This is an optimization exercise on Yosys and OpenROAD, whose aim is small area and a short achievable clock period, not a production implementation. RTL that was checked went through simulation tests only; none was proved equivalent to the original. The series may have gaps, and a smaller design here may also do less where the tests do not look. Function not checked in runs 1, 8, 9 and 14 to 17: the RTL went through the layout flow alone. Power and IR drop assume default switching activity.

==> flow/design.v, too long to show whole: its modules and the start of the top module <==
// module flp32_mac_5stg: 4536 lines
// module fa1: 6 lines
module flp32_mac_5stg(
	clk,
	nrst,
	i_a,
	i_b,
	i_c,
	i_valid,
	o_p,
	o_sign,
	o_zero,
	o_nan,
	o_inf,
	o_valid
);
  // ...
==> flow/run.sh <==
#!/bin/bash
# synth_recipe.tcl (not shown) runs the flow's synth.tcl, then flattens the netlist and writes it again
# the make line also repeats each setting of config.mk as NAME=value (left out here)
make -C /OpenROAD-flow-scripts/flow DESIGN_CONFIG=/design/flow/config.mk WORK_HOME=/design/flow/orfs CLKGATE_MAP_FILE= SYNTH_SCRIPT=/design/flow/synth_recipe.tcl finish
==> flow/config.mk <==
export PLATFORM = sky130hd
export DESIGN_NAME = flp32_mac_5stg
export DESIGN_NICKNAME = flp32_mac_5stg
export VERILOG_FILES = /design/flow/design.v
export SDC_FILE = /design/flow/constraint.sdc
export NUM_CORES = 4
export LEC_CHECK = 0
export CAP_MARGIN = 20
export CORE_MARGIN = 2
export CORE_UTILIZATION = 40
export SLEW_MARGIN = 20
export SYNTH_HIERARCHICAL = 1
export SYNTH_MINIMUM_KEEP_SIZE = 0
==> flow/constraint.sdc <==
create_clock -name core_clock -period 14.0 [get_ports {clk}]
set_input_delay 2.8000 -clock core_clock [delete_from_list [all_inputs] [get_ports {clk}]]
set_output_delay 2.8000 -clock core_clock [all_outputs]
set_load 0.01 [all_outputs]
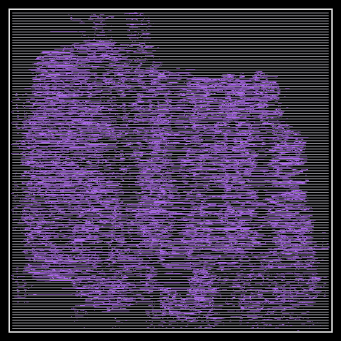
Figure 1: run 1, met1 routing.
Scale: 1 px per µm. Supply wires on this layer in gray.
wire length on this layer	49.8 mm
share of all routed wire	41%

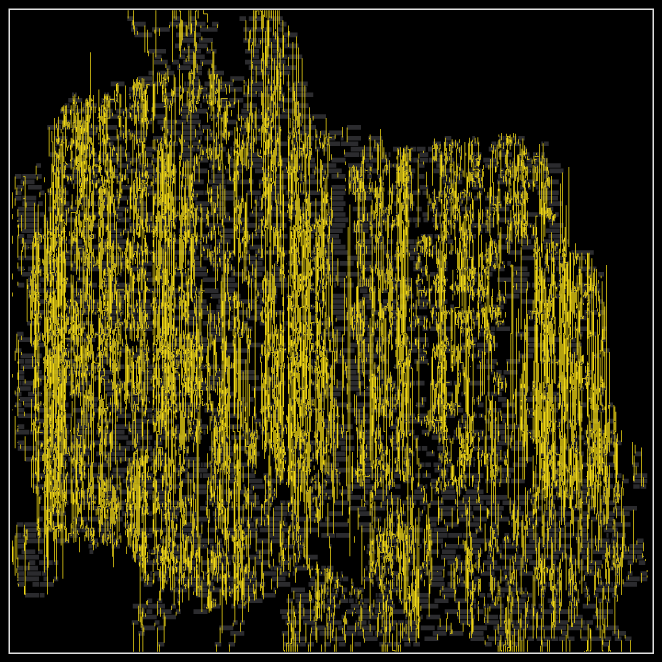
Figure 2: run 1, the metal 2 layer.
Scale: 2 px per µm.
nets with wire on the layer	4,193
wire length on this layer	59.4 mm
main direction	vertical
longest straight run	176 µm
share of all routed wire	49%

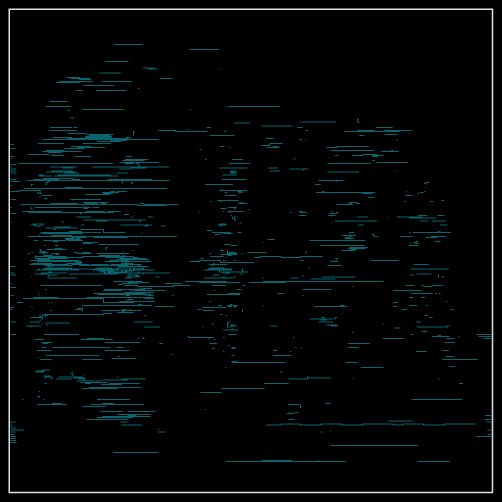
Figure 3: run 1, signal wires on met3.
Scale: 1.5 px per µm.
nets with wire on the layer	396
longest straight run	98.9 µm
share of all routed wire	6.2%

==> results.yml, run 1 <==
power_and_ir_drop:
  power.density_nw_per_um2: 261.0
  pwr-share-comb: 0.656
  clockPowerShare: 0.138
  p_sw_w: 0.005422
run_status:
  status: "finished clean"
yosys:
  synth_top_cell_area_share: 0.2656
  synthTopCellsByArea: "fa_1, dfxtp_1, nand2_1"
  avgSynthCellArea_um2: 9.653
  synthCells: 4169
  seq_area_frac_synth: 0.2480
timing:
  hold_violations: 0
  drv_slew: 0
  maxClockFrequency_mhz: 150.2
  setup-tns-final_ps: 0
cts:
  cts_setup_buffers: 0
  postCtsHoldBufs: 0
  cts_sinks: 497
  cts_resized: 0
  cts_root_buf: "clkbuf_16"
routing:
  post_drt_wl_per_cell_um: 22.20
  drt_wl_total_um: 122500
  vias: 31170
job:
  drv_cap: 0
min_path:
  hp-class: "flop to flop"
critical_path:
  r2r_slack_ps: 7340
  cp.arrival_ps: 7190
  worst-endpoint-required_ps: 14530
placed_design:
  place_congestion: 0.9473
  port_buffers: 135
  dpl.hpwl_um: 89350
floorplanning:
  die_h_um: 321.2
  core_area_um2: 99860
global_route:
  grt.total_usage: 0.2362
layout:
  drive_gt1_frac: 0.08179
## run 1: critical path, stage by stage (launching register included)
cell and delay [ps]:
dfxtp_1 340, or4_1 530, nor2_1 640, a31oi_2 160, buf_4 230, clkinv_2 240
a21oi_1 130, a2111oi_4 720, and4_1 920, inv_4 300, o21a_1 260, o21a_1 170
buf_4 240, ha_1 220, inv_1 50, ha_1 160, inv_1 60, fa_1 440
inv_1 70, a21oi_1 50, o21bai_1 190, a21o_1 150, a21o_1 150, a21boi_0 90
## run 1: logic make-up after synthesis
group,after synthesis,synth area share
AND/OR/NAND/NOR,1429,0.1663
XOR/XNOR,144,0.03134
multiplexers,281,0.08435
buffers and inverters,517,0.05006
adder cells (fa/ha/maj),699,0.3169
AO/OA/AOI/OAI,602,0.1031
flip-flops,497,0.2480
## run 1: power groups by stage
| stage | Sequential (W) | Combinational, W | Clock (W) |
|---|---|---|---|
| 2_1_floorplan | 0.00225 | 0.00550 | 0 |
| 3_3_place_gp | 0.00244 | 0.00751 | 0 |
| 3_5_place_dp | 0.00244 | 0.00759 | 0 |
| 4_1_cts | 0.00241 | 0.00763 | 0.00166 |
| 5_1_grt | 0.00246 | 0.00850 | 0.00172 |
| 6_report | 0.00241 | 0.00767 | 0.00162 |
## run 1: cell usage in the layout (no fill, tap or decap), types with 15 or more instances in the layout
master / instances
a221o_1: 18
and3_1: 31
a21o_1: 56
nand4_1: 40
o21ai_0: 122
a22oi_1: 19
mux2_2: 76
nor3_1: 93
inv_1: 238
clkdlybuf4s50_1: 135
dfxtp_1: 483
buf_4: 81
o211ai_1: 22
a31oi_1: 19
xnor2_1: 111
fa_1: 534
clkbuf_16: 57
nand2b_1: 20
nand3_1: 61
o22ai_1: 22
and2_1: 92
nor2b_1: 42
xor2_1: 33
or3_1: 20
nor3b_1: 29
nor2_1: 175
nand2_1: 710
ha_1: 165
mux4_2: 38
a211oi_1: 26
nor4_1: 47
o21bai_1: 30
mux2i_1: 158
a21oi_1: 124
a2111oi_0: 15
## run 1: per-layer routing
layer	GRT usage	vias up	share of wire
li1	-	14120	-
met1	0.2906	15460	0.41
met2	0.4060	1277	0.49
met3	0.03986	321	0.062
met4	0.1050	0	0.047
met5	0	-	0
## run 1: stage by stage
step,hold slack (ps),worst slack [ps],area [µm²],utilization
5_1_grt,328.8,6778,44840,0.4491
3_5_place_dp,312.1,7391,42770,0.4283
6_report,312.5,7341,44840,0.4491
3_3_place_gp,310.0,7430,42770,0.4283
2_1_floorplan,309.6,8286,40240,-
4_1_cts,318.7,7447,44840,0.4491
## run 1: final cells by class
cell class / count / area, µm²
fill: 9500 / 55020
multi-input combinational: 3155 / 28280
sequential: 497 / 9992
timing repair buffer: 216 / 1959
tap: 1298 / 1624
clock buffer: 71 / 1519
inverter: 243 / 915.9
clock inverter: 36 / 553.0
## Run 2: large edit since run 1, in outline
flow/design.v: 4542 -> 5237 lines; modules unchanged: 1
  flp32_mac_5stg: edited, 4536 -> 5231 lines
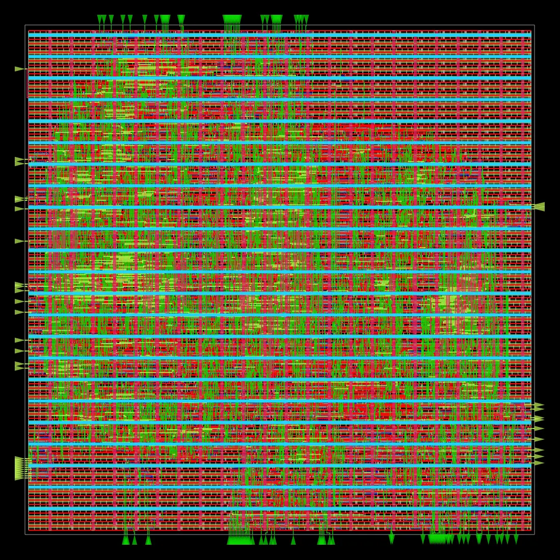
Figure 4: run 2, final layout.
area of the die: 103,600 µm²
Design Area, Final: 45,230 µm²
Die Y: 321.9 µm

==> run 2 against run 1 <==
Still clean on timing, DRC and antenna. Combinational power shrank 7.2%. Area after synthesis up 0.43%. Clock-buffer cell count is 1 lower. Power down 4.3%. Clock skew increased by 14 ps. Register-to-register slack better by 1100 ps. Setup slack gained 1100 ps. Via count grew 3.1%. Wire length grew 2.4%. Synthesized cell count up 5.4%.
==> results.yml, run 2 <==
run_status:
  status: "finished clean"
yosys:
  synthCells: 4395
  synth_top_cell_area_share: 0.2506
  syn_nets: 5233
  synthTopCellsByArea: "fa_1, dfxtp_1, nand2_1"
  avgSynthCellArea_um2: 9.196
  seq_area_frac_synth: 0.2484
critical_path:
  r2r_slack_ps: 8400
  cp.arrival_ps: 6170
  worst-endpoint-required_ps: 14570
floorplanning:
  core_area_um2: 100100
layout:
  final_cell_mix: "nand2_1, fa_1, dfxtp_1, inv_1, ha_1"
  final_common_cell: "nand2_1"
  final_core_util: 0.4516
  drive_gt1_frac: 0.06879
routing:
  post_drt_wl_per_cell_um: 21.76
  vias: 32140
timing:
  maxClockFrequency_mhz: 178.5
  setup-tns-final_ps: 0
  hold_violations: 0
power_and_ir_drop:
  clockPowerShare: 0.152
  p_sw_w: 0.005295
  power.density_nw_per_um2: 247.7
cts:
  cts_sinks: 500
  cts_resized: 0
  postCtsHoldBufs: 0
  cts_root_buf: "clkbuf_16"
global_route:
  grt_util_met1: 0.2923
  gr-usage-met2: 0.4189
  grt-busiest-layer: "met2"
  grt.total_usage: 0.2413
placed_design:
  dpl.hpwl_um: 91080
min_path:
  hp-class: "flop to flop"
job:
  drv_cap: 0
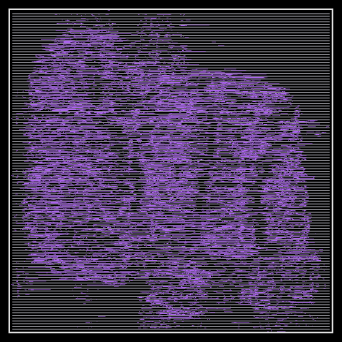
Figure 5: run 2, met1 routing.
Scale: 1 px per µm. Supply wires on this layer in gray.
longest straight run	52.9 µm
share of all routed wire	40%

==> run 2: cell count changes after synthesis, moves of 24 or more <==
cell / before / now
inv_1: 239 / 338
nand2_1: 711 / 788
o21ai_0: 123 / 194
ha_1: 165 / 233
a21oi_1: 124 / 181
nor3_1: 96 / 55
mux4_2: 38 / 0
mux2_2: 76 / 44
xor2_1: 33 / 65
fa_1: 534 / 506
nor3b_1: 29 / 5
or2_2: 13 / 37
==> run 2: stage by stage <==
step / setup WS (ps) / cells / hold WS, ps / instance area (µm²) / power (W)
final: 8398 / 5761 / 325.1 / 45230 / 0.01120
after detailed placement: 8456 / 5648 / 312.1 / 43000 / 0.009411
after global routing: 7883 / 5761 / 330.1 / 45230 / 0.01210
after floorplan: 9080 / 4395 / 309.6 / 40420 / 0.007228
after global placement: 8545 / 5648 / 311.3 / 43000 / 0.009323
after CTS: 8441 / 5761 / 325.4 / 45220 / 0.01117
==> run 2: kinds of logic after synthesis <==
kind of cell,after synthesis,share of synthesized area
XOR/XNOR,185,0.04009
buffers and inverters,598,0.05616
AND/OR/NAND/NOR,1406,0.1583
multiplexers,180,0.04594
adder cells (fa/ha/maj),740,0.3230
flip-flops,500,0.2484
AO/OA/AOI/OAI,786,0.1281
==> run 2: final cells by class <==
| class | instances | area [µm²] |
|---|---|---|
| clock buffer | 70 | 1609 |
| clock inverter | 43 | 611.8 |
| fill | 9772 | 54920 |
| inverter | 342 | 1284 |
| multi-input combinational | 3297 | 28130 |
| sequential | 500 | 10050 |
| tap | 1298 | 1624 |
| timing repair buffer | 211 | 1922 |
==> run 2: power groups by stage <==
stage	Sequential, W	Clock (W)	Combinational, W
finish	0.00238	0.00170	0.00712
global placement	0.00239	0	0.00693
detailed placement	0.00240	0	0.00701
CTS	0.00237	0.00175	0.00705
floorplan	0.00223	0	0.00500
global route	0.00243	0.00181	0.00787
==> run 2: critical path: stages, from the launching register on <==
cell,delay (ps)
dfxtp_1,300
buf_4,250
inv_1,740
or2_2,230
o21ai_0,190
ha_1,460
nand4_1,150
nor3_1,400
nand3_1,130
a21oi_1,480
o21bai_1,190
a311o_1,320
a21oi_1,320
or3_1,710
mux2_2,300
xor2_1,260
==> run 2: per-layer routing <==
| metal | vias to the layer above | routed length [µm] |
|---|---|---|
| li1 | 14640 | - |
| met1 | 15760 | 50150 |
| met2 | 1345 | 60860 |
| met3 | 398 | 7579 |
| met4 | 0 | 6794 |
| met5 | - | 0 |
==> run 3: too many edits to list; what changed since run 2 <==
flow/design.v: 5237 -> 5104 lines; modules unchanged: 1
  flp32_mac_5stg: edited, 5231 -> 5098 lines
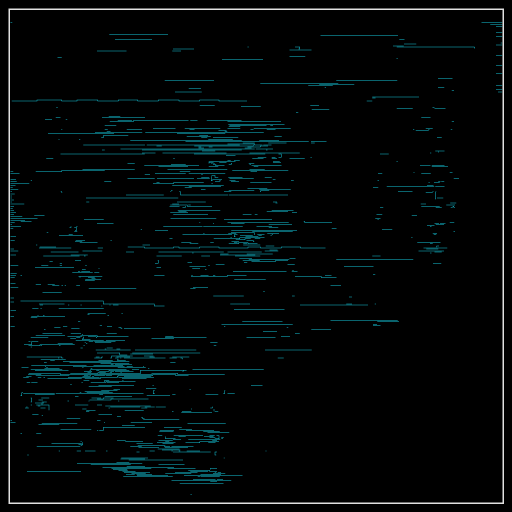
Figure 6: run 3, signal wires on met3.
Scale: 1.5 px per µm.
main direction	horizontal
longest straight run	89.2 µm
nets with wire on the layer	470
wire length on this layer	9,070 µm
share of all routed wire	6.8%

==> run 3 against run 2 <==
Via count rose by 2.8%. Critical path depth fell by 1. Die area rose by 4.0%. Power rose by 6.1%. Final cell count rose by 4.0%. Non-clock buffer count fell by 5. Highest routed layer unchanged. Wire length rose by 6.3%. Sequential cell count rose by 4. Cell area rose by 3.3%. Register-to-register slack improved by 810 ps. Global-route usage rose by 0.63 points.
==> results.yml, run 3 <==
run_status:
  status: "finished clean"
layout:
  multi_input_area_um2: 29410
  final_cell_count_no_fill: 5991
  final_core_util: 0.4494
  final_cell_area_um2: 46710
  final_common_cell: "nand2_1"
  drive_gt1_frac: 0.06484
  final_cell_mix: "nand2_1, fa_1, dfxtp_1, inv_1, ha_1"
global_route:
  grt.total_usage: 0.2476
timing:
  hold_ws_ps: 327.1
  setup-tns-final_ps: 0
  maxClockFrequency_mhz: 208.5
  hold_violations: 0
routing:
  post_drt_wl_per_cell_um: 22.26
  vias: 33060
floorplanning:
  core_area_um2: 103900
  die_h_um: 328.3
placed_design:
  dp.cells: 5884
  dpl.hpwl_um: 101700
  placed_area_um2: 44680
yosys:
  synth_top_cell_area_share: 0.2380
  seq_area_frac_synth: 0.2406
  synthCells: 4561
  syn_nets: 5482
  avgSynthCellArea_um2: 9.223
  synthTopCellsByArea: "fa_1, dfxtp_1, ha_1"
power_and_ir_drop:
  power.density_nw_per_um2: 254.4
critical_path:
  worst_path_max_delay_cell: "dfxtp_2"
  cp.depth: 14
  critPathBufInv: 3
  worst-endpoint-required_ps: 14580
  r2r_slack_ps: 9200
  critPathTopFamily: "compound AO/OA/AOI/OAI gates"
cts:
  cts_sinks: 504
  cts_resized: 0
  cts_root_buf: "clkbuf_16"
  postCtsHoldBufs: 0
job:
  drv_cap: 0
min_path:
  hp-class: "flop to flop"
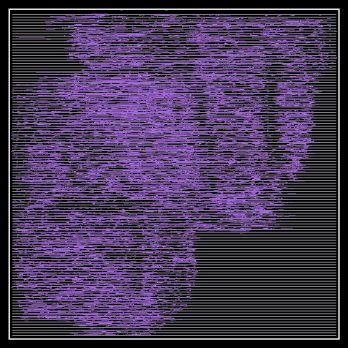
Figure 7: run 3, met1 routing.
Scale: 1 px per µm. Supply wires on this layer in gray.
share of all routed wire	42%
wire length on this layer	55.3 mm
longest straight run	103 µm

[run 3: cell types whose count changed in the layout (fill, tap and decap cells not counted), moves of 14 or more]
cell | before | now
a21o_1 | 78 | 53
ha_1 | 233 | 322
nor2_1 | 186 | 159
o21a_1 | 13 | 27
xnor2_1 | 120 | 189
nor3_1 | 55 | 35
xor2_1 | 65 | 80
inv_1 | 338 | 409
and2_1 | 85 | 42
o21ai_0 | 194 | 177
[run 3: routing by layer]
metal	track usage	wire (µm)
met5	0	0
met4	0.1281	7161
met3	0.04040	9068
met2	0.4044	61750
met1	0.3159	55350
[run 3: stage by stage]
stage	power, W	setup WS [ps]
2_1_floorplan	0.007749	9499
3_3_place_gp	0.01016	9082
3_5_place_dp	0.01024	9041
4_1_cts	0.01186	9028
5_1_grt	0.01288	8938
6_report	0.01188	9203
[run 3: layout make-up]
type	count	area share
clock buffer	64	0.03150
clock inverter	42	0.01130
inverter	412	0.03311
multi-input combinational	3383	0.6296
sequential	504	0.2168
tap	1380	0.03696
timing repair buffer	206	0.04077
[run 3: logic make-up (layout without fill, tap and decap cells)]
group | after synthesis | count (layout) | synth area share
DFF | 504 | 504 | 0.2406
buffers and inverters | 674 | 724 | 0.06151
adders and majority gates | 822 | 822 | 0.3337
muxes | 169 | 169 | 0.04149
AOI/OAI and AO/OA | 785 | 785 | 0.1247
xor gates and xnor gates | 272 | 272 | 0.05744
and+or+nand+nor | 1335 | 1335 | 0.1406
[run 3: worst reg2reg max path, delay by kind of cell (launching register included)]
family,cells,cell delay [ps]
buffers and inverters,3,770
flip-flops,1,530
adder cells (fa/ha/maj),1,200
AO/OA/AOI/OAI,8,2680
multiplexers,1,410
XOR/XNOR,1,120
[run 3: power groups by stage]
| stage | combinational [W] | clock (W) | sequential, W |
|---|---|---|---|
| global route | 0.00866 | 0.00166 | 0.00256 |
| floorplan | 0.00545 | 0 | 0.00230 |
| detailed placement | 0.00771 | 0 | 0.00253 |
| finish | 0.00781 | 0.00156 | 0.00251 |
| global placement | 0.00763 | 0 | 0.00252 |
| CTS | 0.00775 | 0.00160 | 0.00250 |
## Run 4: large edit since run 3, in outline
flow/design.v: 5104 -> 5083 lines; modules unchanged: 1
  flp32_mac_5stg: edited, 5098 -> 5077 lines
==> flow/flow/run.sh (new file) <==
#!/bin/bash
export BUFFER_PORTS_ARGS="-buffer_cell sky130_fd_sc_hd__buf_2"
bash standard.sh > standard.log 2>&1
==> flow/standard.sh (new file) <==
#!/bin/bash
# synth_recipe.tcl (not shown) runs the flow's synth.tcl, then flattens the netlist and writes it again
# the make line also repeats each setting of config.mk as NAME=value (left out here)
make -C /OpenROAD-flow-scripts/flow DESIGN_CONFIG=/design/flow/config.mk WORK_HOME=/design/flow/orfs CLKGATE_MAP_FILE= SYNTH_SCRIPT=/design/flow/synth_recipe.tcl "${@:-finish}"
--- a/flow/config.mk
+++ b/flow/config.mk
@@ -9,5 +9,5 @@
 export CORE_MARGIN = 2
 export CORE_UTILIZATION = 40
-export SLEW_MARGIN = 20
+export SLEW_MARGIN = 35
 export SYNTH_HIERARCHICAL = 1
 export SYNTH_MINIMUM_KEEP_SIZE = 0
removed: flow/run.sh
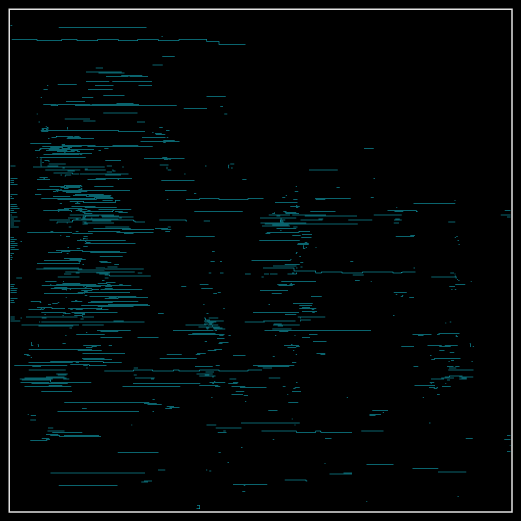
Figure 8: run 4, signal wires on met3.
Scale: 1.5 px per µm.
longest straight run	70.8 µm
main direction	horizontal
wire length on this layer	7,540 µm

==> run 4 against run 3 <==
Non-clock buffer count is 10 lower. Still clean on timing, DRC and antenna. Clock power is 28% higher. Power is 0.86% higher. Critical path depth is 1 higher. Sequential share of layout area is 4.8 points higher. Global-route usage is 2.9 points lower. Clock skew is 11 ps lower. Sequential cell count is 132 higher. Area after synthesis is 3.6% higher. Sequential power is 25% higher. Critical endpoint is now addz3. Final cell count is 0.45% higher. Largest cell class unchanged.
==> results.yml, run 4 <==
cts:
  cts.clk_slew.worst_paths_ps: 60
  cts_tree: "done"
  insertion_delay_ps: 650
  postCtsHoldBufs: 0
  cts_setup_buffers: 0
  cts_resized: 0
placed_design:
  dpl.hpwl_um: 91520
  pre_cts_ws_ps: 9424
yosys:
  syn_nets: 5382
  seq_area_frac_synth: 0.2929
  synth_cell_types: 86
  synth_top_cell_area_share: 0.2889
  synthCells: 4476
  avgSynthCellArea_um2: 9.739
  synthTopCellsByArea: "dfxtp_1, fa_1, ha_1"
  yosys_register_bits: 636
  synth.largest_area_cell: "dfxtp_1"
power_and_ir_drop:
  power.density_nw_per_um2: 248.0
  p_leak_nw: 20.78
  ir_drop_uv: 125.4
run_status:
  status: "finished clean"
critical_path:
  worst-endpoint-required_ps: 14610
  crit_path_max_fanout: 57
  r2r_slack_ps: 9570
global_route:
  grt_max_degree: 58
  grt.total_usage: 0.2182
  grt_antenna_before_repair: 0
floorplanning:
  ios: 136
  core_area_um2: 108600
  die_h_um: 334.1
timing:
  setup-tns-final_ps: 0
  worst_slew_pin_slew_ps: 887.5
  setup_slack_ps: 9567
  hold_violations: 0
  rsz0062_at_grt: "no"
  maxClockFrequency_mhz: 225.6
routing:
  vias: 32050
  dr.pass1.iters: 7
  postRouteAntennaNets: 0
  post_drt_wl_per_cell_um: 20.37
min_path:
  hp-class: "flop to flop"
  min_path_cells: 0
layout:
  final_common_cell: "nand2_1"
  n_antenna_cell: 0
  fin_nets: 5449
  area_growth_pct: 10.85
  drive_gt1_frac: 0.09383
  final_cell_mix: "nand2_1, dfxtp_1, fa_1, inv_1, ha_1"
job:
  drv_cap: 0
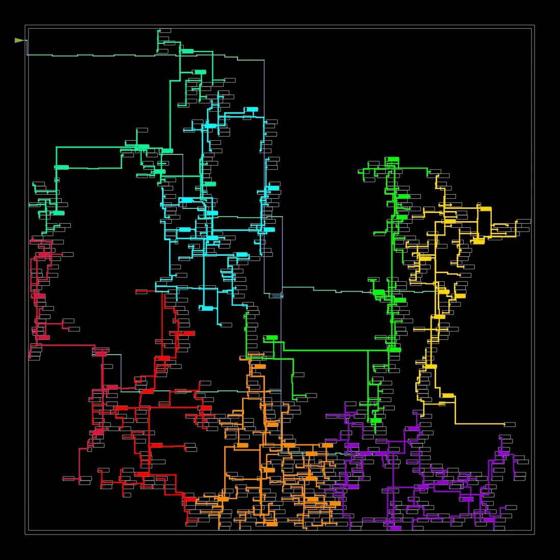
Figure 9: run 4, the clock tree on the layout.
clock root cell: clkbuf_16
clock sinks: 636
htree depth: 3

run 4: changes by cell type in the layout (fill, tap and decap cells not counted), sizes merged, moves of 12 or more:
cell	change
mux2i	+36
buf	+125
nand2b	-12
nand2	-82
clkbuf	+31
dfxtp	+131
a21oi	-12
a22oi	+13
nand3	-13
a21o	+40
xnor2	+13
clkdlybuf4s50	-135
o21ai	-47
run 4: routing by layer:
layer  part of all wire  track usage  vias to the layer above
li1                   -            -                    14890
met1               0.42       0.2740                    15550
met2               0.47       0.3648                     1251
met3              0.061      0.03937                      363
met4              0.048      0.09996                        0
met5                  0            0                        -
run 4: power breakdown:
part	internal, W	total (W)	leakage (nW)	switching [W]
logic	0.00293	0.00686	14.2	0.00393
clock network	0.00118	0.00200	1.25	0.000814
registers	0.00250	0.00313	5.35	0.000629
run 4: area by class of cell:
cell class                 count  area, µm²  share of cell area
clock buffer                  95       2082             0.04309
multi-input combinational   3219      28490              0.5897
tap                         1414       1769             0.03661
timing repair buffer         196       1134             0.02346
clock inverter                41      498.0             0.01031
inverter                     417       1565             0.03239
sequential                   636      12780              0.2644
run 4: per-stage QoR:
step / instance area (µm²) / hold WS [ps] / instances / power [W] / util
finish: 48320 / 323.9 / 6018 / 0.01199 / 0.4452
CTS: 48320 / 326.1 / 6018 / 0.01203 / 0.4451
global route: 48320 / 328.9 / 6018 / 0.01299 / 0.4452
floorplan: 43590 / 309.6 / 4476 / 0.007924 / -
global placement: 45720 / 310.2 / 5882 / 0.009891 / 0.4212
detailed placement: 45740 / 312.1 / 5882 / 0.009981 / 0.4213
run 4: critical path, stage by stage (launching register included):
cell and delay [ps]:
dfxtp_4 630, buf_4 600, nor2_2 70, buf_4 280, a22oi_1 580, nor2_1 80
a31oi_1 160, o211ai_1 90, o21ai_0 190, mux2i_1 210, o21ai_0 450, mux2_2 250
ha_1 140, nand4_1 90, nor4_1 320, and3_1 190
run 4: cells by family (layout without fill, tap and decap cells):
logic type	Yosys count	in the layout	synth area share
XOR/XNOR	276	276	0.05562
buffers and inverters	621	749	0.05482
flip-flops	636	636	0.2929
adder cells (fa/ha/maj)	809	809	0.3170
AO/OA/AOI/OAI	708	708	0.1060
multiplexers	212	212	0.05080
AND/OR/NAND/NOR	1214	1214	0.1229
==> run 5, diff against run 4 <==
==> flow/run.sh (new file) <==
#!/bin/bash
# synth_recipe.tcl (not shown) runs the flow's synth.tcl, then flattens the netlist and writes it again
# the make line also repeats each setting of config.mk as NAME=value (left out here)
make -C /OpenROAD-flow-scripts/flow DESIGN_CONFIG=/design/flow/config.mk WORK_HOME=/design/flow/orfs CLKGATE_MAP_FILE= SYNTH_SCRIPT=/design/flow/synth_recipe.tcl finish
removed: flow/flow/run.sh
removed: flow/standard.sh
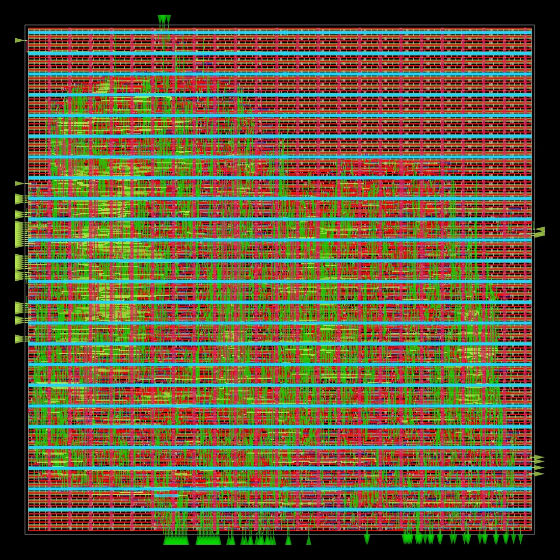
Figure 10: run 5, final layout.
row cnt: 121
Layout Utilization: 0.4531

==> run 5 against run 4 <==
Die area unchanged. Clock-buffer cell count down 2. Synthesized cell count unchanged. Critical path depth down 14. Area after synthesis unchanged. Critical endpoint is now o_p[31]. Largest cell class unchanged.
==> results.yml, run 5 <==
run_status:
  status: "finished clean"
cts:
  cts_root_buf: "clkbuf_16"
  cts_resized: 0
  htreeDepth: 3
  cts_tree: "done"
  cts_setup_buffers: 0
  postCtsHoldBufs: 0
  insertion_delay_ps: 670
  cts_sinks: 636
critical_path:
  slowest_delay_ps: 540
  worstPathCellList: "clkdlybuf4s50_1"
  critPathBufInv: 1
  worst_path_max_delay_cell: "clkdlybuf4s50_1"
  cp.depth: 1
  r2r_slack_ps: 9680
  critPathTopFamily: "buffers and inverters"
timing:
  maxClockFrequency_mhz: 231.3
  worst_slew_pin_slew_ps: 917.1
  hold_ws_ps: 325.3
  setup_slack_ps: 9676
  hold_violations: 0
  setup-tns-final_ps: 0
global_route:
  grt.total_usage: 0.2180
yosys:
  synth_xor_area_frac: 0.05562
  synth_compound_area_frac: 0.1060
  synthTopCellsByArea: "dfxtp_1, fa_1, ha_1"
  synth_cell_types: 86
  synthMuxAreaShare: 0.05080
  avgSynthCellArea_um2: 9.739
  synthCells: 4476
  seq_area_frac_synth: 0.2929
floorplanning:
  core_area_um2: 108600
  ios: 136
  die_h_um: 334.1
min_path:
  min_path_cells: 0
  hp-class: "flop to flop"
layout:
  multi_input_area_um2: 28490
  final_common_cell: "nand2_1"
  drive_gt1_frac: 0.06426
  area_growth_pct: 12.82
  final_cell_area_um2: 49180
  regArea_um2: 12780
routing:
  post_drt_wl_per_cell_um: 20.31
  vias: 31740
  dr.pass1.iters: 7
  postRouteAntennaNets: 0
power_and_ir_drop:
  p_leak_nw: 20.82
placed_design:
  dpl.hpwl_um: 92000
  pre_cts_ws_ps: 9080
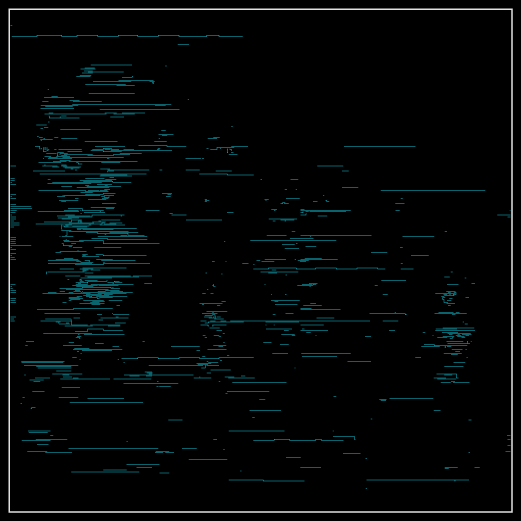
Figure 11: run 5, signal wires on met3.
Scale: 1.5 px per µm.
longest straight run	92.9 µm
share of all routed wire	6.2%

-- run 5: through the flow --
step,total power (W),std cells,util
CTS,0.01219,6020,0.4530
finish,0.01214,6020,0.4531
floorplan,0.007924,4476,-
global placement,0.009933,5881,0.4274
global route,0.01314,6020,0.4531
detailed placement,0.01005,5884,0.4279
-- run 5: area by class of cell --
class                   instances  area share
multi-input cells            3219      0.5793
well taps                    1414     0.03597
repair buffers                198     0.03753
clock buffers                  93     0.04134
inverters                     417     0.03185
clock inverters                43     0.01422
flip-flops and latches        636      0.2598
-- run 5: where the power goes --
group	total [W]	internal (W)	leakage [nW]	switching [W]
combinational	0.00693	0.00298	14.2	0.00394
sequential	0.00313	0.00250	5.35	0.000623
clock	0.00209	0.00126	1.31	0.000825
-- run 5: routing by layer --
layer / routed length [µm] / vias to the layer above / global-route usage
li1: - / 14890 / -
met1: 51000 / 15310 / 0.2715
met2: 58430 / 1214 / 0.3706
met3: 7582 / 322 / 0.03804
met4: 5218 / 2 / 0.09488
met5: 13 / - / 0
-- run 5: logic make-up (layout without fill, tap and decap cells) --
logic type	Yosys count	after routing
DFF	636	636
and+or+nand+nor	1214	1214
AOI/OAI and AO/OA	708	708
xor gates and xnor gates	276	276
buffers and inverters	621	751
muxes	212	212
adders and majority gates	809	809
==> run 6, diff against run 5 <==
--- a/flow/design.v
+++ b/flow/design.v
@@ -3936,14 +3936,10 @@
 wire gt = gone2 | (near2 & (sh2[0] ? cmp1[25] : cmp0[25]));
-wire [47:0] ap = shj ^ oth2;
-wire [47:0] ag = shj & oth2;
-wire addz = ~|(shj | oth2);	 
-reg [47:0] ap3, ag3;
+reg [47:0] u3, w3;
 reg [7:0] ae_exp3;
-reg gt3, addz3, exneg3, sna3, eff3, f_inf3, f_sn3, f_zz3, f_nan3;
+reg gt3, exneg3, sna3, eff3, f_inf3, f_sn3, f_zz3, f_nan3;
 always @(posedge clk)
 begin
-	ap3 <= ap;
-	ag3 <= ag;
+	u3 <= shj;
+	w3 <= oth2;
 	gt3 <= gt;
-	addz3 <= addz;
 	ae_exp3 <= ae_exp2;
@@ -3957,4 +3953,5 @@
 end
-wire [48:0] bp = { eff3, ap3 };
-wire [48:0] bg = { 1'b0, ag3 };
+wire [48:0] bp = { eff3, u3 ^ w3 };
+wire [48:0] bg = { 1'b0, u3 & w3 };
+wire addz3 = ~|(u3 | w3);	 
 wire acin = eff3 & gt3;
--- a/flow/config.mk
+++ b/flow/config.mk
@@ -10,3 +10,3 @@
 export CORE_UTILIZATION = 40
-export SLEW_MARGIN = 35
+export SLEW_MARGIN = 65
 export SYNTH_HIERARCHICAL = 1
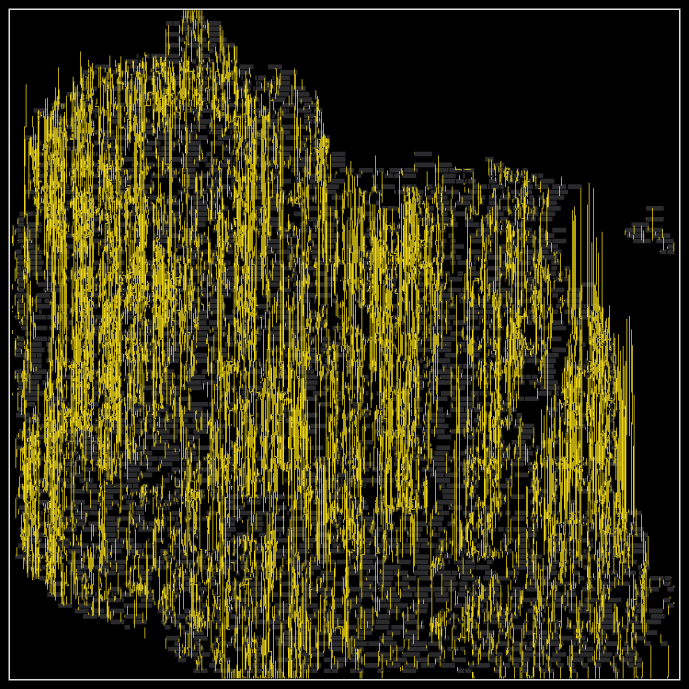
Figure 12: run 6, the metal 2 layer.
Scale: 2 px per µm.
longest straight run	137 µm
wire length on this layer	62.0 mm

==> run 6 against run 5 <==
Still clean. Core utilization up 0.37 points. Non-clock buffer count up 27. Via count up 1.3%. Die area up 0.20%. Cell area up 0.82%. Critical path depth unchanged. Clock power down 3%. Highest routed layer is now met4.
==> results.yml, run 6 <==
critical_path:
  critPathTopFamily: "buffers and inverters"
  worstPathCellList: "clkdlybuf4s50_1"
  critPathBufInv: 1
  r2r_slack_ps: 9790
timing:
  hold_ws_ps: 324.7
  maxClockFrequency_mhz: 232.1
  hold_violations: 0
  worst_slew_pin_slew_ps: 539.8
routing:
  vias: 32150
cts:
  cts_tree: "done"
  cts_setup_buffers: 0
  insertion_delay_ps: 660
  htreeDepth: 3
floorplanning:
  die_h_um: 334.5
yosys:
  seq_area_frac_synth: 0.2918
  synthTopCellsByArea: "dfxtp_1, fa_1, ha_1"
  synthCells: 4503
  synth_cell_types: 81
min_path:
  min_path_cells: 0
  hp-class: "flop to flop"
run_status:
  status: "finished clean"
layout:
  final_cell_area_um2: 49580
  drive_gt1_frac: 0.07221
  area_growth_pct: 13.51
placed_design:
  dpl.hpwl_um: 96090
power_and_ir_drop:
  p_leak_nw: 20.49
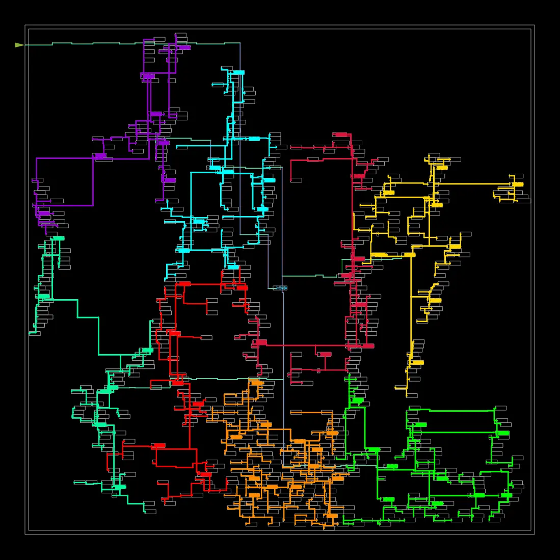
Figure 13: run 6, the clock tree on the layout.
number of CTS-inserted buffers: 71
clock sinks: 635
FF+latch count: 635

[run 6: changes by cell type after synthesis, sizes merged, moves of 10 or more]
cell and delta:
a21o -50, inv +32, nor2 -30, clkbuf +24
a22o +16, nor3 +16, a221o +12, buf -12
nand3 -11, o21a -11, a22oi -10
[run 6: cell families after synthesis]
family,count (synthesis),share of synthesized area
muxes,207,0.04881
buffers and inverters,664,0.05774
and+or+nand+nor,1209,0.1235
DFF,635,0.2918
xor gates and xnor gates,271,0.05434
AOI/OAI and AO/OA,710,0.1078
adders and majority gates,807,0.3160
[run 6: through the flow]
step           worst slack [ps]  utilization  cells  power, W
2_1_floorplan              9832            -   4503  0.007792
4_1_cts                    9647       0.4560   6050   0.01218
6_report                   9692       0.4568   6055   0.01215
3_3_place_gp               9113       0.4290   5913  0.009899
3_5_place_dp               9150       0.4321   5923   0.01011
5_1_grt                    9578       0.4567   6054   0.01311
[run 6: metal layers]
layer  vias to the layer above  part of all wire  global-route usage
li1                      15040                 -                   -
met1                     15610              0.41              0.2720
met2                      1174              0.49              0.3916
met3                       336             0.056             0.03568
met4                         0             0.043             0.09488
met5                         -                 0                   0
[run 6: layout make-up]
class,count,area (µm²),area share
diodes,2,5.005,0.0001009
clock buffers,94,1994,0.04022
clock inverters,33,600.6,0.01211
inverters,448,1689,0.03407
multi-input cells,3204,28720,0.5791
flip-flops and latches,635,12770,0.2575
well taps,1414,1769,0.03568
repair buffers,225,2041,0.04116
[run 6: where the power goes]
part           switching (W)  internal, W
Clock               0.000797      0.00123
Combinational        0.00410      0.00298
Sequential          0.000559      0.00249
==> run 7, diff against run 6 <==
==> flow/flow/run.sh (new file) <==
#!/bin/bash
export BUFFER_PORTS_ARGS="-buffer_cell sky130_fd_sc_hd__buf_2"
bash standard.sh > standard.log 2>&1
==> flow/standard.sh (new file) <==
#!/bin/bash
# synth_recipe.tcl (not shown) runs the flow's synth.tcl, then flattens the netlist and writes it again
# the make line also repeats each setting of config.mk as NAME=value (left out here)
make -C /OpenROAD-flow-scripts/flow DESIGN_CONFIG=/design/flow/config.mk WORK_HOME=/design/flow/orfs CLKGATE_MAP_FILE= SYNTH_SCRIPT=/design/flow/synth_recipe.tcl "${@:-finish}"
removed: flow/run.sh
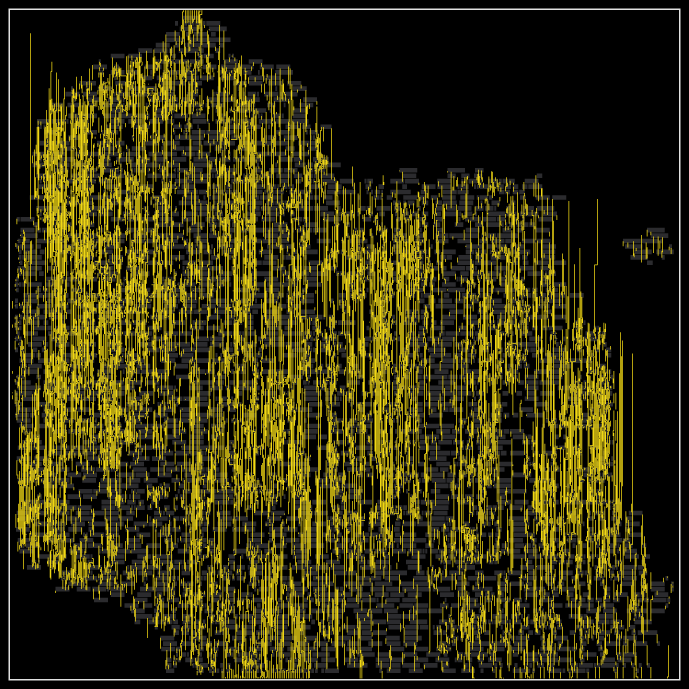
Figure 14: run 7, the metal 2 layer.
Scale: 2 px per µm.
nets with wire on the layer	4,539
longest straight run	131 µm

==> run 7 against run 6 <==
Still clean. Global-route usage is 0.055 points lower. Cell area is 1.0% lower. Power hardly changed. Register-to-register slack better by 140 ps. Combinational power is 0.8% lower.
==> results.yml, run 7 <==
run_status:
  status: "finished clean"
yosys:
  synthTopCellsByArea: "dfxtp_1, fa_1, ha_1"
  seq_area_frac_synth: 0.2918
routing:
  vias: 32370
  vias_per_cell: 5.344
timing:
  worst_slew_pin_slew_ps: 529.0
  setup_slack_ps: 9934
  hold_ws_ps: 324.3
  hold_violations: 0
min_path:
  hp-class: "flop to flop"
  min_path_cells: 0
critical_path:
  r2r_slack_ps: 9930
  critPathTopFamily: "adder cells"
  worstPathCellList: "buf_4 > nand2_1 > fa_1 > fa_1 > fa_1 > fa_1 > fa_1 > fa_1 > inv_1 > ha_1 > inv_1"
  worst-endpoint-required_ps: 14610
placed_design:
  pre_cts_ws_ps: 9562
  dpl.hpwl_um: 94760
layout:
  final_core_util: 0.4520
  multi_input_area_um2: 28780
  drive_gt1_frac: 0.1036
  regArea_um2: 12760
  area_growth_pct: 12.32
cts:
  cts_tree: "done"
  htreeDepth: 3
  cts_sinks: 635
  cts_setup_buffers: 0
  insertion_delay_ps: 680
power_and_ir_drop:
  p_leak_nw: 20.56
floorplanning:
  die_h_um: 334.5
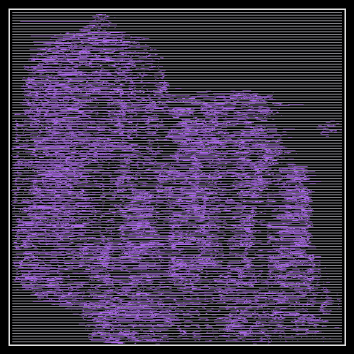
Figure 15: run 7, met1 routing.
Scale: 1 px per µm. Supply wires on this layer in gray.
main direction	horizontal
share of all routed wire	41%

==> run 7: cell counts after synthesis <==
Identical to the previous run, type by type.
==> run 7: worst reg2reg max path, cell delays in order, from the launching register on <==
cell     delay (ps)
dfxtp_1         510
buf_4           360
nand2_1         120
fa_1            550
fa_1            470
fa_1            430
fa_1            430
fa_1            410
fa_1            380
inv_1            80
ha_1            230
inv_1            50
==> run 7: stage by stage <==
step	instances	power, W	instance area (µm²)
6_report	6058	0.01214	49060
4_1_cts	6055	0.01217	48970
3_5_place_dp	5922	0.01005	46260
5_1_grt	6058	0.01309	49060
2_1_floorplan	4503	0.007792	43680
3_3_place_gp	5910	0.009828	45870
==> run 7: power by group <==
group | internal, W | switching (W)
logic | 0.00292 | 0.00410
registers | 0.00249 | 0.000557
clock network | 0.00125 | 0.000825
total | 0.00666 | 0.00548
==> run 7: final cells by class <==
| class | instances | share of cell area |
|---|---|---|
| Timing Repair Buffer | 224 | 0.02749 |
| Multi-Input combinational cell | 3204 | 0.5866 |
| Tap cell | 1414 | 0.03606 |
| Sequential cell | 635 | 0.2602 |
| Clock inverter | 30 | 0.01122 |
| Clock buffer | 103 | 0.04401 |
| Inverter | 448 | 0.03443 |
==> run 7: metal layers <==
metal / global-route usage / share of wire
met5: 0 / 0
met4: 0.1212 / 0.055
met3: 0.03822 / 0.059
met2: 0.3763 / 0.48
met1: 0.2713 / 0.41
==> run 7: cells by family (layout without fill, tap and decap cells) <==
kind of cell | count (synthesis) | after routing | synth area share
buffers and inverters | 664 | 805 | 0.05774
adder cells (fa/ha/maj) | 807 | 807 | 0.3160
XOR/XNOR | 271 | 271 | 0.05434
multiplexers | 207 | 207 | 0.04881
AND/OR/NAND/NOR | 1209 | 1209 | 0.1235
AO/OA/AOI/OAI | 710 | 710 | 0.1078
flip-flops | 635 | 635 | 0.2918
==> run 8, diff against run 7 <==
--- a/flow/design.v
+++ b/flow/design.v
@@ -3438,98 +3438,98 @@
 wire c_s400;
-assign c_g1 = ~ns[0] & ~nc[0];
-assign c_p2 = ~ns[0] ^ ~nc[0];
-assign c_g3 = ~ns[1] & ~nc[1];
-assign c_p4 = ~ns[1] ^ ~nc[1];
-assign c_g5 = ~ns[2] & ~nc[2];
-assign c_p6 = ~ns[2] ^ ~nc[2];
-assign c_g7 = ~ns[3] & ~nc[3];
-assign c_p8 = ~ns[3] ^ ~nc[3];
-assign c_g9 = ~ns[4] & ~nc[4];
-assign c_p10 = ~ns[4] ^ ~nc[4];
-assign c_g11 = ~ns[5] & ~nc[5];
-assign c_p12 = ~ns[5] ^ ~nc[5];
-assign c_g13 = ~ns[6] & ~nc[6];
-assign c_p14 = ~ns[6] ^ ~nc[6];
-assign c_g15 = ~ns[7] & ~nc[7];
-assign c_p16 = ~ns[7] ^ ~nc[7];
-assign c_g17 = ~ns[8] & ~nc[8];
-assign c_p18 = ~ns[8] ^ ~nc[8];
-assign c_g19 = ~ns[9] & ~nc[9];
-assign c_p20 = ~ns[9] ^ ~nc[9];
-assign c_g21 = ~ns[10] & ~nc[10];
-assign c_p22 = ~ns[10] ^ ~nc[10];
-assign c_g23 = ~ns[11] & ~nc[11];
-assign c_p24 = ~ns[11] ^ ~nc[11];
-assign c_g25 = ~ns[12] & ~nc[12];
-assign c_p26 = ~ns[12] ^ ~nc[12];
-assign c_g27 = ~ns[13] & ~nc[13];
-assign c_p28 = ~ns[13] ^ ~nc[13];
-assign c_g29 = ~ns[14] & ~nc[14];
-assign c_p30 = ~ns[14] ^ ~nc[14];
-assign c_g31 = ~ns[15] & ~nc[15];
-assign c_p32 = ~ns[15] ^ ~nc[15];
-assign c_g33 = ~ns[16] & ~nc[16];
-assign c_p34 = ~ns[16] ^ ~nc[16];
-assign c_g35 = ~ns[17] & ~nc[17];
-assign c_p36 = ~ns[17] ^ ~nc[17];
-assign c_g37 = ~ns[18] & ~nc[18];
-assign c_p38 = ~ns[18] ^ ~nc[18];
-assign c_g39 = ~ns[19] & ~nc[19];
-assign c_p40 = ~ns[19] ^ ~nc[19];
-assign c_g41 = ~ns[20] & ~nc[20];
-assign c_p42 = ~ns[20] ^ ~nc[20];
-assign c_g43 = ~ns[21] & ~nc[21];
-assign c_p44 = ~ns[21] ^ ~nc[21];
-assign c_g45 = ~ns[22] & ~nc[22];
-assign c_p46 = ~ns[22] ^ ~nc[22];
-assign c_g47 = ~ns[23] & ~nc[23];
-assign c_p48 = ~ns[23] ^ ~nc[23];
-assign c_g49 = ~ns[24] & ~nc[24];
-assign c_p50 = ~ns[24] ^ ~nc[24];
-assign c_g51 = ~ns[25] & ~nc[25];
-assign c_p52 = ~ns[25] ^ ~nc[25];
-assign c_g53 = ~ns[26] & ~nc[26];
-assign c_p54 = ~ns[26] ^ ~nc[26];
-assign c_g55 = ~ns[27] & ~nc[27];
-assign c_p56 = ~ns[27] ^ ~nc[27];
-assign c_g57 = ~ns[28] & ~nc[28];
-assign c_p58 = ~ns[28] ^ ~nc[28];
-assign c_g59 = ~ns[29] & ~nc[29];
-assign c_p60 = ~ns[29] ^ ~nc[29];
-assign c_g61 = ~ns[30] & ~nc[30];
-assign c_p62 = ~ns[30] ^ ~nc[30];
-assign c_g63 = ~ns[31] & ~nc[31];
-assign c_p64 = ~ns[31] ^ ~nc[31];
-assign c_g65 = ~ns[32] & ~nc[32];
-assign c_p66 = ~ns[32] ^ ~nc[32];
-assign c_g67 = ~ns[33] & ~nc[33];
-assign c_p68 = ~ns[33] ^ ~nc[33];
-assign c_g69 = ~ns[34] & ~nc[34];
-assign c_p70 = ~ns[34] ^ ~nc[34];
-assign c_g71 = ~ns[35] & ~nc[35];
-assign c_p72 = ~ns[35] ^ ~nc[35];
-assign c_g73 = ~ns[36] & ~nc[36];
-assign c_p74 = ~ns[36] ^ ~nc[36];
-assign c_g75 = ~ns[37] & ~nc[37];
-assign c_p76 = ~ns[37] ^ ~nc[37];
-assign c_g77 = ~ns[38] & ~nc[38];
-assign c_p78 = ~ns[38] ^ ~nc[38];
-assign c_g79 = ~ns[39] & ~nc[39];
-assign c_p80 = ~ns[39] ^ ~nc[39];
-assign c_g81 = ~ns[40] & ~nc[40];
-assign c_p82 = ~ns[40] ^ ~nc[40];
-assign c_g83 = ~ns[41] & ~nc[41];
-assign c_p84 = ~ns[41] ^ ~nc[41];
-assign c_g85 = ~ns[42] & ~nc[42];
-assign c_p86 = ~ns[42] ^ ~nc[42];
-assign c_g87 = ~ns[43] & ~nc[43];
-assign c_p88 = ~ns[43] ^ ~nc[43];
-assign c_g89 = ~ns[44] & ~nc[44];
-assign c_p90 = ~ns[44] ^ ~nc[44];
-assign c_g91 = ~ns[45] & ~nc[45];
-assign c_p92 = ~ns[45] ^ ~nc[45];
-assign c_g93 = ~ns[46] & ~nc[46];
-assign c_p94 = ~ns[46] ^ ~nc[46];
-assign c_g95 = ~ns[47] & ~nc[47];
-assign c_p96 = ~ns[47] ^ ~nc[47];
+assign c_g1 = ns[0] & nc[0];
+assign c_p2 = ns[0] ^ nc[0];
+assign c_g3 = ns[1] & nc[1];
+assign c_p4 = ns[1] ^ nc[1];
+assign c_g5 = ns[2] & nc[2];
+assign c_p6 = ns[2] ^ nc[2];
+assign c_g7 = ns[3] & nc[3];
+assign c_p8 = ns[3] ^ nc[3];
+assign c_g9 = ns[4] & nc[4];
+assign c_p10 = ns[4] ^ nc[4];
+assign c_g11 = ns[5] & nc[5];
+assign c_p12 = ns[5] ^ nc[5];
+assign c_g13 = ns[6] & nc[6];
+assign c_p14 = ns[6] ^ nc[6];
+assign c_g15 = ns[7] & nc[7];
+assign c_p16 = ns[7] ^ nc[7];
+assign c_g17 = ns[8] & nc[8];
+assign c_p18 = ns[8] ^ nc[8];
+assign c_g19 = ns[9] & nc[9];
+assign c_p20 = ns[9] ^ nc[9];
+assign c_g21 = ns[10] & nc[10];
+assign c_p22 = ns[10] ^ nc[10];
+assign c_g23 = ns[11] & nc[11];
+assign c_p24 = ns[11] ^ nc[11];
+assign c_g25 = ns[12] & nc[12];
+assign c_p26 = ns[12] ^ nc[12];
+assign c_g27 = ns[13] & nc[13];
+assign c_p28 = ns[13] ^ nc[13];
+assign c_g29 = ns[14] & nc[14];
+assign c_p30 = ns[14] ^ nc[14];
+assign c_g31 = ns[15] & nc[15];
+assign c_p32 = ns[15] ^ nc[15];
+assign c_g33 = ns[16] & nc[16];
+assign c_p34 = ns[16] ^ nc[16];
+assign c_g35 = ns[17] & nc[17];
+assign c_p36 = ns[17] ^ nc[17];
+assign c_g37 = ns[18] & nc[18];
+assign c_p38 = ns[18] ^ nc[18];
+assign c_g39 = ns[19] & nc[19];
+assign c_p40 = ns[19] ^ nc[19];
+assign c_g41 = ns[20] & nc[20];
+assign c_p42 = ns[20] ^ nc[20];
+assign c_g43 = ns[21] & nc[21];
+assign c_p44 = ns[21] ^ nc[21];
+assign c_g45 = ns[22] & nc[22];
+assign c_p46 = ns[22] ^ nc[22];
+assign c_g47 = ns[23] & nc[23];
+assign c_p48 = ns[23] ^ nc[23];
+assign c_g49 = ns[24] & nc[24];
+assign c_p50 = ns[24] ^ nc[24];
+assign c_g51 = ns[25] & nc[25];
+assign c_p52 = ns[25] ^ nc[25];
+assign c_g53 = ns[26] & nc[26];
+assign c_p54 = ns[26] ^ nc[26];
+assign c_g55 = ns[27] & nc[27];
+assign c_p56 = ns[27] ^ nc[27];
+assign c_g57 = ns[28] & nc[28];
+assign c_p58 = ns[28] ^ nc[28];
+assign c_g59 = ns[29] & nc[29];
+assign c_p60 = ns[29] ^ nc[29];
+assign c_g61 = ns[30] & nc[30];
+assign c_p62 = ns[30] ^ nc[30];
+assign c_g63 = ns[31] & nc[31];
+assign c_p64 = ns[31] ^ nc[31];
+assign c_g65 = ns[32] & nc[32];
+assign c_p66 = ns[32] ^ nc[32];
+assign c_g67 = ns[33] & nc[33];
+assign c_p68 = ns[33] ^ nc[33];
+assign c_g69 = ns[34] & nc[34];
+assign c_p70 = ns[34] ^ nc[34];
+assign c_g71 = ns[35] & nc[35];
+assign c_p72 = ns[35] ^ nc[35];
+assign c_g73 = ns[36] & nc[36];
+assign c_p74 = ns[36] ^ nc[36];
+assign c_g75 = ns[37] & nc[37];
+assign c_p76 = ns[37] ^ nc[37];
+assign c_g77 = ns[38] & nc[38];
+assign c_p78 = ns[38] ^ nc[38];
+assign c_g79 = ns[39] & nc[39];
+assign c_p80 = ns[39] ^ nc[39];
+assign c_g81 = ns[40] & nc[40];
+assign c_p82 = ns[40] ^ nc[40];
+assign c_g83 = ns[41] & nc[41];
+assign c_p84 = ns[41] ^ nc[41];
+assign c_g85 = ns[42] & nc[42];
+assign c_p86 = ns[42] ^ nc[42];
+assign c_g87 = ns[43] & nc[43];
+assign c_p88 = ns[43] ^ nc[43];
+assign c_g89 = ns[44] & nc[44];
+assign c_p90 = ns[44] ^ nc[44];
+assign c_g91 = ns[45] & nc[45];
+assign c_p92 = ns[45] ^ nc[45];
+assign c_g93 = ns[46] & nc[46];
+assign c_p94 = ns[46] ^ nc[46];
+assign c_g95 = ns[47] & nc[47];
+assign c_p96 = ns[47] ^ nc[47];
 assign c_g97 = c_g3 | (c_p4 & c_g1);
@@ -3790,98 +3790,98 @@
 assign c_p352 = c_p288 & c_p320;
-assign c_s353 = c_p2;
-assign c_s354 = c_p4 ^ c_g1;
-assign c_s355 = c_p6 ^ c_g97;
-assign c_s356 = c_p8 ^ c_g145;
-assign c_s357 = c_p10 ^ c_g147;
-assign c_s358 = c_p12 ^ c_g193;
-assign c_s359 = c_p14 ^ c_g195;
-assign c_s360 = c_p16 ^ c_g197;
-assign c_s361 = c_p18 ^ c_g199;
-assign c_s362 = c_p20 ^ c_g241;
-assign c_s363 = c_p22 ^ c_g243;
-assign c_s364 = c_p24 ^ c_g245;
-assign c_s365 = c_p26 ^ c_g247;
-assign c_s366 = c_p28 ^ c_g249;
-assign c_s367 = c_p30 ^ c_g251;
-assign c_s368 = c_p32 ^ c_g253;
-assign c_s369 = c_p34 ^ c_g255;
-assign c_s370 = c_p36 ^ c_g289;
-assign c_s371 = c_p38 ^ c_g291;
-assign c_s372 = c_p40 ^ c_g293;
-assign c_s373 = c_p42 ^ c_g295;
-assign c_s374 = c_p44 ^ c_g297;
-assign c_s375 = c_p46 ^ c_g299;
-assign c_s376 = c_p48 ^ c_g301;
-assign c_s377 = c_p50 ^ c_g303;
-assign c_s378 = c_p52 ^ c_g305;
-assign c_s379 = c_p54 ^ c_g307;
-assign c_s380 = c_p56 ^ c_g309;
-assign c_s381 = c_p58 ^ c_g311;
-assign c_s382 = c_p60 ^ c_g313;
-assign c_s383 = c_p62 ^ c_g315;
-assign c_s384 = c_p64 ^ c_g317;
-assign c_s385 = c_p66 ^ c_g319;
-assign c_s386 = c_p68 ^ c_g321;
-assign c_s387 = c_p70 ^ c_g323;
-assign c_s388 = c_p72 ^ c_g325;
-assign c_s389 = c_p74 ^ c_g327;
-assign c_s390 = c_p76 ^ c_g329;
-assign c_s391 = c_p78 ^ c_g331;
-assign c_s392 = c_p80 ^ c_g333;
-assign c_s393 = c_p82 ^ c_g335;
-assign c_s394 = c_p84 ^ c_g337;
-assign c_s395 = c_p86 ^ c_g339;
-assign c_s396 = c_p88 ^ c_g341;
-assign c_s397 = c_p90 ^ c_g343;
-assign c_s398 = c_p92 ^ c_g345;
-assign c_s399 = c_p94 ^ c_g347;
-assign c_s400 = c_p96 ^ c_g349;
-assign p2[0] = c_s353;
-assign p2[1] = c_s354;
-assign p2[2] = c_s355;
-assign p2[3] = c_s356;
-assign p2[4] = c_s357;
-assign p2[5] = c_s358;
-assign p2[6] = c_s359;
-assign p2[7] = c_s360;
-assign p2[8] = c_s361;
-assign p2[9] = c_s362;
-assign p2[10] = c_s363;
-assign p2[11] = c_s364;
-assign p2[12] = c_s365;
-assign p2[13] = c_s366;
-assign p2[14] = c_s367;
-assign p2[15] = c_s368;
-assign p2[16] = c_s369;
-assign p2[17] = c_s370;
-assign p2[18] = c_s371;
-assign p2[19] = c_s372;
-assign p2[20] = c_s373;
-assign p2[21] = c_s374;
-assign p2[22] = c_s375;
-assign p2[23] = c_s376;
-assign p2[24] = c_s377;
-assign p2[25] = c_s378;
-assign p2[26] = c_s379;
-assign p2[27] = c_s380;
-assign p2[28] = c_s381;
-assign p2[29] = c_s382;
-assign p2[30] = c_s383;
-assign p2[31] = c_s384;
-assign p2[32] = c_s385;
-assign p2[33] = c_s386;
-assign p2[34] = c_s387;
-assign p2[35] = c_s388;
-assign p2[36] = c_s389;
-assign p2[37] = c_s390;
-assign p2[38] = c_s391;
-assign p2[39] = c_s392;
-assign p2[40] = c_s393;
-assign p2[41] = c_s394;
-assign p2[42] = c_s395;
-assign p2[43] = c_s396;
-assign p2[44] = c_s397;
-assign p2[45] = c_s398;
-assign p2[46] = c_s399;
-assign p2[47] = c_s400;
+assign c_s353 = c_p2 ^ 1'b1;
+assign c_s354 = c_p4 ^ (c_g1 | (c_p2 & 1'b1));
+assign c_s355 = c_p6 ^ (c_g97 | (c_p98 & 1'b1));
+assign c_s356 = c_p8 ^ (c_g145 | (c_p146 & 1'b1));
+assign c_s357 = c_p10 ^ (c_g147 | (c_p148 & 1'b1));
+assign c_s358 = c_p12 ^ (c_g193 | (c_p194 & 1'b1));
+assign c_s359 = c_p14 ^ (c_g195 | (c_p196 & 1'b1));
+assign c_s360 = c_p16 ^ (c_g197 | (c_p198 & 1'b1));
+assign c_s361 = c_p18 ^ (c_g199 | (c_p200 & 1'b1));
+assign c_s362 = c_p20 ^ (c_g241 | (c_p242 & 1'b1));
+assign c_s363 = c_p22 ^ (c_g243 | (c_p244 & 1'b1));
+assign c_s364 = c_p24 ^ (c_g245 | (c_p246 & 1'b1));
+assign c_s365 = c_p26 ^ (c_g247 | (c_p248 & 1'b1));
+assign c_s366 = c_p28 ^ (c_g249 | (c_p250 & 1'b1));
+assign c_s367 = c_p30 ^ (c_g251 | (c_p252 & 1'b1));
+assign c_s368 = c_p32 ^ (c_g253 | (c_p254 & 1'b1));
+assign c_s369 = c_p34 ^ (c_g255 | (c_p256 & 1'b1));
+assign c_s370 = c_p36 ^ (c_g289 | (c_p290 & 1'b1));
+assign c_s371 = c_p38 ^ (c_g291 | (c_p292 & 1'b1));
+assign c_s372 = c_p40 ^ (c_g293 | (c_p294 & 1'b1));
+assign c_s373 = c_p42 ^ (c_g295 | (c_p296 & 1'b1));
+assign c_s374 = c_p44 ^ (c_g297 | (c_p298 & 1'b1));
+assign c_s375 = c_p46 ^ (c_g299 | (c_p300 & 1'b1));
+assign c_s376 = c_p48 ^ (c_g301 | (c_p302 & 1'b1));
+assign c_s377 = c_p50 ^ (c_g303 | (c_p304 & 1'b1));
+assign c_s378 = c_p52 ^ (c_g305 | (c_p306 & 1'b1));
+assign c_s379 = c_p54 ^ (c_g307 | (c_p308 & 1'b1));
+assign c_s380 = c_p56 ^ (c_g309 | (c_p310 & 1'b1));
+assign c_s381 = c_p58 ^ (c_g311 | (c_p312 & 1'b1));
+assign c_s382 = c_p60 ^ (c_g313 | (c_p314 & 1'b1));
+assign c_s383 = c_p62 ^ (c_g315 | (c_p316 & 1'b1));
+assign c_s384 = c_p64 ^ (c_g317 | (c_p318 & 1'b1));
+assign c_s385 = c_p66 ^ (c_g319 | (c_p320 & 1'b1));
+assign c_s386 = c_p68 ^ (c_g321 | (c_p322 & 1'b1));
+assign c_s387 = c_p70 ^ (c_g323 | (c_p324 & 1'b1));
+assign c_s388 = c_p72 ^ (c_g325 | (c_p326 & 1'b1));
+assign c_s389 = c_p74 ^ (c_g327 | (c_p328 & 1'b1));
+assign c_s390 = c_p76 ^ (c_g329 | (c_p330 & 1'b1));
+assign c_s391 = c_p78 ^ (c_g331 | (c_p332 & 1'b1));
+assign c_s392 = c_p80 ^ (c_g333 | (c_p334 & 1'b1));
+assign c_s393 = c_p82 ^ (c_g335 | (c_p336 & 1'b1));
+assign c_s394 = c_p84 ^ (c_g337 | (c_p338 & 1'b1));
+assign c_s395 = c_p86 ^ (c_g339 | (c_p340 & 1'b1));
+assign c_s396 = c_p88 ^ (c_g341 | (c_p342 & 1'b1));
+assign c_s397 = c_p90 ^ (c_g343 | (c_p344 & 1'b1));
+assign c_s398 = c_p92 ^ (c_g345 | (c_p346 & 1'b1));
+assign c_s399 = c_p94 ^ (c_g347 | (c_p348 & 1'b1));
+assign c_s400 = c_p96 ^ (c_g349 | (c_p350 & 1'b1));
+assign p2[0] = ~c_s353;
+assign p2[1] = ~c_s354;
+assign p2[2] = ~c_s355;
+assign p2[3] = ~c_s356;
+assign p2[4] = ~c_s357;
+assign p2[5] = ~c_s358;
+assign p2[6] = ~c_s359;
+assign p2[7] = ~c_s360;
+assign p2[8] = ~c_s361;
+assign p2[9] = ~c_s362;
+assign p2[10] = ~c_s363;
+assign p2[11] = ~c_s364;
+assign p2[12] = ~c_s365;
+assign p2[13] = ~c_s366;
+assign p2[14] = ~c_s367;
+assign p2[15] = ~c_s368;
+assign p2[16] = ~c_s369;
+assign p2[17] = ~c_s370;
+assign p2[18] = ~c_s371;
+assign p2[19] = ~c_s372;
+assign p2[20] = ~c_s373;
+assign p2[21] = ~c_s374;
+assign p2[22] = ~c_s375;
+assign p2[23] = ~c_s376;
+assign p2[24] = ~c_s377;
+assign p2[25] = ~c_s378;
+assign p2[26] = ~c_s379;
+assign p2[27] = ~c_s380;
+assign p2[28] = ~c_s381;
+assign p2[29] = ~c_s382;
+assign p2[30] = ~c_s383;
+assign p2[31] = ~c_s384;
+assign p2[32] = ~c_s385;
+assign p2[33] = ~c_s386;
+assign p2[34] = ~c_s387;
+assign p2[35] = ~c_s388;
+assign p2[36] = ~c_s389;
+assign p2[37] = ~c_s390;
+assign p2[38] = ~c_s391;
+assign p2[39] = ~c_s392;
+assign p2[40] = ~c_s393;
+assign p2[41] = ~c_s394;
+assign p2[42] = ~c_s395;
+assign p2[43] = ~c_s396;
+assign p2[44] = ~c_s397;
+assign p2[45] = ~c_s398;
+assign p2[46] = ~c_s399;
+assign p2[47] = ~c_s400;
 wire [47:0] sga48 = { 1'b0, sga1, 23'd0 };
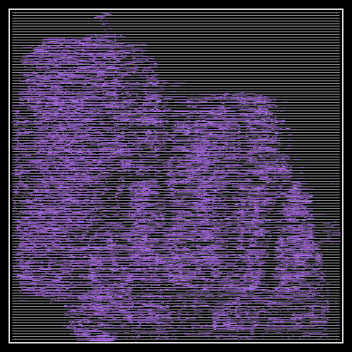
Figure 16: run 8, met1 routing.
Scale: 1 px per µm. Supply wires on this layer in gray.
share of all routed wire	42%
wire length on this layer	51.4 mm

==> run 8 against run 7 <==
Still clean. Die area fell by 1.5%. Wire length fell by 1.7%. Core utilization fell by 0.14 points. Clock power fell by 3%. Critical path depth did not move. Cell area fell by 1.8%. Power fell by 3.0%. Combinational power fell by 4.6%. Critical path type unchanged.
==> results.yml, run 8 <==
run_status:
  status: "finished clean"
cts:
  cts_setup_buffers: 0
  htreeDepth: 3
  cts_sinks: 635
  insertion_delay_ps: 670
  cts_tree: "done"
layout:
  final_cell_area_um2: 48170
  drive_gt1_frac: 0.1043
  multi_input_area_um2: 28380
  area_growth_pct: 12.01
  regArea_um2: 12780
  fin_nets: 5284
  final_common_cell: "nand2_1"
  final_cell_count_no_fill: 5860
placed_design:
  placed_area_um2: 45510
  dp.cells: 5729
  dpl.hpwl_um: 92270
global_route:
  grt.total_usage: 0.2201
  grt_antenna_before_repair: 1
yosys:
  seq_area_frac_synth: 0.2964
  synth_top_cell_area_share: 0.2924
  synthTopCellsByArea: "dfxtp_1, fa_1, ha_1"
floorplanning:
  die_h_um: 331.9
routing:
  post_drt_wl_per_cell_um: 21.01
  postRouteAntennaNets: 0
  vias_per_cell: 5.351
  vias: 31360
timing:
  period_needed_ps: 4099
  worst_slew_pin_slew_ps: 495.0
  hold_violations: 0
min_path:
  min_path_cells: 0
  hp-class: "flop to flop"
critical_path:
  worst-endpoint-required_ps: 14610
  worstPathCellList: "buf_4 > nand2_1 > fa_1 > fa_1 > fa_1 > fa_1 > fa_1 > fa_1 > inv_1 > ha_1 > inv_1"
  r2r_slack_ps: 9900
power_and_ir_drop:
  p_leak_nw: 19.96
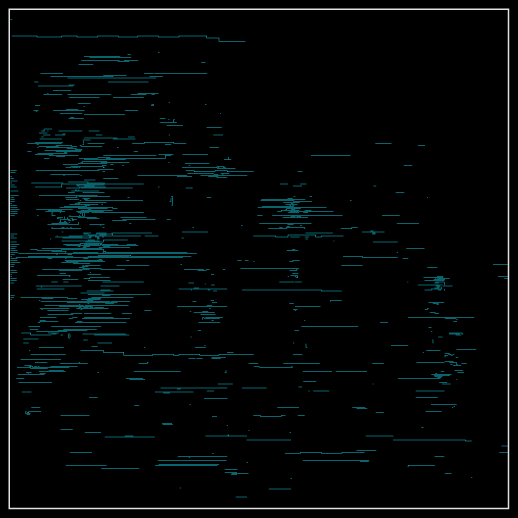
Figure 17: run 8, signal wires on met3.
Scale: 1.5 px per µm.
wire length on this layer	7,860 µm
nets with wire on the layer	378
main direction	horizontal
longest straight run	119 µm

run 8: cell types whose count changed in the layout (fill, tap and decap cells not counted), sizes merged, moves of 14 or more:
cell	delta
a21o	+32
a21oi	-25
clkbuf	-16
fa	+19
ha	-44
inv	-84
mux2i	+35
nand2	-43
nor2	+15
nor3	-14
o21ai	-14
o21bai	-23
xnor2	-41
run 8: kinds of logic (layout without fill, tap and decap cells):
logic type,Yosys count,count (layout),synth area share
flip-flops,635,635,0.2964
adder cells (fa/ha/maj),782,782,0.3171
buffers and inverters,565,704,0.05048
XOR/XNOR,243,243,0.04949
multiplexers,255,255,0.06218
AO/OA/AOI/OAI,667,667,0.1030
AND/OR/NAND/NOR,1171,1171,0.1213
run 8: power breakdown:
part	leakage [nW]	switching, W	internal (W)	total, W
logic	13.4	0.00384	0.00286	0.00670
registers	5.34	0.000587	0.00248	0.00306
clock network	1.23	0.000827	0.00118	0.00201
total	20.0	0.00525	0.00652	0.0118
run 8: final cells by class:
type / count / area share
Sequential cell: 635 / 0.2653
Inverter: 360 / 0.02826
Multi-Input combinational cell: 3118 / 0.5893
Clock inverter: 39 / 0.01278
Tap cell: 1403 / 0.03644
Timing Repair Buffer: 216 / 0.02733
Clock buffer: 89 / 0.04060
run 8: per-layer routing:
metal	share of wire	GRT usage	vias to the layer above	routed length, µm
met1	0.42	0.2738	15270	51410
met5	0	0	-	0
met3	0.064	0.04221	326	7859
met4	0.045	0.09749	0	5489
li1	-	-	14560	-
met2	0.47	0.3713	1196	58340
run 8: through the flow:
| stage | power [W] | utilization | hold slack [ps] | setup WS (ps) |
|---|---|---|---|---|
| after floorplan | 0.007549 | - | 309.6 | 9734 |
| after global placement | 0.009583 | 0.4225 | 311.1 | 9468 |
| after detailed placement | 0.009754 | 0.4257 | 312.1 | 9483 |
| after CTS | 0.01180 | 0.4497 | 326.2 | 9952 |
| after global routing | 0.01268 | 0.4506 | 328.0 | 9769 |
| final | 0.01178 | 0.4506 | 325.5 | 9901 |
run 8: critical path: cells and delay by family (launching register included):
kind          cells  cell delay (ps)
fa+ha+maj         7             2910
flops             1              540
buf+inv           3              470
simple gates      1              120
==> run 9, diff against run 8 <==
--- a/flow/config.mk
+++ b/flow/config.mk
@@ -10,2 +10,3 @@
 export CORE_UTILIZATION = 40
+export CTS_BUF_LIST = sky130_fd_sc_hd__clkbuf_8
 export SLEW_MARGIN = 65
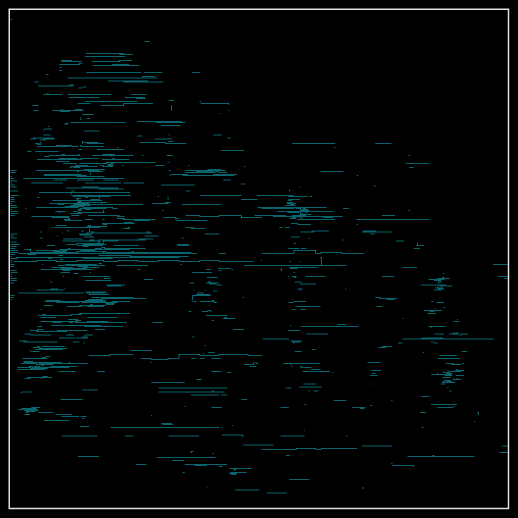
Figure 18: run 9, signal wires on met3.
Scale: 1.5 px per µm.
main direction	horizontal
wire length on this layer	7,600 µm
longest straight run	119 µm
share of all routed wire	6.2%
nets with wire on the layer	388

==> run 9 against run 8 <==
Register-to-register slack about the same. Final cell count increased by 1.1%. Sequential cell count unchanged. Critical path type unchanged. Die area unchanged. Power down 1.3%. Wire length barely moved. Non-clock buffer count is the same. Still clean on timing, DRC and antenna. Setup slack worse by 8.4 ps. Via count grew 0.77%. Global-route usage is essentially flat.
==> results.yml, run 9 <==
cts:
  cts_sinks: 635
  cts_setup_buffers: 0
  cts_made_buffers: 106
  htreeDepth: 3
  cts_tree: "done"
  postCtsHoldBufs: 0
  insertion_delay_ps: 790
  cts_resized: 0
min_path:
  min_path_cells: 0
  hp-class: "flop to flop"
global_route:
  gr-usage-met2: 0.3745
  grt_antenna_before_repair: 1
  grt.total_usage: 0.2201
  grt-busiest-layer: "met2"
  grt_util_met1: 0.2720
  grt_use_met3: 0.04268
timing:
  period_needed_ps: 4108
  hold_ws_ps: 319.5
  hold_violations: 0
  worst_slew_pin_slew_ps: 494.7
critical_path:
  critPathTopFamily: "adder cells"
  r2r_slack_ps: 9890
  worstPathCellList: "buf_4 > nand2_1 > fa_1 > fa_1 > fa_1 > fa_1 > fa_1 > fa_1 > inv_1 > ha_1 > inv_1"
  cp.depth: 11
  worst-endpoint-required_ps: 14730
  critPathBufInv: 3
  reg2regPathDepth: 11
yosys:
  seq_area_frac_synth: 0.2964
  yosysMostFrequentCell: "nand2_1"
  yosys_register_bits: 635
  syn_area_um2: 43000
  synth_top_cell_area_share: 0.2924
  synthTopCellsByArea: "dfxtp_1, fa_1, ha_1"
routing:
  drt_wl_total_um: 123200
  vias: 31600
  postRouteAntennaNets: 0
  post_drt_wl_per_cell_um: 20.79
  vias_per_cell: 5.332
placed_design:
  dpl.hpwl_um: 92270
  dp.cells: 5729
floorplanning:
  die_h_um: 331.9
layout:
  fin_nets: 5318
  drive_gt1_frac: 0.1148
  final_core_util: 0.4493
  regArea_um2: 12780
  final_common_cell: "nand2_1"
  multi_input_area_um2: 28380
  final_cell_count_no_fill: 5926
  fillCellCount: 10290
  area_growth_pct: 11.68
power_and_ir_drop:
  power.total_w: 0.01162
  p_leak_nw: 20.04
run_status:
  status: "finished clean"
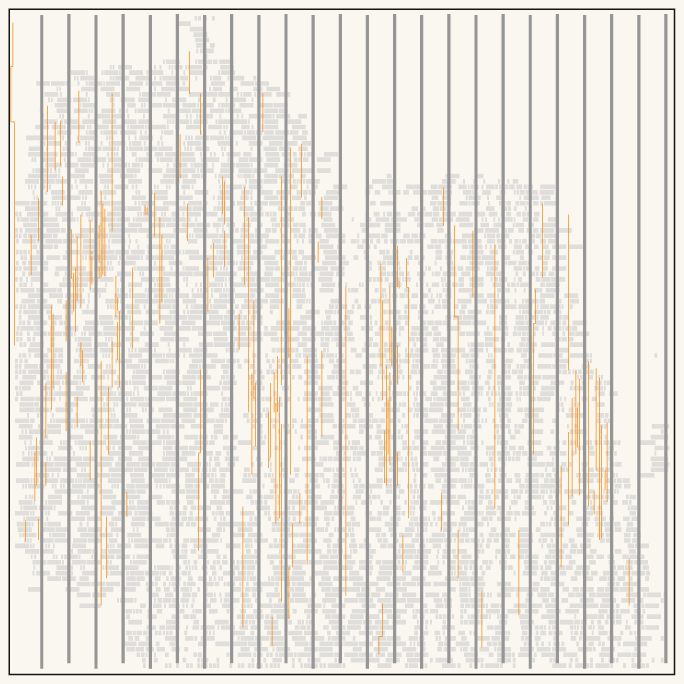
Figure 19: run 9, signal wires on met4.
Scale: 2 px per µm. Supply wires on this layer in gray.
main direction	vertical
wire length on this layer	4,950 µm
longest straight run	163 µm
share of all routed wire	4.0%

run 9: cell counts after synthesis:
Identical to the previous run, type by type.
run 9: layout make-up:
| class | count | share of cell area |
|---|---|---|
| Tap cell | 1403 | 0.03655 |
| Antenna cell | 1 | 0.00005210 |
| Inverter | 360 | 0.02834 |
| Multi-Input combinational cell | 3118 | 0.5910 |
| Clock inverter | 66 | 0.01415 |
| Sequential cell | 635 | 0.2661 |
| Timing Repair Buffer | 216 | 0.02741 |
| Clock buffer | 127 | 0.03639 |
run 9: logic make-up after synthesis:
family / after synthesis / share of synthesized area
xor+xnor: 243 / 0.04949
flops: 635 / 0.2964
simple gates: 1171 / 0.1213
fa+ha+maj: 782 / 0.3171
compound gates: 667 / 0.1030
mux: 255 / 0.06218
buf+inv: 565 / 0.05048
run 9: routing by layer:
metal / wire [µm] / vias up
met4: 4948 / 0
met3: 7603 / 310
met5: 0 / -
li1: - / 14670
met1: 51560 / 15360
met2: 59080 / 1261
run 9: metrics by stage:
step / worst slack, ps / cell area, µm²
after floorplan: 9734 / 43000
after global placement: 9468 / 45160
after detailed placement: 9483 / 45510
after CTS: 9853 / 47930
after global routing: 9800 / 48030
final: 9892 / 48030
run 9: report_power, final:
group / switching (W) / internal (W)
clock: 0.000805 / 0.00103
sequential: 0.000584 / 0.00248
combinational: 0.00386 / 0.00286
run 9: worst register-to-register path, stage by stage, from the launching register on:
cell and delay (ps):
dfxtp_2 540, buf_4 350, nand2_1 130, fa_1 570, fa_1 450, fa_1 430, fa_1 420, fa_1 440
fa_1 380, inv_1 70, ha_1 230, inv_1 50
==> run 10: too many edits to list; what changed since run 9 <==
flow/design.v: 5080 -> 5080 lines; modules unchanged: 1
  flp32_mac_5stg: edited, 5074 -> 5074 lines
--- a/flow/config.mk
+++ b/flow/config.mk
@@ -10,4 +10,5 @@
 export CORE_UTILIZATION = 40
 export CTS_BUF_LIST = sky130_fd_sc_hd__clkbuf_8
+export CTS_CLUSTER_SIZE = 20
 export SLEW_MARGIN = 65
 export SYNTH_HIERARCHICAL = 1
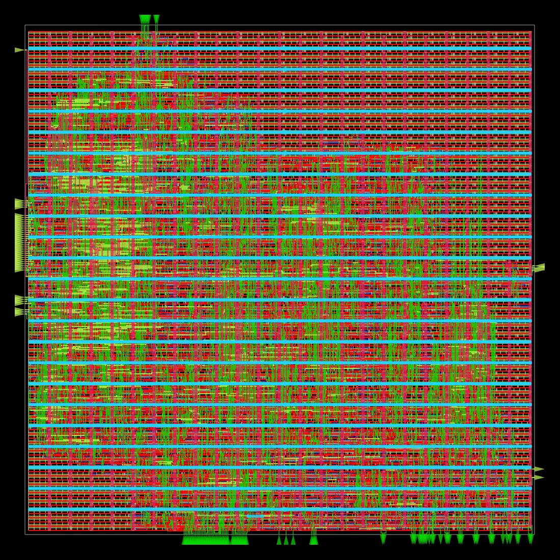
Figure 20: run 10, final layout.
Layout Cells excl Fill: 5,905
Layout Utilization: 0.4518
Design Area, Final: 47,700 µm²
final WL: 120,400 µm

==> run 10 against run 9 <==
Wire length fell by 2.3%. Global-route usage is 0.062 points higher. Clock-buffer cell count is the same. Power is 0.85% lower. Largest cell class unchanged. Critical path type is now flop to primary output. Register-to-register slack better by 140 ps. Non-clock buffer count grew 1. Highest routed layer is now met5. Worst hold slack improved by 5.4 ps.
==> results.yml, run 10 <==
routing:
  vias: 31450
  post_drt_wl_per_cell_um: 20.39
  drc: 0
  vias_per_cell: 5.325
  postRouteAntennaNets: 0
cts:
  htreeDepth: 3
  cts_setup_buffers: 0
  insertion_delay_ps: 800
  cts_resized: 0
  cts_made_buffers: 104
  cts_tree: "done"
  cts_sinks: 615
  postCtsHoldBufs: 0
  cts_root_buf: "clkbuf_8"
critical_path:
  reg2regPathDepth: 11
  r2r_slack_ps: 10030
  critPathBufInv: 1
  cp.depth: 1
  worstPathCellList: "buf_2"
  critPathTopFamily: "flip-flops"
  worst-endpoint-required_ps: 11200
global_route:
  gr-usage-met2: 0.3717
  grt_util_met1: 0.2745
  grt_max_degree: 71
  grt.total_usage: 0.2207
  grt_use_met3: 0.03791
  grt_antenna_before_repair: 3
  grt-busiest-layer: "met2"
yosys:
  synthCells: 4316
  synth_commonest_cells: "nand2_1, dfxtp_1, fa_1"
  syn_area_um2: 42700
  synth_top_cell_area_share: 0.2850
  synth_cell_types: 84
  synth.largest_area_cell: "dfxtp_1"
  synthTopCellsByArea: "dfxtp_1, fa_1, ha_1"
  yosysMostFrequentCell: "nand2_1"
  avgSynthCellArea_um2: 9.894
  seq_area_frac_synth: 0.2891
  yosys_register_bits: 615
  ys.flop_type: "dfxtp_1"
floorplanning:
  die_h_um: 330.7
  ios: 136
  core_area_um2: 105600
layout:
  drive_gt1_frac: 0.1121
  fillCellCount: 10000
  final_common_cell: "nand2_1"
  fin_nets: 5307
  area_growth_pct: 11.69
timing:
  period_needed_ps: 4046
  drv_slew: 0
  setup_slack_ps: 9954
  worst_slew_pin_slew_ps: 568.5
  hold_violations: 0
placed_design:
  dpl.hpwl_um: 90320
  pre_cts_ws_ps: 9423
  dp.cells: 5706
min_path:
  hp-class: "flop to flop"
  min_path_cells: 0
run_status:
  status: "finished clean"
power_and_ir_drop:
  p_leak_nw: 19.92
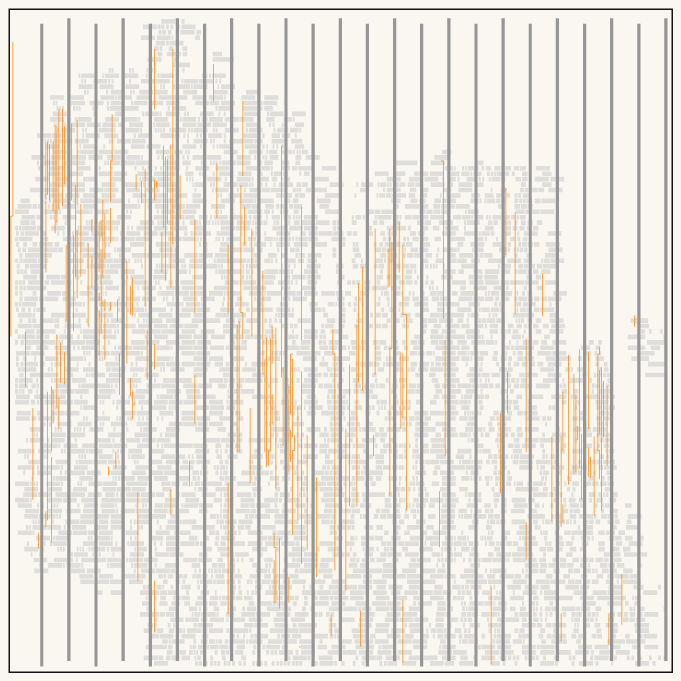
Figure 21: run 10, signal wires on met4.
Scale: 2 px per µm. Supply wires on this layer in gray.
share of all routed wire	5.1%
longest straight run	116 µm
nets with wire on the layer	106
main direction	vertical

-- run 10: area by class of cell --
cell class | count | area [µm²] | area share
clock inverters | 65 | 700.7 | 0.01469
multi-input cells | 3109 | 28350 | 0.5943
diodes | 2 | 5.005 | 0.0001049
repair buffers | 217 | 1353 | 0.02836
well taps | 1391 | 1740 | 0.03649
clock buffers | 127 | 1748 | 0.03665
inverters | 379 | 1425 | 0.02988
flip-flops and latches | 615 | 12380 | 0.2595
-- run 10: power by group --
| group | total, W | leakage [nW] | internal, W | switching (W) |
|---|---|---|---|---|
| sequential | 0.00302 | 5.18 | 0.00243 | 0.000595 |
| combinational | 0.00667 | 13.4 | 0.00287 | 0.00380 |
| clock | 0.00183 | 1.34 | 0.00103 | 0.000799 |
-- run 10: cells by family (layout without fill, tap and decap cells) --
kind of cell | after synthesis | after routing | share of synthesized area
AOI/OAI and AO/OA | 672 | 672 | 0.1053
other | 0 | 2 | 0
adders and majority gates | 784 | 784 | 0.3198
DFF | 615 | 615 | 0.2891
xor gates and xnor gates | 257 | 257 | 0.05289
and+or+nand+nor | 1167 | 1167 | 0.1234
muxes | 229 | 229 | 0.05605
buffers and inverters | 592 | 788 | 0.05341
-- run 10: per-layer routing --
metal | share of wire | routed length (µm) | vias up
li1 | - | - | 14590
met1 | 0.41 | 49810 | 15310
met2 | 0.48 | 57400 | 1162
met3 | 0.059 | 7067 | 382
met4 | 0.051 | 6132 | 2
met5 | 0.000075 | 9 | -
-- run 10: metrics by stage --
stage          total power, W  hold WS [ps]  cell area (µm²)
4_1_cts               0.01156         314.7            47570
2_1_floorplan        0.007595         309.6            42700
3_3_place_gp         0.009513         310.4            44820
3_5_place_dp         0.009694         312.0            45130
5_1_grt               0.01249         327.5            47690
6_report              0.01152         324.9            47700
-- run 10: worst register-to-register path: stages (launching register included) --
cell and delay, ps:
dfxtp_2 540, buf_4 320, nand2_1 120, fa_1 420
fa_1 500, fa_1 470, fa_1 440, fa_1 410
fa_1 370, inv_1 70, ha_1 220, inv_1 50
==> run 11, diff against run 10 <==
--- a/flow/config.mk
+++ b/flow/config.mk
@@ -11,3 +11,2 @@
 export CTS_BUF_LIST = sky130_fd_sc_hd__clkbuf_8
-export CTS_CLUSTER_SIZE = 20
 export SLEW_MARGIN = 65
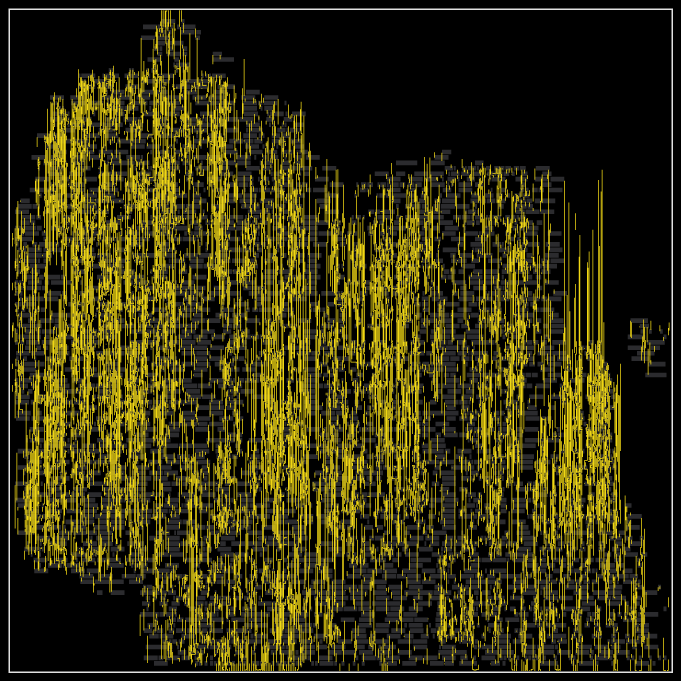
Figure 22: run 11, the metal 2 layer.
Scale: 2 px per µm.
longest straight run	105 µm
wire length on this layer	57.4 mm

==> run 11 against run 10 <==
Clock power barely moved. Core utilization unchanged. Synthesized cell count is the same. Critical path depth stayed put. Sequential share of layout area stayed put. Die area unchanged. Sequential cell count unchanged. Via count is the same.
==> results.yml, run 11 <==
run_status:
  status: "finished clean"
yosys:
  seq_area_frac_synth: 0.2891
  yosys_register_bits: 615
  avgSynthCellArea_um2: 9.894
  synth_commonest_cells: "nand2_1, dfxtp_1, fa_1"
  synth_top_cell_area_share: 0.2850
  yosysMostFrequentCell: "nand2_1"
  synth.largest_area_cell: "dfxtp_1"
  synthTopCellsByArea: "dfxtp_1, fa_1, ha_1"
  synthCells: 4316
floorplanning:
  die_h_um: 330.7
  core_area_um2: 105600
power_and_ir_drop:
  clockPowerShare: 0.159
  p_leak_nw: 19.92
  pwr-share-comb: 0.579
  p_sw_w: 0.005191
critical_path:
  critPathTopFamily: "flip-flops"
  reg2regPathDepth: 11
  r2r_slack_ps: 10030
  cp.depth: 1
min_path:
  min_path_cells: 0
routing:
  wl_met1_um: 49810
  vias: 31450
  wl_met2_um: 57400
  postRouteAntennaNets: 0
  met3_wirelength_um: 7067
  highest_layer: "met5"
  vias_per_cell: 5.325
placed_design:
  dpl.hpwl_um: 90320
  dp.cells: 5706
timing:
  period_needed_ps: 4046
  hold_violations: 0
  drv_slew: 0
layout:
  area_growth_pct: 11.69
  final_cell_count_no_fill: 5905
  fillCellCount: 10000
  final_common_cell: "nand2_1"
cts:
  cts_setup_buffers: 0
  htreeDepth: 3
  cts_tree: "done"
  insertion_delay_ps: 800
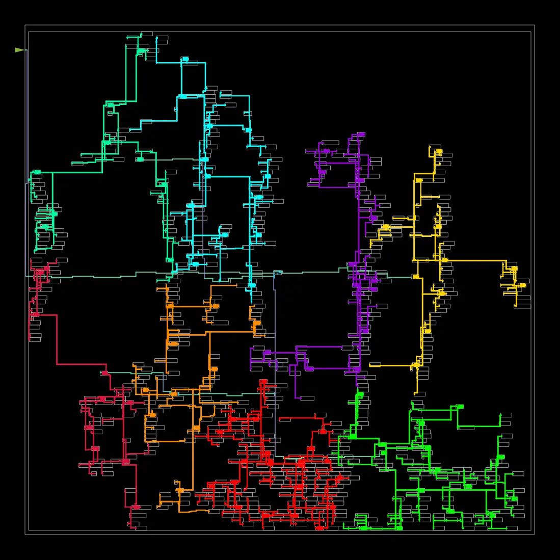
Figure 23: run 11, the clock tree on the layout.
clock root cell: clkbuf_8
clock sinks: 615

## run 11: kinds of logic (layout without fill, tap and decap cells)
logic type | count (synthesis) | after routing | share of synthesized area
xor gates and xnor gates | 257 | 257 | 0.05289
adders and majority gates | 784 | 784 | 0.3198
and+or+nand+nor | 1167 | 1167 | 0.1234
other | 0 | 2 | 0
DFF | 615 | 615 | 0.2891
buffers and inverters | 592 | 788 | 0.05341
muxes | 229 | 229 | 0.05605
AOI/OAI and AO/OA | 672 | 672 | 0.1053
## run 11: through the flow
step	area [µm²]	total power [W]	setup WS (ps)	hold slack (ps)	utilization
CTS	47570	0.01156	9862	314.7	0.4507
global route	47690	0.01249	9859	327.5	0.4518
finish	47700	0.01152	9954	324.9	0.4518
detailed placement	45130	0.009694	9423	312.0	0.4275
global placement	44820	0.009513	9422	310.4	0.4246
floorplan	42700	0.007595	9734	309.6	-
## run 11: per-layer routing
layer / track usage / vias up
met5: 0 / -
met3: 0.03791 / 382
met1: 0.2745 / 15310
met4: 0.1059 / 2
li1: - / 14590
met2: 0.3717 / 1162
## run 11: area by class of cell
cell class / instances / area [µm²] / share of cell area
Timing Repair Buffer: 217 / 1353 / 0.02836
Inverter: 379 / 1425 / 0.02988
Antenna cell: 2 / 5.005 / 0.0001049
Clock buffer: 127 / 1748 / 0.03665
Sequential cell: 615 / 12380 / 0.2595
Multi-Input combinational cell: 3109 / 28350 / 0.5943
Clock inverter: 65 / 700.7 / 0.01469
Tap cell: 1391 / 1740 / 0.03649
## run 11: worst register-to-register path, cell delays in order (launching register included)
cell and delay (ps):
dfxtp_2 540, buf_4 320, nand2_1 120, fa_1 420, fa_1 500, fa_1 470, fa_1 440, fa_1 410
fa_1 370, inv_1 70, ha_1 220, inv_1 50
## run 11: power by group through the flow
stage,sequential [W],combinational [W],clock (W)
floorplan,0.00277,0.00483,0
global placement,0.00305,0.00647,0
detailed placement,0.00306,0.00663,0
CTS,0.00302,0.00666,0.00188
global route,0.00308,0.00745,0.00196
finish,0.00302,0.00667,0.00183
==> run 12, diff against run 11 <==
--- a/flow/config.mk
+++ b/flow/config.mk
@@ -11,3 +11,3 @@
 export CTS_BUF_LIST = sky130_fd_sc_hd__clkbuf_8
-export SLEW_MARGIN = 65
+export SLEW_MARGIN = 50
 export SYNTH_HIERARCHICAL = 1
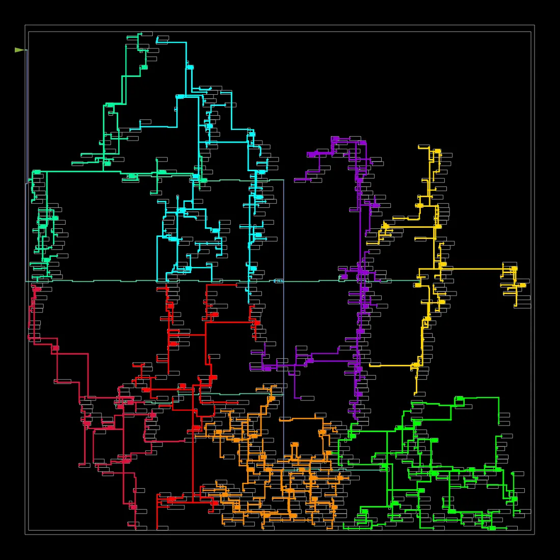
Figure 24: run 12, the clock tree on the layout.
number of CTS-inserted buffers: 103
FF+latch count: 615

==> run 12 against run 11 <==
Sequential power about the same. Power shrank 1.1%. Setup slack worse by 110 ps.
==> results.yml, run 12 <==
yosys:
  synthTopCellsByArea: "dfxtp_1, fa_1, ha_1"
  yosys_register_bits: 615
  avgSynthCellArea_um2: 9.894
  synthCells: 4316
  seq_area_frac_synth: 0.2891
  synth.largest_area_cell: "dfxtp_1"
  yosysMostFrequentCell: "nand2_1"
  synth_commonest_cells: "nand2_1, dfxtp_1, fa_1"
cts:
  ctsLongestPathBuffers: 3
  cts_setup_buffers: 0
  cts_sinks: 615
  cts_tree: "done"
  insertion_delay_ps: 790
  htreeDepth: 3
run_status:
  status: "finished clean"
critical_path:
  end_kind: "flop"
  critPathTopFamily: "adder cells"
  worst_path_max_delay_cell: "dfxtp_1"
  r2r_slack_ps: 9840
  reg2regPathDepth: 11
timing:
  drv_slew: 0
  hold_violations: 0
  finalCritPeriodShare: 0.2969
  period_needed_ps: 4157
layout:
  final_common_cell: "nand2_1"
  area_growth_pct: 10.83
  drive_gt1_frac: 0.1018
  final_core_util: 0.4483
routing:
  vias_per_cell: 5.334
  postRouteAntennaNets: 0
  vias: 31420
min_path:
  min_path_cells: 0
power_and_ir_drop:
  power.total_w: 0.01139
  p_leak_nw: 19.78
floorplanning:
  core_area_um2: 105600
  die_h_um: 330.7
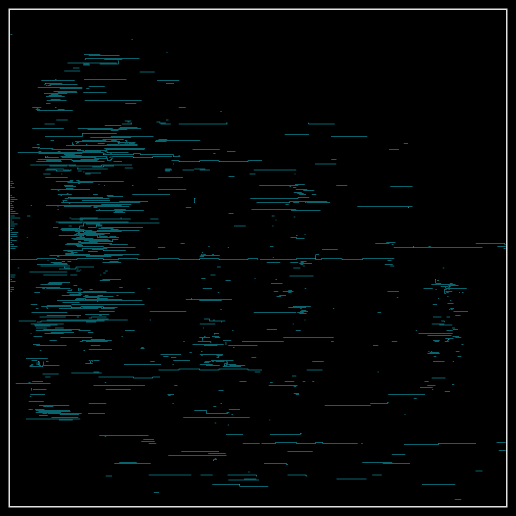
Figure 25: run 12, signal wires on met3.
Scale: 1.5 px per µm.
longest straight run	58.9 µm
nets with wire on the layer	369
main direction	horizontal

## run 12: cell types whose count changed in the layout (fill, tap and decap cells not counted), moves of 3 or more
| cell | before | now |
|---|---|---|
| a22oi_1 | 23 | 26 |
| a22oi_2 | 3 | 0 |
| clkbuf_2 | 4 | 0 |
| clkinv_2 | 23 | 13 |
| dfxtp_1 | 592 | 598 |
| dfxtp_2 | 12 | 8 |
| inv_1 | 398 | 402 |
| nor2_1 | 109 | 112 |
| nor4_1 | 42 | 46 |
| o21ai_0 | 113 | 116 |
## run 12: per-stage QoR
| stage | cells | cell area (µm²) | setup WS, ps | hold WS [ps] |
|---|---|---|---|---|
| 2_1_floorplan | 4316 | 42700 | 9734 | 309.6 |
| 3_3_place_gp | 5698 | 44820 | 9422 | 310.4 |
| 3_5_place_dp | 5703 | 44930 | 9372 | 312.1 |
| 4_1_cts | 5889 | 47300 | 9875 | 317.2 |
| 5_1_grt | 5890 | 47330 | 9709 | 328.3 |
| 6_report | 5890 | 47330 | 9843 | 310.1 |
## run 12: cells by family after synthesis
logic type / synth area share
DFF: 0.2891
AOI/OAI and AO/OA: 0.1053
xor gates and xnor gates: 0.05289
muxes: 0.05605
and+or+nand+nor: 0.1234
adders and majority gates: 0.3198
buffers and inverters: 0.05341
## run 12: layout make-up
class                   instances  area, µm²
diodes                          1      2.502
repair buffers                209       1259
fillers                     10080      58240
well taps                    1391       1740
multi-input cells            3109      28170
clock inverters                59      618.1
inverters                     379       1423
flip-flops and latches        615      12360
clock buffers                 127       1748
## run 12: worst register-to-register path, stage by stage, from the launching register on
cell and delay (ps):
dfxtp_1 710, buf_4 370, nand2_1 120, fa_1 420
fa_1 490, fa_1 480, fa_1 440, fa_1 400
fa_1 380, inv_1 70, ha_1 220, inv_1 50
## run 12: layer usage
metal,part of all wire,track usage,routed length [µm]
met1,0.41,0.2726,49300
met2,0.48,0.3732,57660
met3,0.063,0.03929,7538
met4,0.048,0.1021,5767
met5,0.000075,0,9
## run 12: report_power, final
part / total, W / switching [W] / leakage (nW) / internal [W]
sequential: 0.00303 / 0.000605 / 5.18 / 0.00243
combinational: 0.00659 / 0.00375 / 13.3 / 0.00284
clock: 0.00178 / 0.000773 / 1.30 / 0.00100
==> run 13, diff against run 12 <==
--- a/flow/config.mk
+++ b/flow/config.mk
@@ -11,3 +11,5 @@
 export CTS_BUF_LIST = sky130_fd_sc_hd__clkbuf_8
-export SLEW_MARGIN = 50
+export CTS_CLUSTER_DIAMETER = 50
+export CTS_CLUSTER_SIZE = 25
+export SLEW_MARGIN = 65
 export SYNTH_HIERARCHICAL = 1
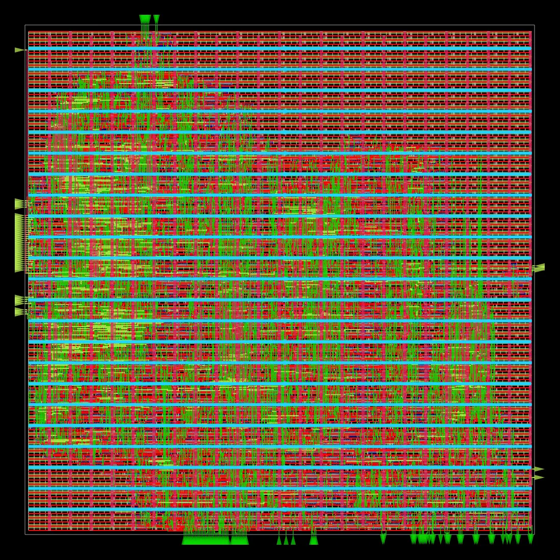
Figure 26: run 13, final layout.
final WL: 119,500 µm
Top Ports: 136
Die Y: 330.7 µm

==> run 13 against run 12 <==
Still clean on timing, DRC and antenna. Area after synthesis unchanged. Wire length decreased by 0.68%. Power decreased by 2.4%. Combinational power increased by 1%. Worst hold slack improved by 22 ps. Clock-buffer cell count decreased by 52. Clock skew increased by 16 ps. Critical path depth unchanged. Core utilization decreased by 0.34 points. Sequential share of layout area increased by 0.23 points. Critical path type unchanged. Critical endpoint unchanged.
==> results.yml, run 13 <==
cts:
  cts_resized: 0
  insertion_delay_ps: 770
  cts_sinks: 615
  cts_tree: "done"
  htreeDepth: 3
  cts_made_buffers: 74
  ctsLongestPathBuffers: 3
  cts_setup_buffers: 0
timing:
  setup_viol: 0
  finalClockSkew_ps: 61.82
  finalCritPeriodShare: 0.2883
  drv_slew: 0
  period_needed_ps: 4036
  hold_ws_ps: 331.6
  hold_violations: 0
layout:
  fin_nets: 5277
  largest_register_ffs: 49
  final_common_cell: "nand2_1"
  final_cell_area_um2: 46970
  area_growth_pct: 9.983
  final_cell_count_no_fill: 5847
  drive_gt1_frac: 0.1053
yosys:
  avgSynthCellArea_um2: 9.894
  synth.largest_area_cell: "dfxtp_1"
  yosys_warnings: 7
  yosysMostFrequentCell: "nand2_1"
  seq_area_frac_synth: 0.2891
  yosys_register_bits: 615
  synthCells: 4316
  synthTopCellsByArea: "dfxtp_1, fa_1, ha_1"
  synth_commonest_cells: "nand2_1, dfxtp_1, fa_1"
  syn_nets: 5197
  synth-edff-count: 0
global_route:
  grt_antenna_before_repair: 2
  grt_pass1_vias: 32410
routing:
  postRouteAntennaNets: 0
  vias: 31250
  vias_per_cell: 5.345
  post_drt_wl_per_cell_um: 20.43
placed_design:
  dp.cells: 5706
  place_congestion: 0.9353
  dpl.hpwl_um: 90320
  placed_area_um2: 45130
  port_buffers: 135
floorplanning:
  die_w_um: 330.7
  die_area_um2: 109400
  rows: 119
  core_area_um2: 105600
min_path:
  min_path_cells: 0
critical_path:
  slowest_delay_ps: 580
  end_kind: "flop"
  worstPathCellList: "buf_4 > nand2_1 > fa_1 > fa_1 > fa_1 > fa_1 > fa_1 > fa_1 > inv_1 > ha_1 > inv_1"
  r2r_slack_ps: 9960
  reg2regPathDepth: 11
  worst_path_max_delay_cell: "fa_1"
run_status:
  status: "finished clean"
power_and_ir_drop:
  p_leak_nw: 19.44
  power.density_nw_per_um2: 236.8
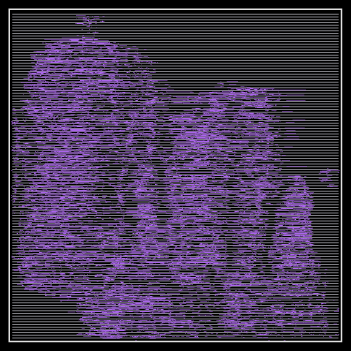
Figure 27: run 13, met1 routing.
Scale: 1 px per µm. Supply wires on this layer in gray.
nets with wire on the layer	4,884
share of all routed wire	42%
longest straight run	75.0 µm
wire length on this layer	49.7 mm
main direction	horizontal

## run 13: cell count changes in the layout (fill, tap and decap cells not counted), moves of 7 or more
cell and change:
inv_6 +14, inv_1 -25, clkinv_4 +7, clkbuf_8 -51, clkinv_8 +8, inv_8 +7
## run 13: final cells by class
class | instances | area, µm²
fillers | 10070 | 58600
multi-input cells | 3109 | 28340
flip-flops and latches | 615 | 12380
well taps | 1391 | 1740
inverters | 379 | 1425
repair buffers | 217 | 1353
clock buffers | 75 | 1032
clock inverters | 59 | 696.9
diodes | 2 | 5.005
## run 13: worst max-delay path, delay by kind of cell (launching register included)
family,cells,cell delay [ps]
AND/OR/NAND/NOR,1,160
adder cells (fa/ha/maj),7,2860
flip-flops,1,390
buffers and inverters,3,510
## run 13: through the flow
stage | power [W] | worst slack [ps] | utilization
final | 0.01112 | 9964 | 0.4449
after CTS | 0.01116 | 9931 | 0.4438
after floorplan | 0.007595 | 9734 | -
after global placement | 0.009513 | 9422 | 0.4246
after global routing | 0.01208 | 9871 | 0.4449
after detailed placement | 0.009694 | 9423 | 0.4275
## run 13: logic make-up (layout without fill, tap and decap cells)
kind of cell             after synthesis  after routing  share of synthesized area
AO/OA/AOI/OAI                        672            672                     0.1053
XOR/XNOR                             257            257                    0.05289
adder cells (fa/ha/maj)              784            784                     0.3198
buffers and inverters                592            730                    0.05341
flip-flops                           615            615                     0.2891
multiplexers                         229            229                    0.05605
other                                  0              2                          0
AND/OR/NAND/NOR                     1167           1167                     0.1234
## run 13: metal layers
metal | global-route usage | vias up | part of all wire
met1 | 0.2734 | 15260 | 0.42
met4 | 0.09955 | 0 | 0.048
met3 | 0.03629 | 341 | 0.055
met5 | 0 | - | 0
met2 | 0.3702 | 1127 | 0.48
li1 | - | 14530 | -
## run 13: where the power goes
part	total [W]	switching, W	internal, W	leakage (nW)
sequential	0.00302	0.000594	0.00242	5.18
combinational	0.00667	0.00379	0.00287	13.4
clock	0.00143	0.000800	0.000634	0.876
==> run 14, diff against run 13 <==
--- a/flow/design.v
+++ b/flow/design.v
@@ -3955,6 +3955,4 @@
 wire [48:0] bg = { 1'b0, u3 & w3 };
-wire addz3 = ~|(u3 | w3);	 
 wire acin = eff3 & gt3;
 wire [48:0] as0;
-wire aco, apall;
 wire d_g1;
@@ -4626,8 +4624,6 @@
 assign as0[48] = d_s309;
-assign aco = d_g259;
-assign apall = d_p260;
 wire [48:0] a_sg = as0 ^ {49{eff3 & ~gt3}};
-wire a_zero = eff3 ? apall : addz3;
+wire a_zero = ~|a_sg;
 wire u_gt = gt3;
-wire w_gt = ~gt3 & ~apall;
+wire w_gt = ~gt3 & ~a_zero;
 wire x_gt = exneg3 ? u_gt : w_gt;
--- a/flow/config.mk
+++ b/flow/config.mk
@@ -11,4 +11,2 @@
 export CTS_BUF_LIST = sky130_fd_sc_hd__clkbuf_8
-export CTS_CLUSTER_DIAMETER = 50
-export CTS_CLUSTER_SIZE = 25
 export SLEW_MARGIN = 65
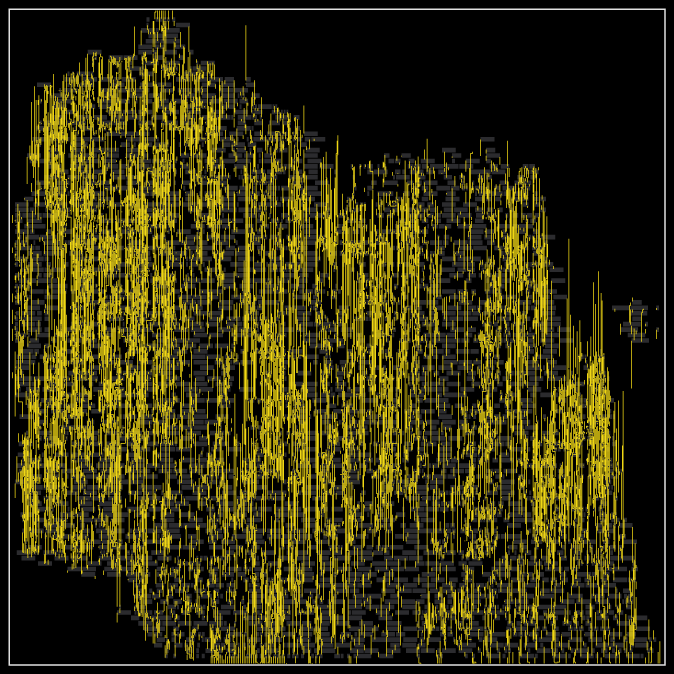
Figure 28: run 14, the metal 2 layer.
Scale: 2 px per µm.
wire length on this layer	58.0 mm
longest straight run	135 µm

==> run 14 against run 13 <==
Still clean on timing, DRC and antenna. Non-clock buffer count decreased by 3. Die area decreased by 2.2%. Critical path depth increased by 7. First-iteration DRC count increased by 1.1%. Register-to-register slack got worse by 120 ps. Largest cell class unchanged. Highest routed layer unchanged.
==> results.yml, run 14 <==
run_status:
  status: "finished clean"
critical_path:
  end_kind: "flop"
  r2r_slack_ps: 9840
  reg2regPathDepth: 18
  crit_path_max_fanout: 3
  cp-start-kind: "flop"
timing:
  slew_headroom: 0.6559
  setup_viol: 0
  finalClockSkew_ps: 50.00
  setup-tns-final_ps: 0
  hold_violations: 0
  period_needed_ps: 4156
  drv_slew: 0
  finalCritPeriodShare: 0.2969
power_and_ir_drop:
  power.density_nw_per_um2: 241.4
  p_leak_nw: 19.12
floorplanning:
  ios: 136
  rows: 118
  die_area_um2: 107000
  core_area_um2: 103500
  die_w_um: 327.1
  die_h_um: 327.1
layout:
  final_cell_area_um2: 46550
  area_growth_pct: 11.50
  fin_nets: 5235
  final_core_util: 0.4498
  drive_gt1_frac: 0.1122
  final_common_cell: "nand2_1"
  largest_register_ffs: 49
  final_cell_count_no_fill: 5865
cts:
  cts_sinks: 615
  htreeDepth: 3
  ctsLongestPathBuffers: 3
  cts_tree: "done"
  cts_setup_buffers: 0
  cts_resized: 0
  insertion_delay_ps: 780
  cts_made_buffers: 104
yosys:
  synth_commonest_cells: "nand2_1, dfxtp_1, fa_1"
  yosys_warnings: 7
  avgSynthCellArea_um2: 9.721
  synth-edff-count: 0
  synthCells: 4295
  syn_nets: 5128
  yosysMostFrequentCell: "nand2_1"
  yosys_register_bits: 615
  synthTopCellsByArea: "dfxtp_1, fa_1, ha_1"
  synth.largest_area_cell: "dfxtp_1"
routing:
  postRouteAntennaNets: 0
  drt_wl_total_um: 119600
  vias: 31190
  vias_per_cell: 5.317
placed_design:
  dpl.hpwl_um: 89620
  placed_area_um2: 44160
  dp.cells: 5675
  place_congestion: 0.9279
  port_buffers: 135
global_route:
  grt_pass1_vias: 32460
  grt_antenna_before_repair: 1
min_path:
  min_path_cells: 0
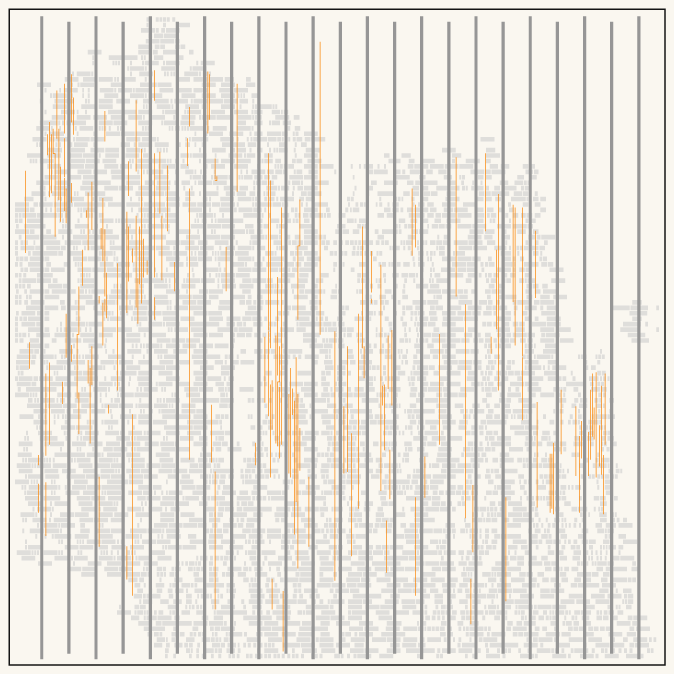
Figure 29: run 14, signal wires on met4.
Scale: 2 px per µm. Supply wires on this layer in gray.
longest straight run	146 µm
wire length on this layer	5,540 µm
nets with wire on the layer	108
main direction	vertical

run 14: kinds of logic (layout without fill, tap and decap cells):
logic type | after synthesis | in the layout | synth area share
flip-flops | 615 | 615 | 0.2957
multiplexers | 178 | 178 | 0.04420
other | 0 | 1 | 0
AO/OA/AOI/OAI | 679 | 679 | 0.1063
buffers and inverters | 496 | 685 | 0.04513
XOR/XNOR | 262 | 262 | 0.05496
AND/OR/NAND/NOR | 1331 | 1331 | 0.1415
adder cells (fa/ha/maj) | 734 | 734 | 0.3122
run 14: area by class of cell:
class	count	area, µm²
Clock buffer	131	1803
Inverter	283	1067
Multi-Input combinational cell	3184	27750
Sequential cell	615	12370
Antenna cell	1	2.502
Fill cell	9830	56940
Clock inverter	57	514.2
Timing Repair Buffer	214	1315
Tap cell	1380	1727
run 14: through the flow:
step | setup WS (ps) | total power, W | hold slack (ps)
global route | 9549 | 0.01217 | 326.4
detailed placement | 9454 | 0.009518 | 312.1
CTS | 9779 | 0.01129 | 326.6
global placement | 9427 | 0.009378 | 310.0
floorplan | 9734 | 0.007486 | 309.6
finish | 9844 | 0.01124 | 323.6
run 14: layer usage:
layer | vias up | routed length, µm | GRT usage
met1 | 15120 | 49240 | 0.2722
met4 | 0 | 5544 | 0.1044
met2 | 1198 | 57950 | 0.3816
li1 | 14520 | - | -
met3 | 348 | 6821 | 0.03494
met5 | - | 0 | 0
run 14: power by group:
| group | leakage (nW) | switching [W] | internal, W |
|---|---|---|---|
| registers | 5.18 | 0.000529 | 0.00244 |
| clock network | 1.24 | 0.000789 | 0.000940 |
| logic | 12.7 | 0.00378 | 0.00277 |
run 14: critical path: stages (launching register included):
cell and delay (ps):
dfxtp_1 310, inv_1 40, ha_1 280, inv_1 60, ha_1 170, inv_1 60
fa_1 370, inv_1 80, o21ai_1 100, a21oi_1 260, o2111ai_1 200, a2111oi_1 480
buf_4 210, o2111ai_1 220, a211oi_1 520, a21o_1 200, a21o_1 170, a31oi_1 140
xor2_1 170
==> run 15, diff against run 14 <==
--- a/flow/design.v
+++ b/flow/design.v
@@ -3938,3 +3938,3 @@
 reg [7:0] ae_exp3;
-reg gt3, exneg3, sna3, eff3, f_inf3, f_sn3, f_zz3, f_nan3;
+reg gt3, addz3, exneg3, sna3, eff3, f_inf3, f_sn3, f_zz3, f_nan3;
 always @(posedge clk)
@@ -3944,2 +3944,3 @@
 	gt3 <= gt;
+	addz3 <= ~|(shj | oth2);	 
 	ae_exp3 <= ae_exp2;
@@ -3957,2 +3958,3 @@
 wire [48:0] as0;
+wire aco, apall;
 wire d_g1;
@@ -4624,6 +4626,8 @@
 assign as0[48] = d_s309;
+assign aco = d_g259;
+assign apall = d_p260;
 wire [48:0] a_sg = as0 ^ {49{eff3 & ~gt3}};
-wire a_zero = ~|a_sg;
+wire a_zero = eff3 ? apall : addz3;
 wire u_gt = gt3;
-wire w_gt = ~gt3 & ~a_zero;
+wire w_gt = ~gt3 & ~apall;
 wire x_gt = exneg3 ? u_gt : w_gt;
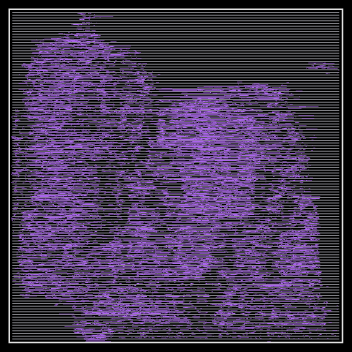
Figure 30: run 15, met1 routing.
Scale: 1 px per µm. Supply wires on this layer in gray.
main direction	horizontal
longest straight run	61.6 µm

==> run 15 against run 14 <==
Still clean on timing, DRC and antenna. Synthesized cell count increased by 2.7%. Die area increased by 2.8%. Setup slack improved by 110 ps. Non-clock buffer count increased by 19. Clock power increased by 9%. Global-route usage increased by 2.5 points. Critical endpoint is now o_sign.
==> results.yml, run 15 <==
critical_path:
  reg2regPathDepth: 13
  cp-start-kind: "flop"
  cp.depth: 1
  critPathTopFamily: "flip-flops"
  worstPathCellList: "buf_2"
  end_kind: "primary output"
  r2r_slack_ps: 10060
  slowest_delay_ps: 320
power_and_ir_drop:
  p_leak_nw: 19.77
  power.density_nw_per_um2: 242.9
  power_frac_seq: 0.264
  p_sw_w: 0.005313
timing:
  setup-tns-final_ps: 0
  setup_viol: 0
  slew_headroom: 0.6030
  finalCritPeriodShare: 0.2888
  hold_ws_ps: 313.6
floorplanning:
  die_w_um: 331.7
  core_area_um2: 106800
  die_area_um2: 110000
  ios: 136
  die_h_um: 331.7
yosys:
  synth_commonest_cells: "nand2_1, dfxtp_1, fa_1"
  yosys_register_bits: 616
  yosys_warnings: 7
  synthTopCellsByArea: "dfxtp_1, fa_1, nand2_1"
  synth-edff-count: 0
run_status:
  status: "finished clean"
routing:
  vias_per_cell: 5.635
  postRouteAntennaNets: 0
  drt_wl_total_um: 138300
cts:
  cts_made_buffers: 103
  cts_tree: "done"
  htreeDepth: 3
  ctsLongestPathBuffers: 3
  cts_setup_buffers: 0
layout:
  fin_nets: 5351
  final_common_cell: "nand2_1"
  area_growth_pct: 11.89
min_path:
  min_path_cells: 0
placed_design:
  dpl.hpwl_um: 102200
  port_buffers: 135
global_route:
  grt_pass1_vias: 34870
  grt_antenna_before_repair: 4
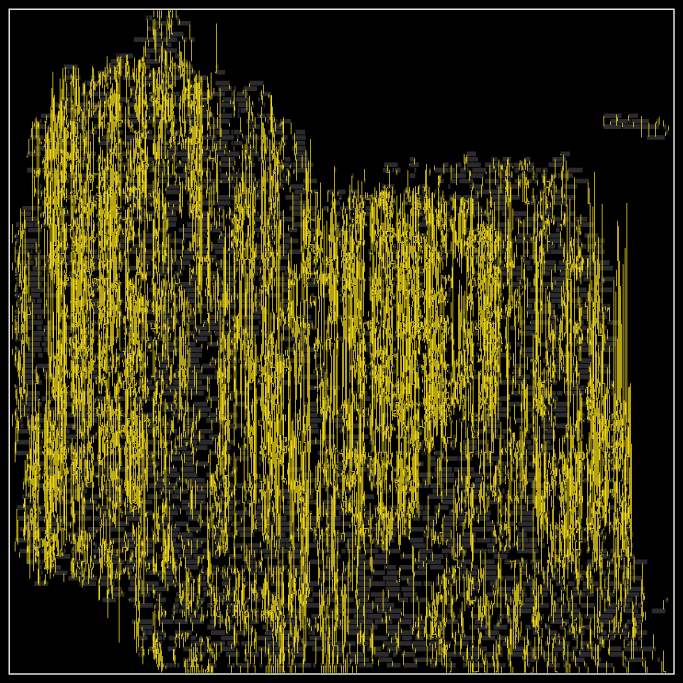
Figure 31: run 15, the metal 2 layer.
Scale: 2 px per µm.
nets with wire on the layer	4,532
share of all routed wire	47%
main direction	vertical
wire length on this layer	65.4 mm
longest straight run	119 µm

run 15: cell types whose count changed in the layout (fill, tap and decap cells not counted), sizes merged, moves of 22 or more:
cell,change
a32oi,+27
nor2,-74
o22ai,-23
nand2,+27
xnor2,-22
run 15: power groups by stage:
stage / logic [W] / clock network, W / registers [W]
2_1_floorplan: 0.00478 / 0 / 0.00277
3_3_place_gp: 0.00645 / 0 / 0.00311
3_5_place_dp: 0.00660 / 0 / 0.00310
4_1_cts: 0.00665 / 0.00194 / 0.00307
5_1_grt: 0.00741 / 0.00201 / 0.00313
6_report: 0.00670 / 0.00189 / 0.00309
run 15: cells by family after synthesis:
group | after synthesis | share of synthesized area
DFF | 616 | 0.2879
and+or+nand+nor | 1333 | 0.1413
buffers and inverters | 513 | 0.04707
adders and majority gates | 734 | 0.3035
muxes | 180 | 0.04600
AOI/OAI and AO/OA | 777 | 0.1212
xor gates and xnor gates | 260 | 0.05302
run 15: final cells by class:
cell class | count | area, µm² | area share
clock buffer | 131 | 1803 | 0.03752
inverter | 280 | 1059 | 0.02203
sequential | 616 | 12410 | 0.2582
timing repair buffer | 233 | 1455 | 0.03028
tap | 1403 | 1755 | 0.03653
clock inverter | 64 | 716.9 | 0.01492
multi-input combinational | 3284 | 28850 | 0.6004
antenna | 3 | 7.507 | 0.0001562
run 15: layer usage:
layer / routed length (µm) / global-route usage / share of wire
met4: 7773 / 0.1285 / 0.056
met3: 10280 / 0.04776 / 0.074
met2: 65410 / 0.4126 / 0.47
met1: 54810 / 0.3010 / 0.40
met5: 11 / 0 / 0.000080
run 15: through the flow:
step / std cells / instance area [µm²] / setup slack, ps
after floorplan: 4413 / 42950 / 9734
after global placement: 5791 / 44990 / 9458
after detailed placement: 5811 / 45430 / 9494
after CTS: 6006 / 47950 / 9868
after global routing: 6013 / 48050 / 9852
final: 6014 / 48060 / 9957
==> run 16, diff against run 15 <==
--- a/flow/config.mk
+++ b/flow/config.mk
@@ -11,3 +11,3 @@
 export CTS_BUF_LIST = sky130_fd_sc_hd__clkbuf_8
-export SLEW_MARGIN = 65
+export SLEW_MARGIN = 80
 export SYNTH_HIERARCHICAL = 1
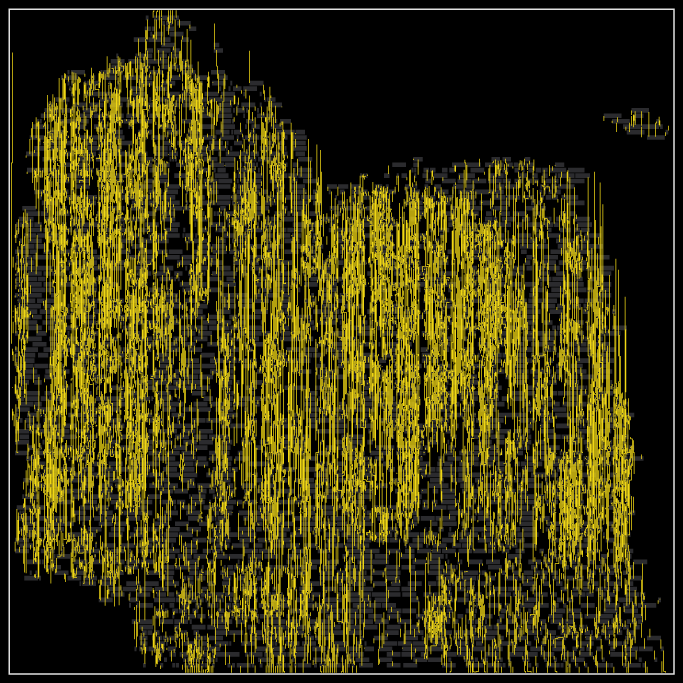
Figure 32: run 16, the metal 2 layer.
Scale: 2 px per µm.
wire length on this layer	66.3 mm
longest straight run	107 µm
share of all routed wire	47%
main direction	vertical

==> run 16 against run 15 <==
Power increased by 6.1%. Worst hold slack improved by 7.5 ps. Clock power decreased by 7%. Critical path depth increased by 18. Non-clock buffer count increased by 132.
==> results.yml, run 16 <==
timing:
  finalCritPeriodShare: 0.3883
  hold_ws_ps: 321.1
  slew_headroom: 0.7442
  setup-tns-final_ps: 0
power_and_ir_drop:
  power.density_nw_per_um2: 239.6
  p_leak_nw: 20.86
  power_frac_seq: 0.256
  p_sw_w: 0.005674
cts:
  cts_setup_buffers: 0
  htreeDepth: 3
yosys:
  synthSimpleGateAreaFrac: 0.1413
  synth_xor_area_frac: 0.05302
  synth_commonest_cells: "nand2_1, dfxtp_1, fa_1"
  yosys_warnings: 7
  synthMuxAreaShare: 0.04600
  synth_top_family_by_area: "adder cells"
  yosys.area_share.adder: 0.3035
placed_design:
  dpl.hpwl_um: 104800
  placed_area_um2: 48390
routing:
  postRouteAntennaNets: 0
  vias_per_cell: 5.627
layout:
  area_growth_pct: 20.35
  final_common_cell: "nand2_1"
  final_cell_area_um2: 51690
run_status:
  status: "finished clean"
critical_path:
  r2r_slack_ps: 8560
  cp-start-kind: "flop"
global_route:
  grt_antenna_before_repair: 7
floorplanning:
  core_area_um2: 106800
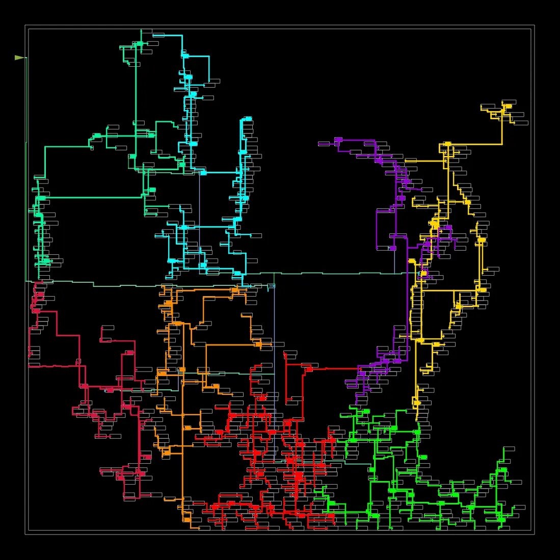
Figure 33: run 16, the clock tree on the layout.
FF+latch count: 616
number of CTS-inserted buffers: 102
clock sinks: 616

## run 16: routing by layer
metal / global-route usage / part of all wire / vias up
met5: 0 / 0.000064 / -
met4: 0.1441 / 0.062 / 2
met3: 0.04390 / 0.074 / 479
met2: 0.4168 / 0.47 / 1689
met1: 0.3042 / 0.39 / 16870
li1: - / - / 15490
## run 16: logic make-up (layout without fill, tap and decap cells)
group,count (synthesis),in the layout
AO/OA/AOI/OAI,777,777
XOR/XNOR,260,260
adder cells (fa/ha/maj),734,734
buffers and inverters,513,831
flip-flops,616,616
multiplexers,180,180
other,0,3
AND/OR/NAND/NOR,1333,1333
## run 16: worst max-delay path, cell delays in order (launching register included)
cell	delay, ps
dfxtp_4	480
buf_8	200
buf_8	270
buf_16	210
nor2_1	50
buf_4	230
a22o_1	270
a222oi_1	280
clkdlybuf4s50_1	560
buf_1	150
clkdlybuf4s50_1	540
clkdlybuf4s50_1	490
nand2_1	50
nand2_1	60
a222oi_1	110
clkdlybuf4s50_1	460
nor4b_2	230
clkdlybuf4s25_1	370
and3_1	190
and3_1	150
## run 16: area by class of cell
| class | instances | area (µm²) | share of cell area |
|---|---|---|---|
| Multi-Input combinational cell | 3284 | 30910 | 0.5980 |
| Sequential cell | 616 | 12550 | 0.2429 |
| Timing Repair Buffer | 365 | 3053 | 0.05906 |
| Tap cell | 1403 | 1755 | 0.03396 |
| Clock buffer | 127 | 1748 | 0.03381 |
| Inverter | 280 | 1071 | 0.02072 |
| Clock inverter | 59 | 593.1 | 0.01147 |
| Antenna cell | 3 | 7.507 | 0.0001452 |
## run 16: through the flow
| step | std cells | setup slack (ps) | util |
|---|---|---|---|
| after floorplan | 4413 | 9734 | - |
| after global placement | 5791 | 9458 | 0.4214 |
| after detailed placement | 5927 | 9261 | 0.4533 |
| after CTS | 6113 | 9175 | 0.4752 |
| after global routing | 6137 | 8417 | 0.4842 |
| final | 6137 | 8563 | 0.4842 |
## run 16: power groups by stage
stage	logic, W	clock network (W)	registers [W]
detailed placement	0.00719	0	0.00315
global placement	0.00645	0	0.00311
finish	0.00746	0.00175	0.00317
floorplan	0.00478	0	0.00277
global route	0.00817	0.00188	0.00321
CTS	0.00723	0.00180	0.00312
## Run 17: large edit since run 16, in outline
flow/design.v: 5080 -> 5085 lines; modules unchanged: 1
  flp32_mac_5stg: edited, 5074 -> 5079 lines
--- a/flow/config.mk
+++ b/flow/config.mk
@@ -9,6 +9,5 @@
 export CORE_MARGIN = 2
 export CORE_UTILIZATION = 40
-export CTS_BUF_LIST = sky130_fd_sc_hd__clkbuf_8
-export SLEW_MARGIN = 80
+export SLEW_MARGIN = 65
 export SYNTH_HIERARCHICAL = 1
 export SYNTH_MINIMUM_KEEP_SIZE = 0
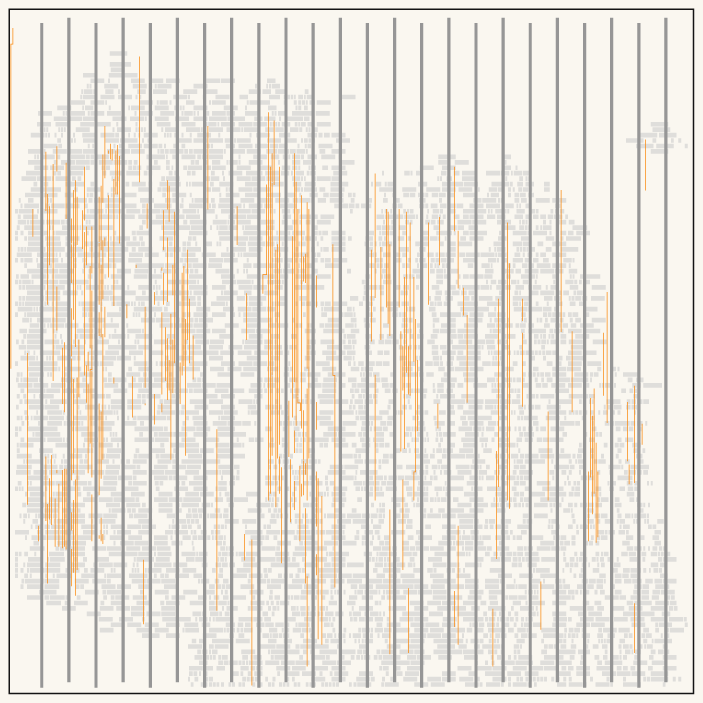
Figure 34: run 17, signal wires on met4.
Scale: 2 px per µm. Supply wires on this layer in gray.
share of all routed wire	6.4%
longest straight run	194 µm

==> run 17 against run 16 <==
Worst hold slack worse by 1.8 ps. Core utilization fell by 3.4 points. Combinational power is 4.3% lower. Final cell count up 0.64%. Via count is 3.9% lower. Die area grew 5.9%. Register-to-register slack improved by 1300 ps. Wire length decreased by 2.4%. Critical path depth decreased by 8. Area after synthesis increased by 6.0%. Synthesized cell count rose by 3.5%. Critical path type unchanged. Largest cell class unchanged. Largest power group unchanged. Highest routed layer unchanged.
==> results.yml, run 17 <==
run_status:
  status: "finished clean"
timing:
  finalCritPeriodShare: 0.2934
  hold_violations: 0
  setup_slack_ps: 9892
  worst_slew_pin_slew_ps: 596.6
  setup-tns-final_ps: 0
  hold_ws_ps: 319.3
  slew_headroom: 0.6009
placed_design:
  dpl.hpwl_um: 106400
  port_buffers: 135
  pre_cts_ws_ps: 9620
layout:
  area_growth_pct: 11.48
  final_core_util: 0.4505
  final_common_cell: "dfxtp_1"
global_route:
  gr-usage-met2: 0.3810
  grt_util_met1: 0.2887
  grt_use_met3: 0.04483
  grt_antenna_before_repair: 3
  grt-busiest-layer: "met2"
cts:
  cts_made_buffers: 74
  cts_setup_buffers: 0
  ctsLongestPathBuffers: 3
  htreeDepth: 3
  cts_sinks: 681
yosys:
  synth_top_family_by_area: "adder cells"
  yosys.area_share.adder: 0.3035
  yosys_warnings: 7
  synthSimpleGateAreaFrac: 0.1362
  synth_xor_area_frac: 0.05233
  synthMuxAreaShare: 0.04774
  ys.flop_type: "dfxtp_1"
  synth_commonest_cells: "dfxtp_1, fa_1, inv_1"
  synth_cell_types: 87
routing:
  vias_per_cell: 5.375
  drc: 0
  postRouteAntennaNets: 0
min_path:
  min_path_cells: 0
critical_path:
  cp.arrival_ps: 4690
  cp-start-kind: "flop"
  path_common_cell: "fa_1"
  critPathBufInv: 3
  worst_path_max_delay_cell: "fa_1"
  worstPathCellList: "buf_4 > or2_2 > fa_1 > fa_1 > fa_1 > fa_1 > fa_1 > fa_1 > inv_1 > ha_1 > inv_1"
  slowest_delay_ps: 490
  cp.depth: 11
  r2r_slack_ps: 9890
power_and_ir_drop:
  power.density_nw_per_um2: 246.0
  p_sw_w: 0.005628
  power_frac_seq: 0.263
  p_leak_nw: 20.82
floorplanning:
  start_util: 0.4041
  core_area_um2: 112700
  rows: 123
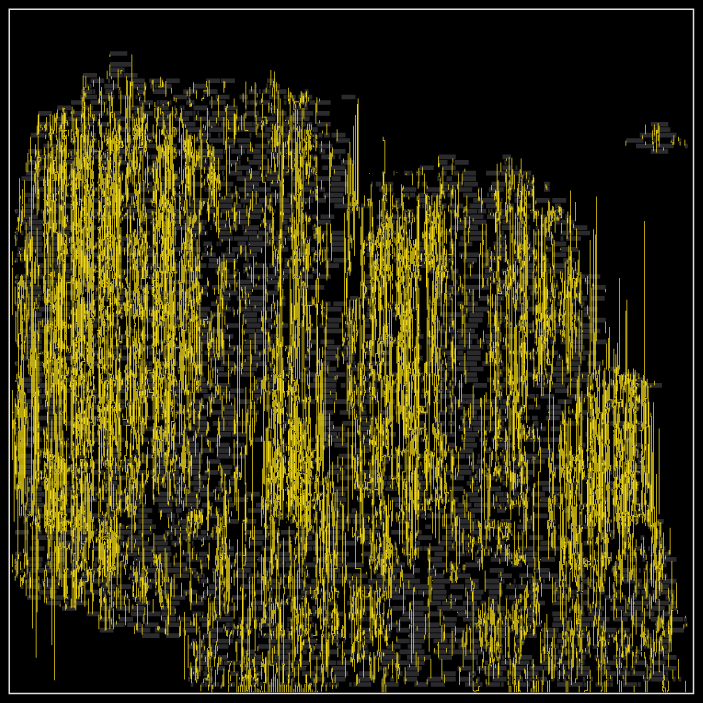
Figure 35: run 17, the metal 2 layer.
Scale: 2 px per µm.
main direction	vertical
wire length on this layer	63.0 mm
longest straight run	116 µm

run 17: power by group through the flow:
stage | clock network, W | registers, W | logic (W)
after floorplan | 0 | 0.00299 | 0.00504
after global placement | 0 | 0.00330 | 0.00692
after detailed placement | 0 | 0.00332 | 0.00713
after CTS | 0.00212 | 0.00327 | 0.00715
after global routing | 0.00219 | 0.00335 | 0.00791
final | 0.00206 | 0.00329 | 0.00714
run 17: cells by family after synthesis:
family,Yosys count
xor gates and xnor gates,272
and+or+nand+nor,1216
AOI/OAI and AO/OA,720
DFF,681
adders and majority gates,808
muxes,210
buffers and inverters,659
run 17: area by class of cell:
class,count,area [µm²],share of cell area
clock buffers,102,2150,0.04236
flip-flops and latches,681,13790,0.2718
repair buffers,182,1060,0.02088
multi-input cells,3226,29680,0.5848
inverters,449,1692,0.03333
clock inverters,34,494.2,0.009738
diodes,2,5.005,0.00009862
well taps,1500,1877,0.03698
run 17: layer usage:
metal | wire length [µm] | part of all wire
met4 | 8715 | 0.064
met5 | 21 | 0.00015
met3 | 9433 | 0.069
met2 | 63050 | 0.46
met1 | 55360 | 0.41
run 17: metrics by stage:
stage          total power (W)  std cells  instance area (µm²)
6_report               0.01249       6176                50750
5_1_grt                0.01345       6174                50740
4_1_cts                0.01254       6173                50670
3_5_place_dp           0.01044       6037                48030
3_3_place_gp           0.01021       6024                47510
2_1_floorplan         0.008027       4566                45520

-- port drivers added, routing unchanged --
The results above use ideal ports. As a check the final layouts listed here were re-extracted and re-timed, cells and wires unchanged.
Step 1 assumes that a clkbuf_16 drives the clock port and a buf_2 every other input.
Step 2 moves the port delays by t, midway between the first and last clock arrival at a register: inputs arrive t later, outputs are due t later. That takes back most of the time a late clock gives input paths.
Three values: no drivers, after step 1, after step 2; two values: the first two.
run	shift t [ns]	slack for setup (ns)	pins driven straight from the clock port
run 1	0.712	7.341 / 7.341 / 7.341	1
run 2	0.736	8.398 / 8.398 / 8.398	1
run 3	0.743	9.203 / 9.203 / 9.203	1
run 4	0.712	9.567 / 9.567 / 9.490	1
run 5	0.713	9.676 / 9.608 / 9.135	1
run 6	0.723	9.692 / 9.620 / 9.100	1
run 7	0.716	9.934 / 9.934 / 9.543	1
run 8	0.719	9.901 / 9.901 / 9.455	1
run 9	0.832	9.892 / 9.862 / 9.464	1
run 10	0.847	9.954 / 9.887 / 9.377	1
run 11	0.847	9.954 / 9.887 / 9.377	1
run 12	0.837	9.843 / 9.843 / 9.325	1
run 13	0.809	9.964 / 9.934 / 9.369	1
run 14	0.822	9.844 / 9.844 / 9.417	1
run 15	0.822	9.957 / 9.889 / 9.497	1
run 16	0.858	8.563 / 8.563 / 8.563	1
run 17	0.716	9.892 / 9.892 / 9.589	1
After both steps every run listed still meets setup and hold. The setup slack of run 13, which loses most, moves by -0.030 ns with the drivers and by -0.595 ns with both steps.
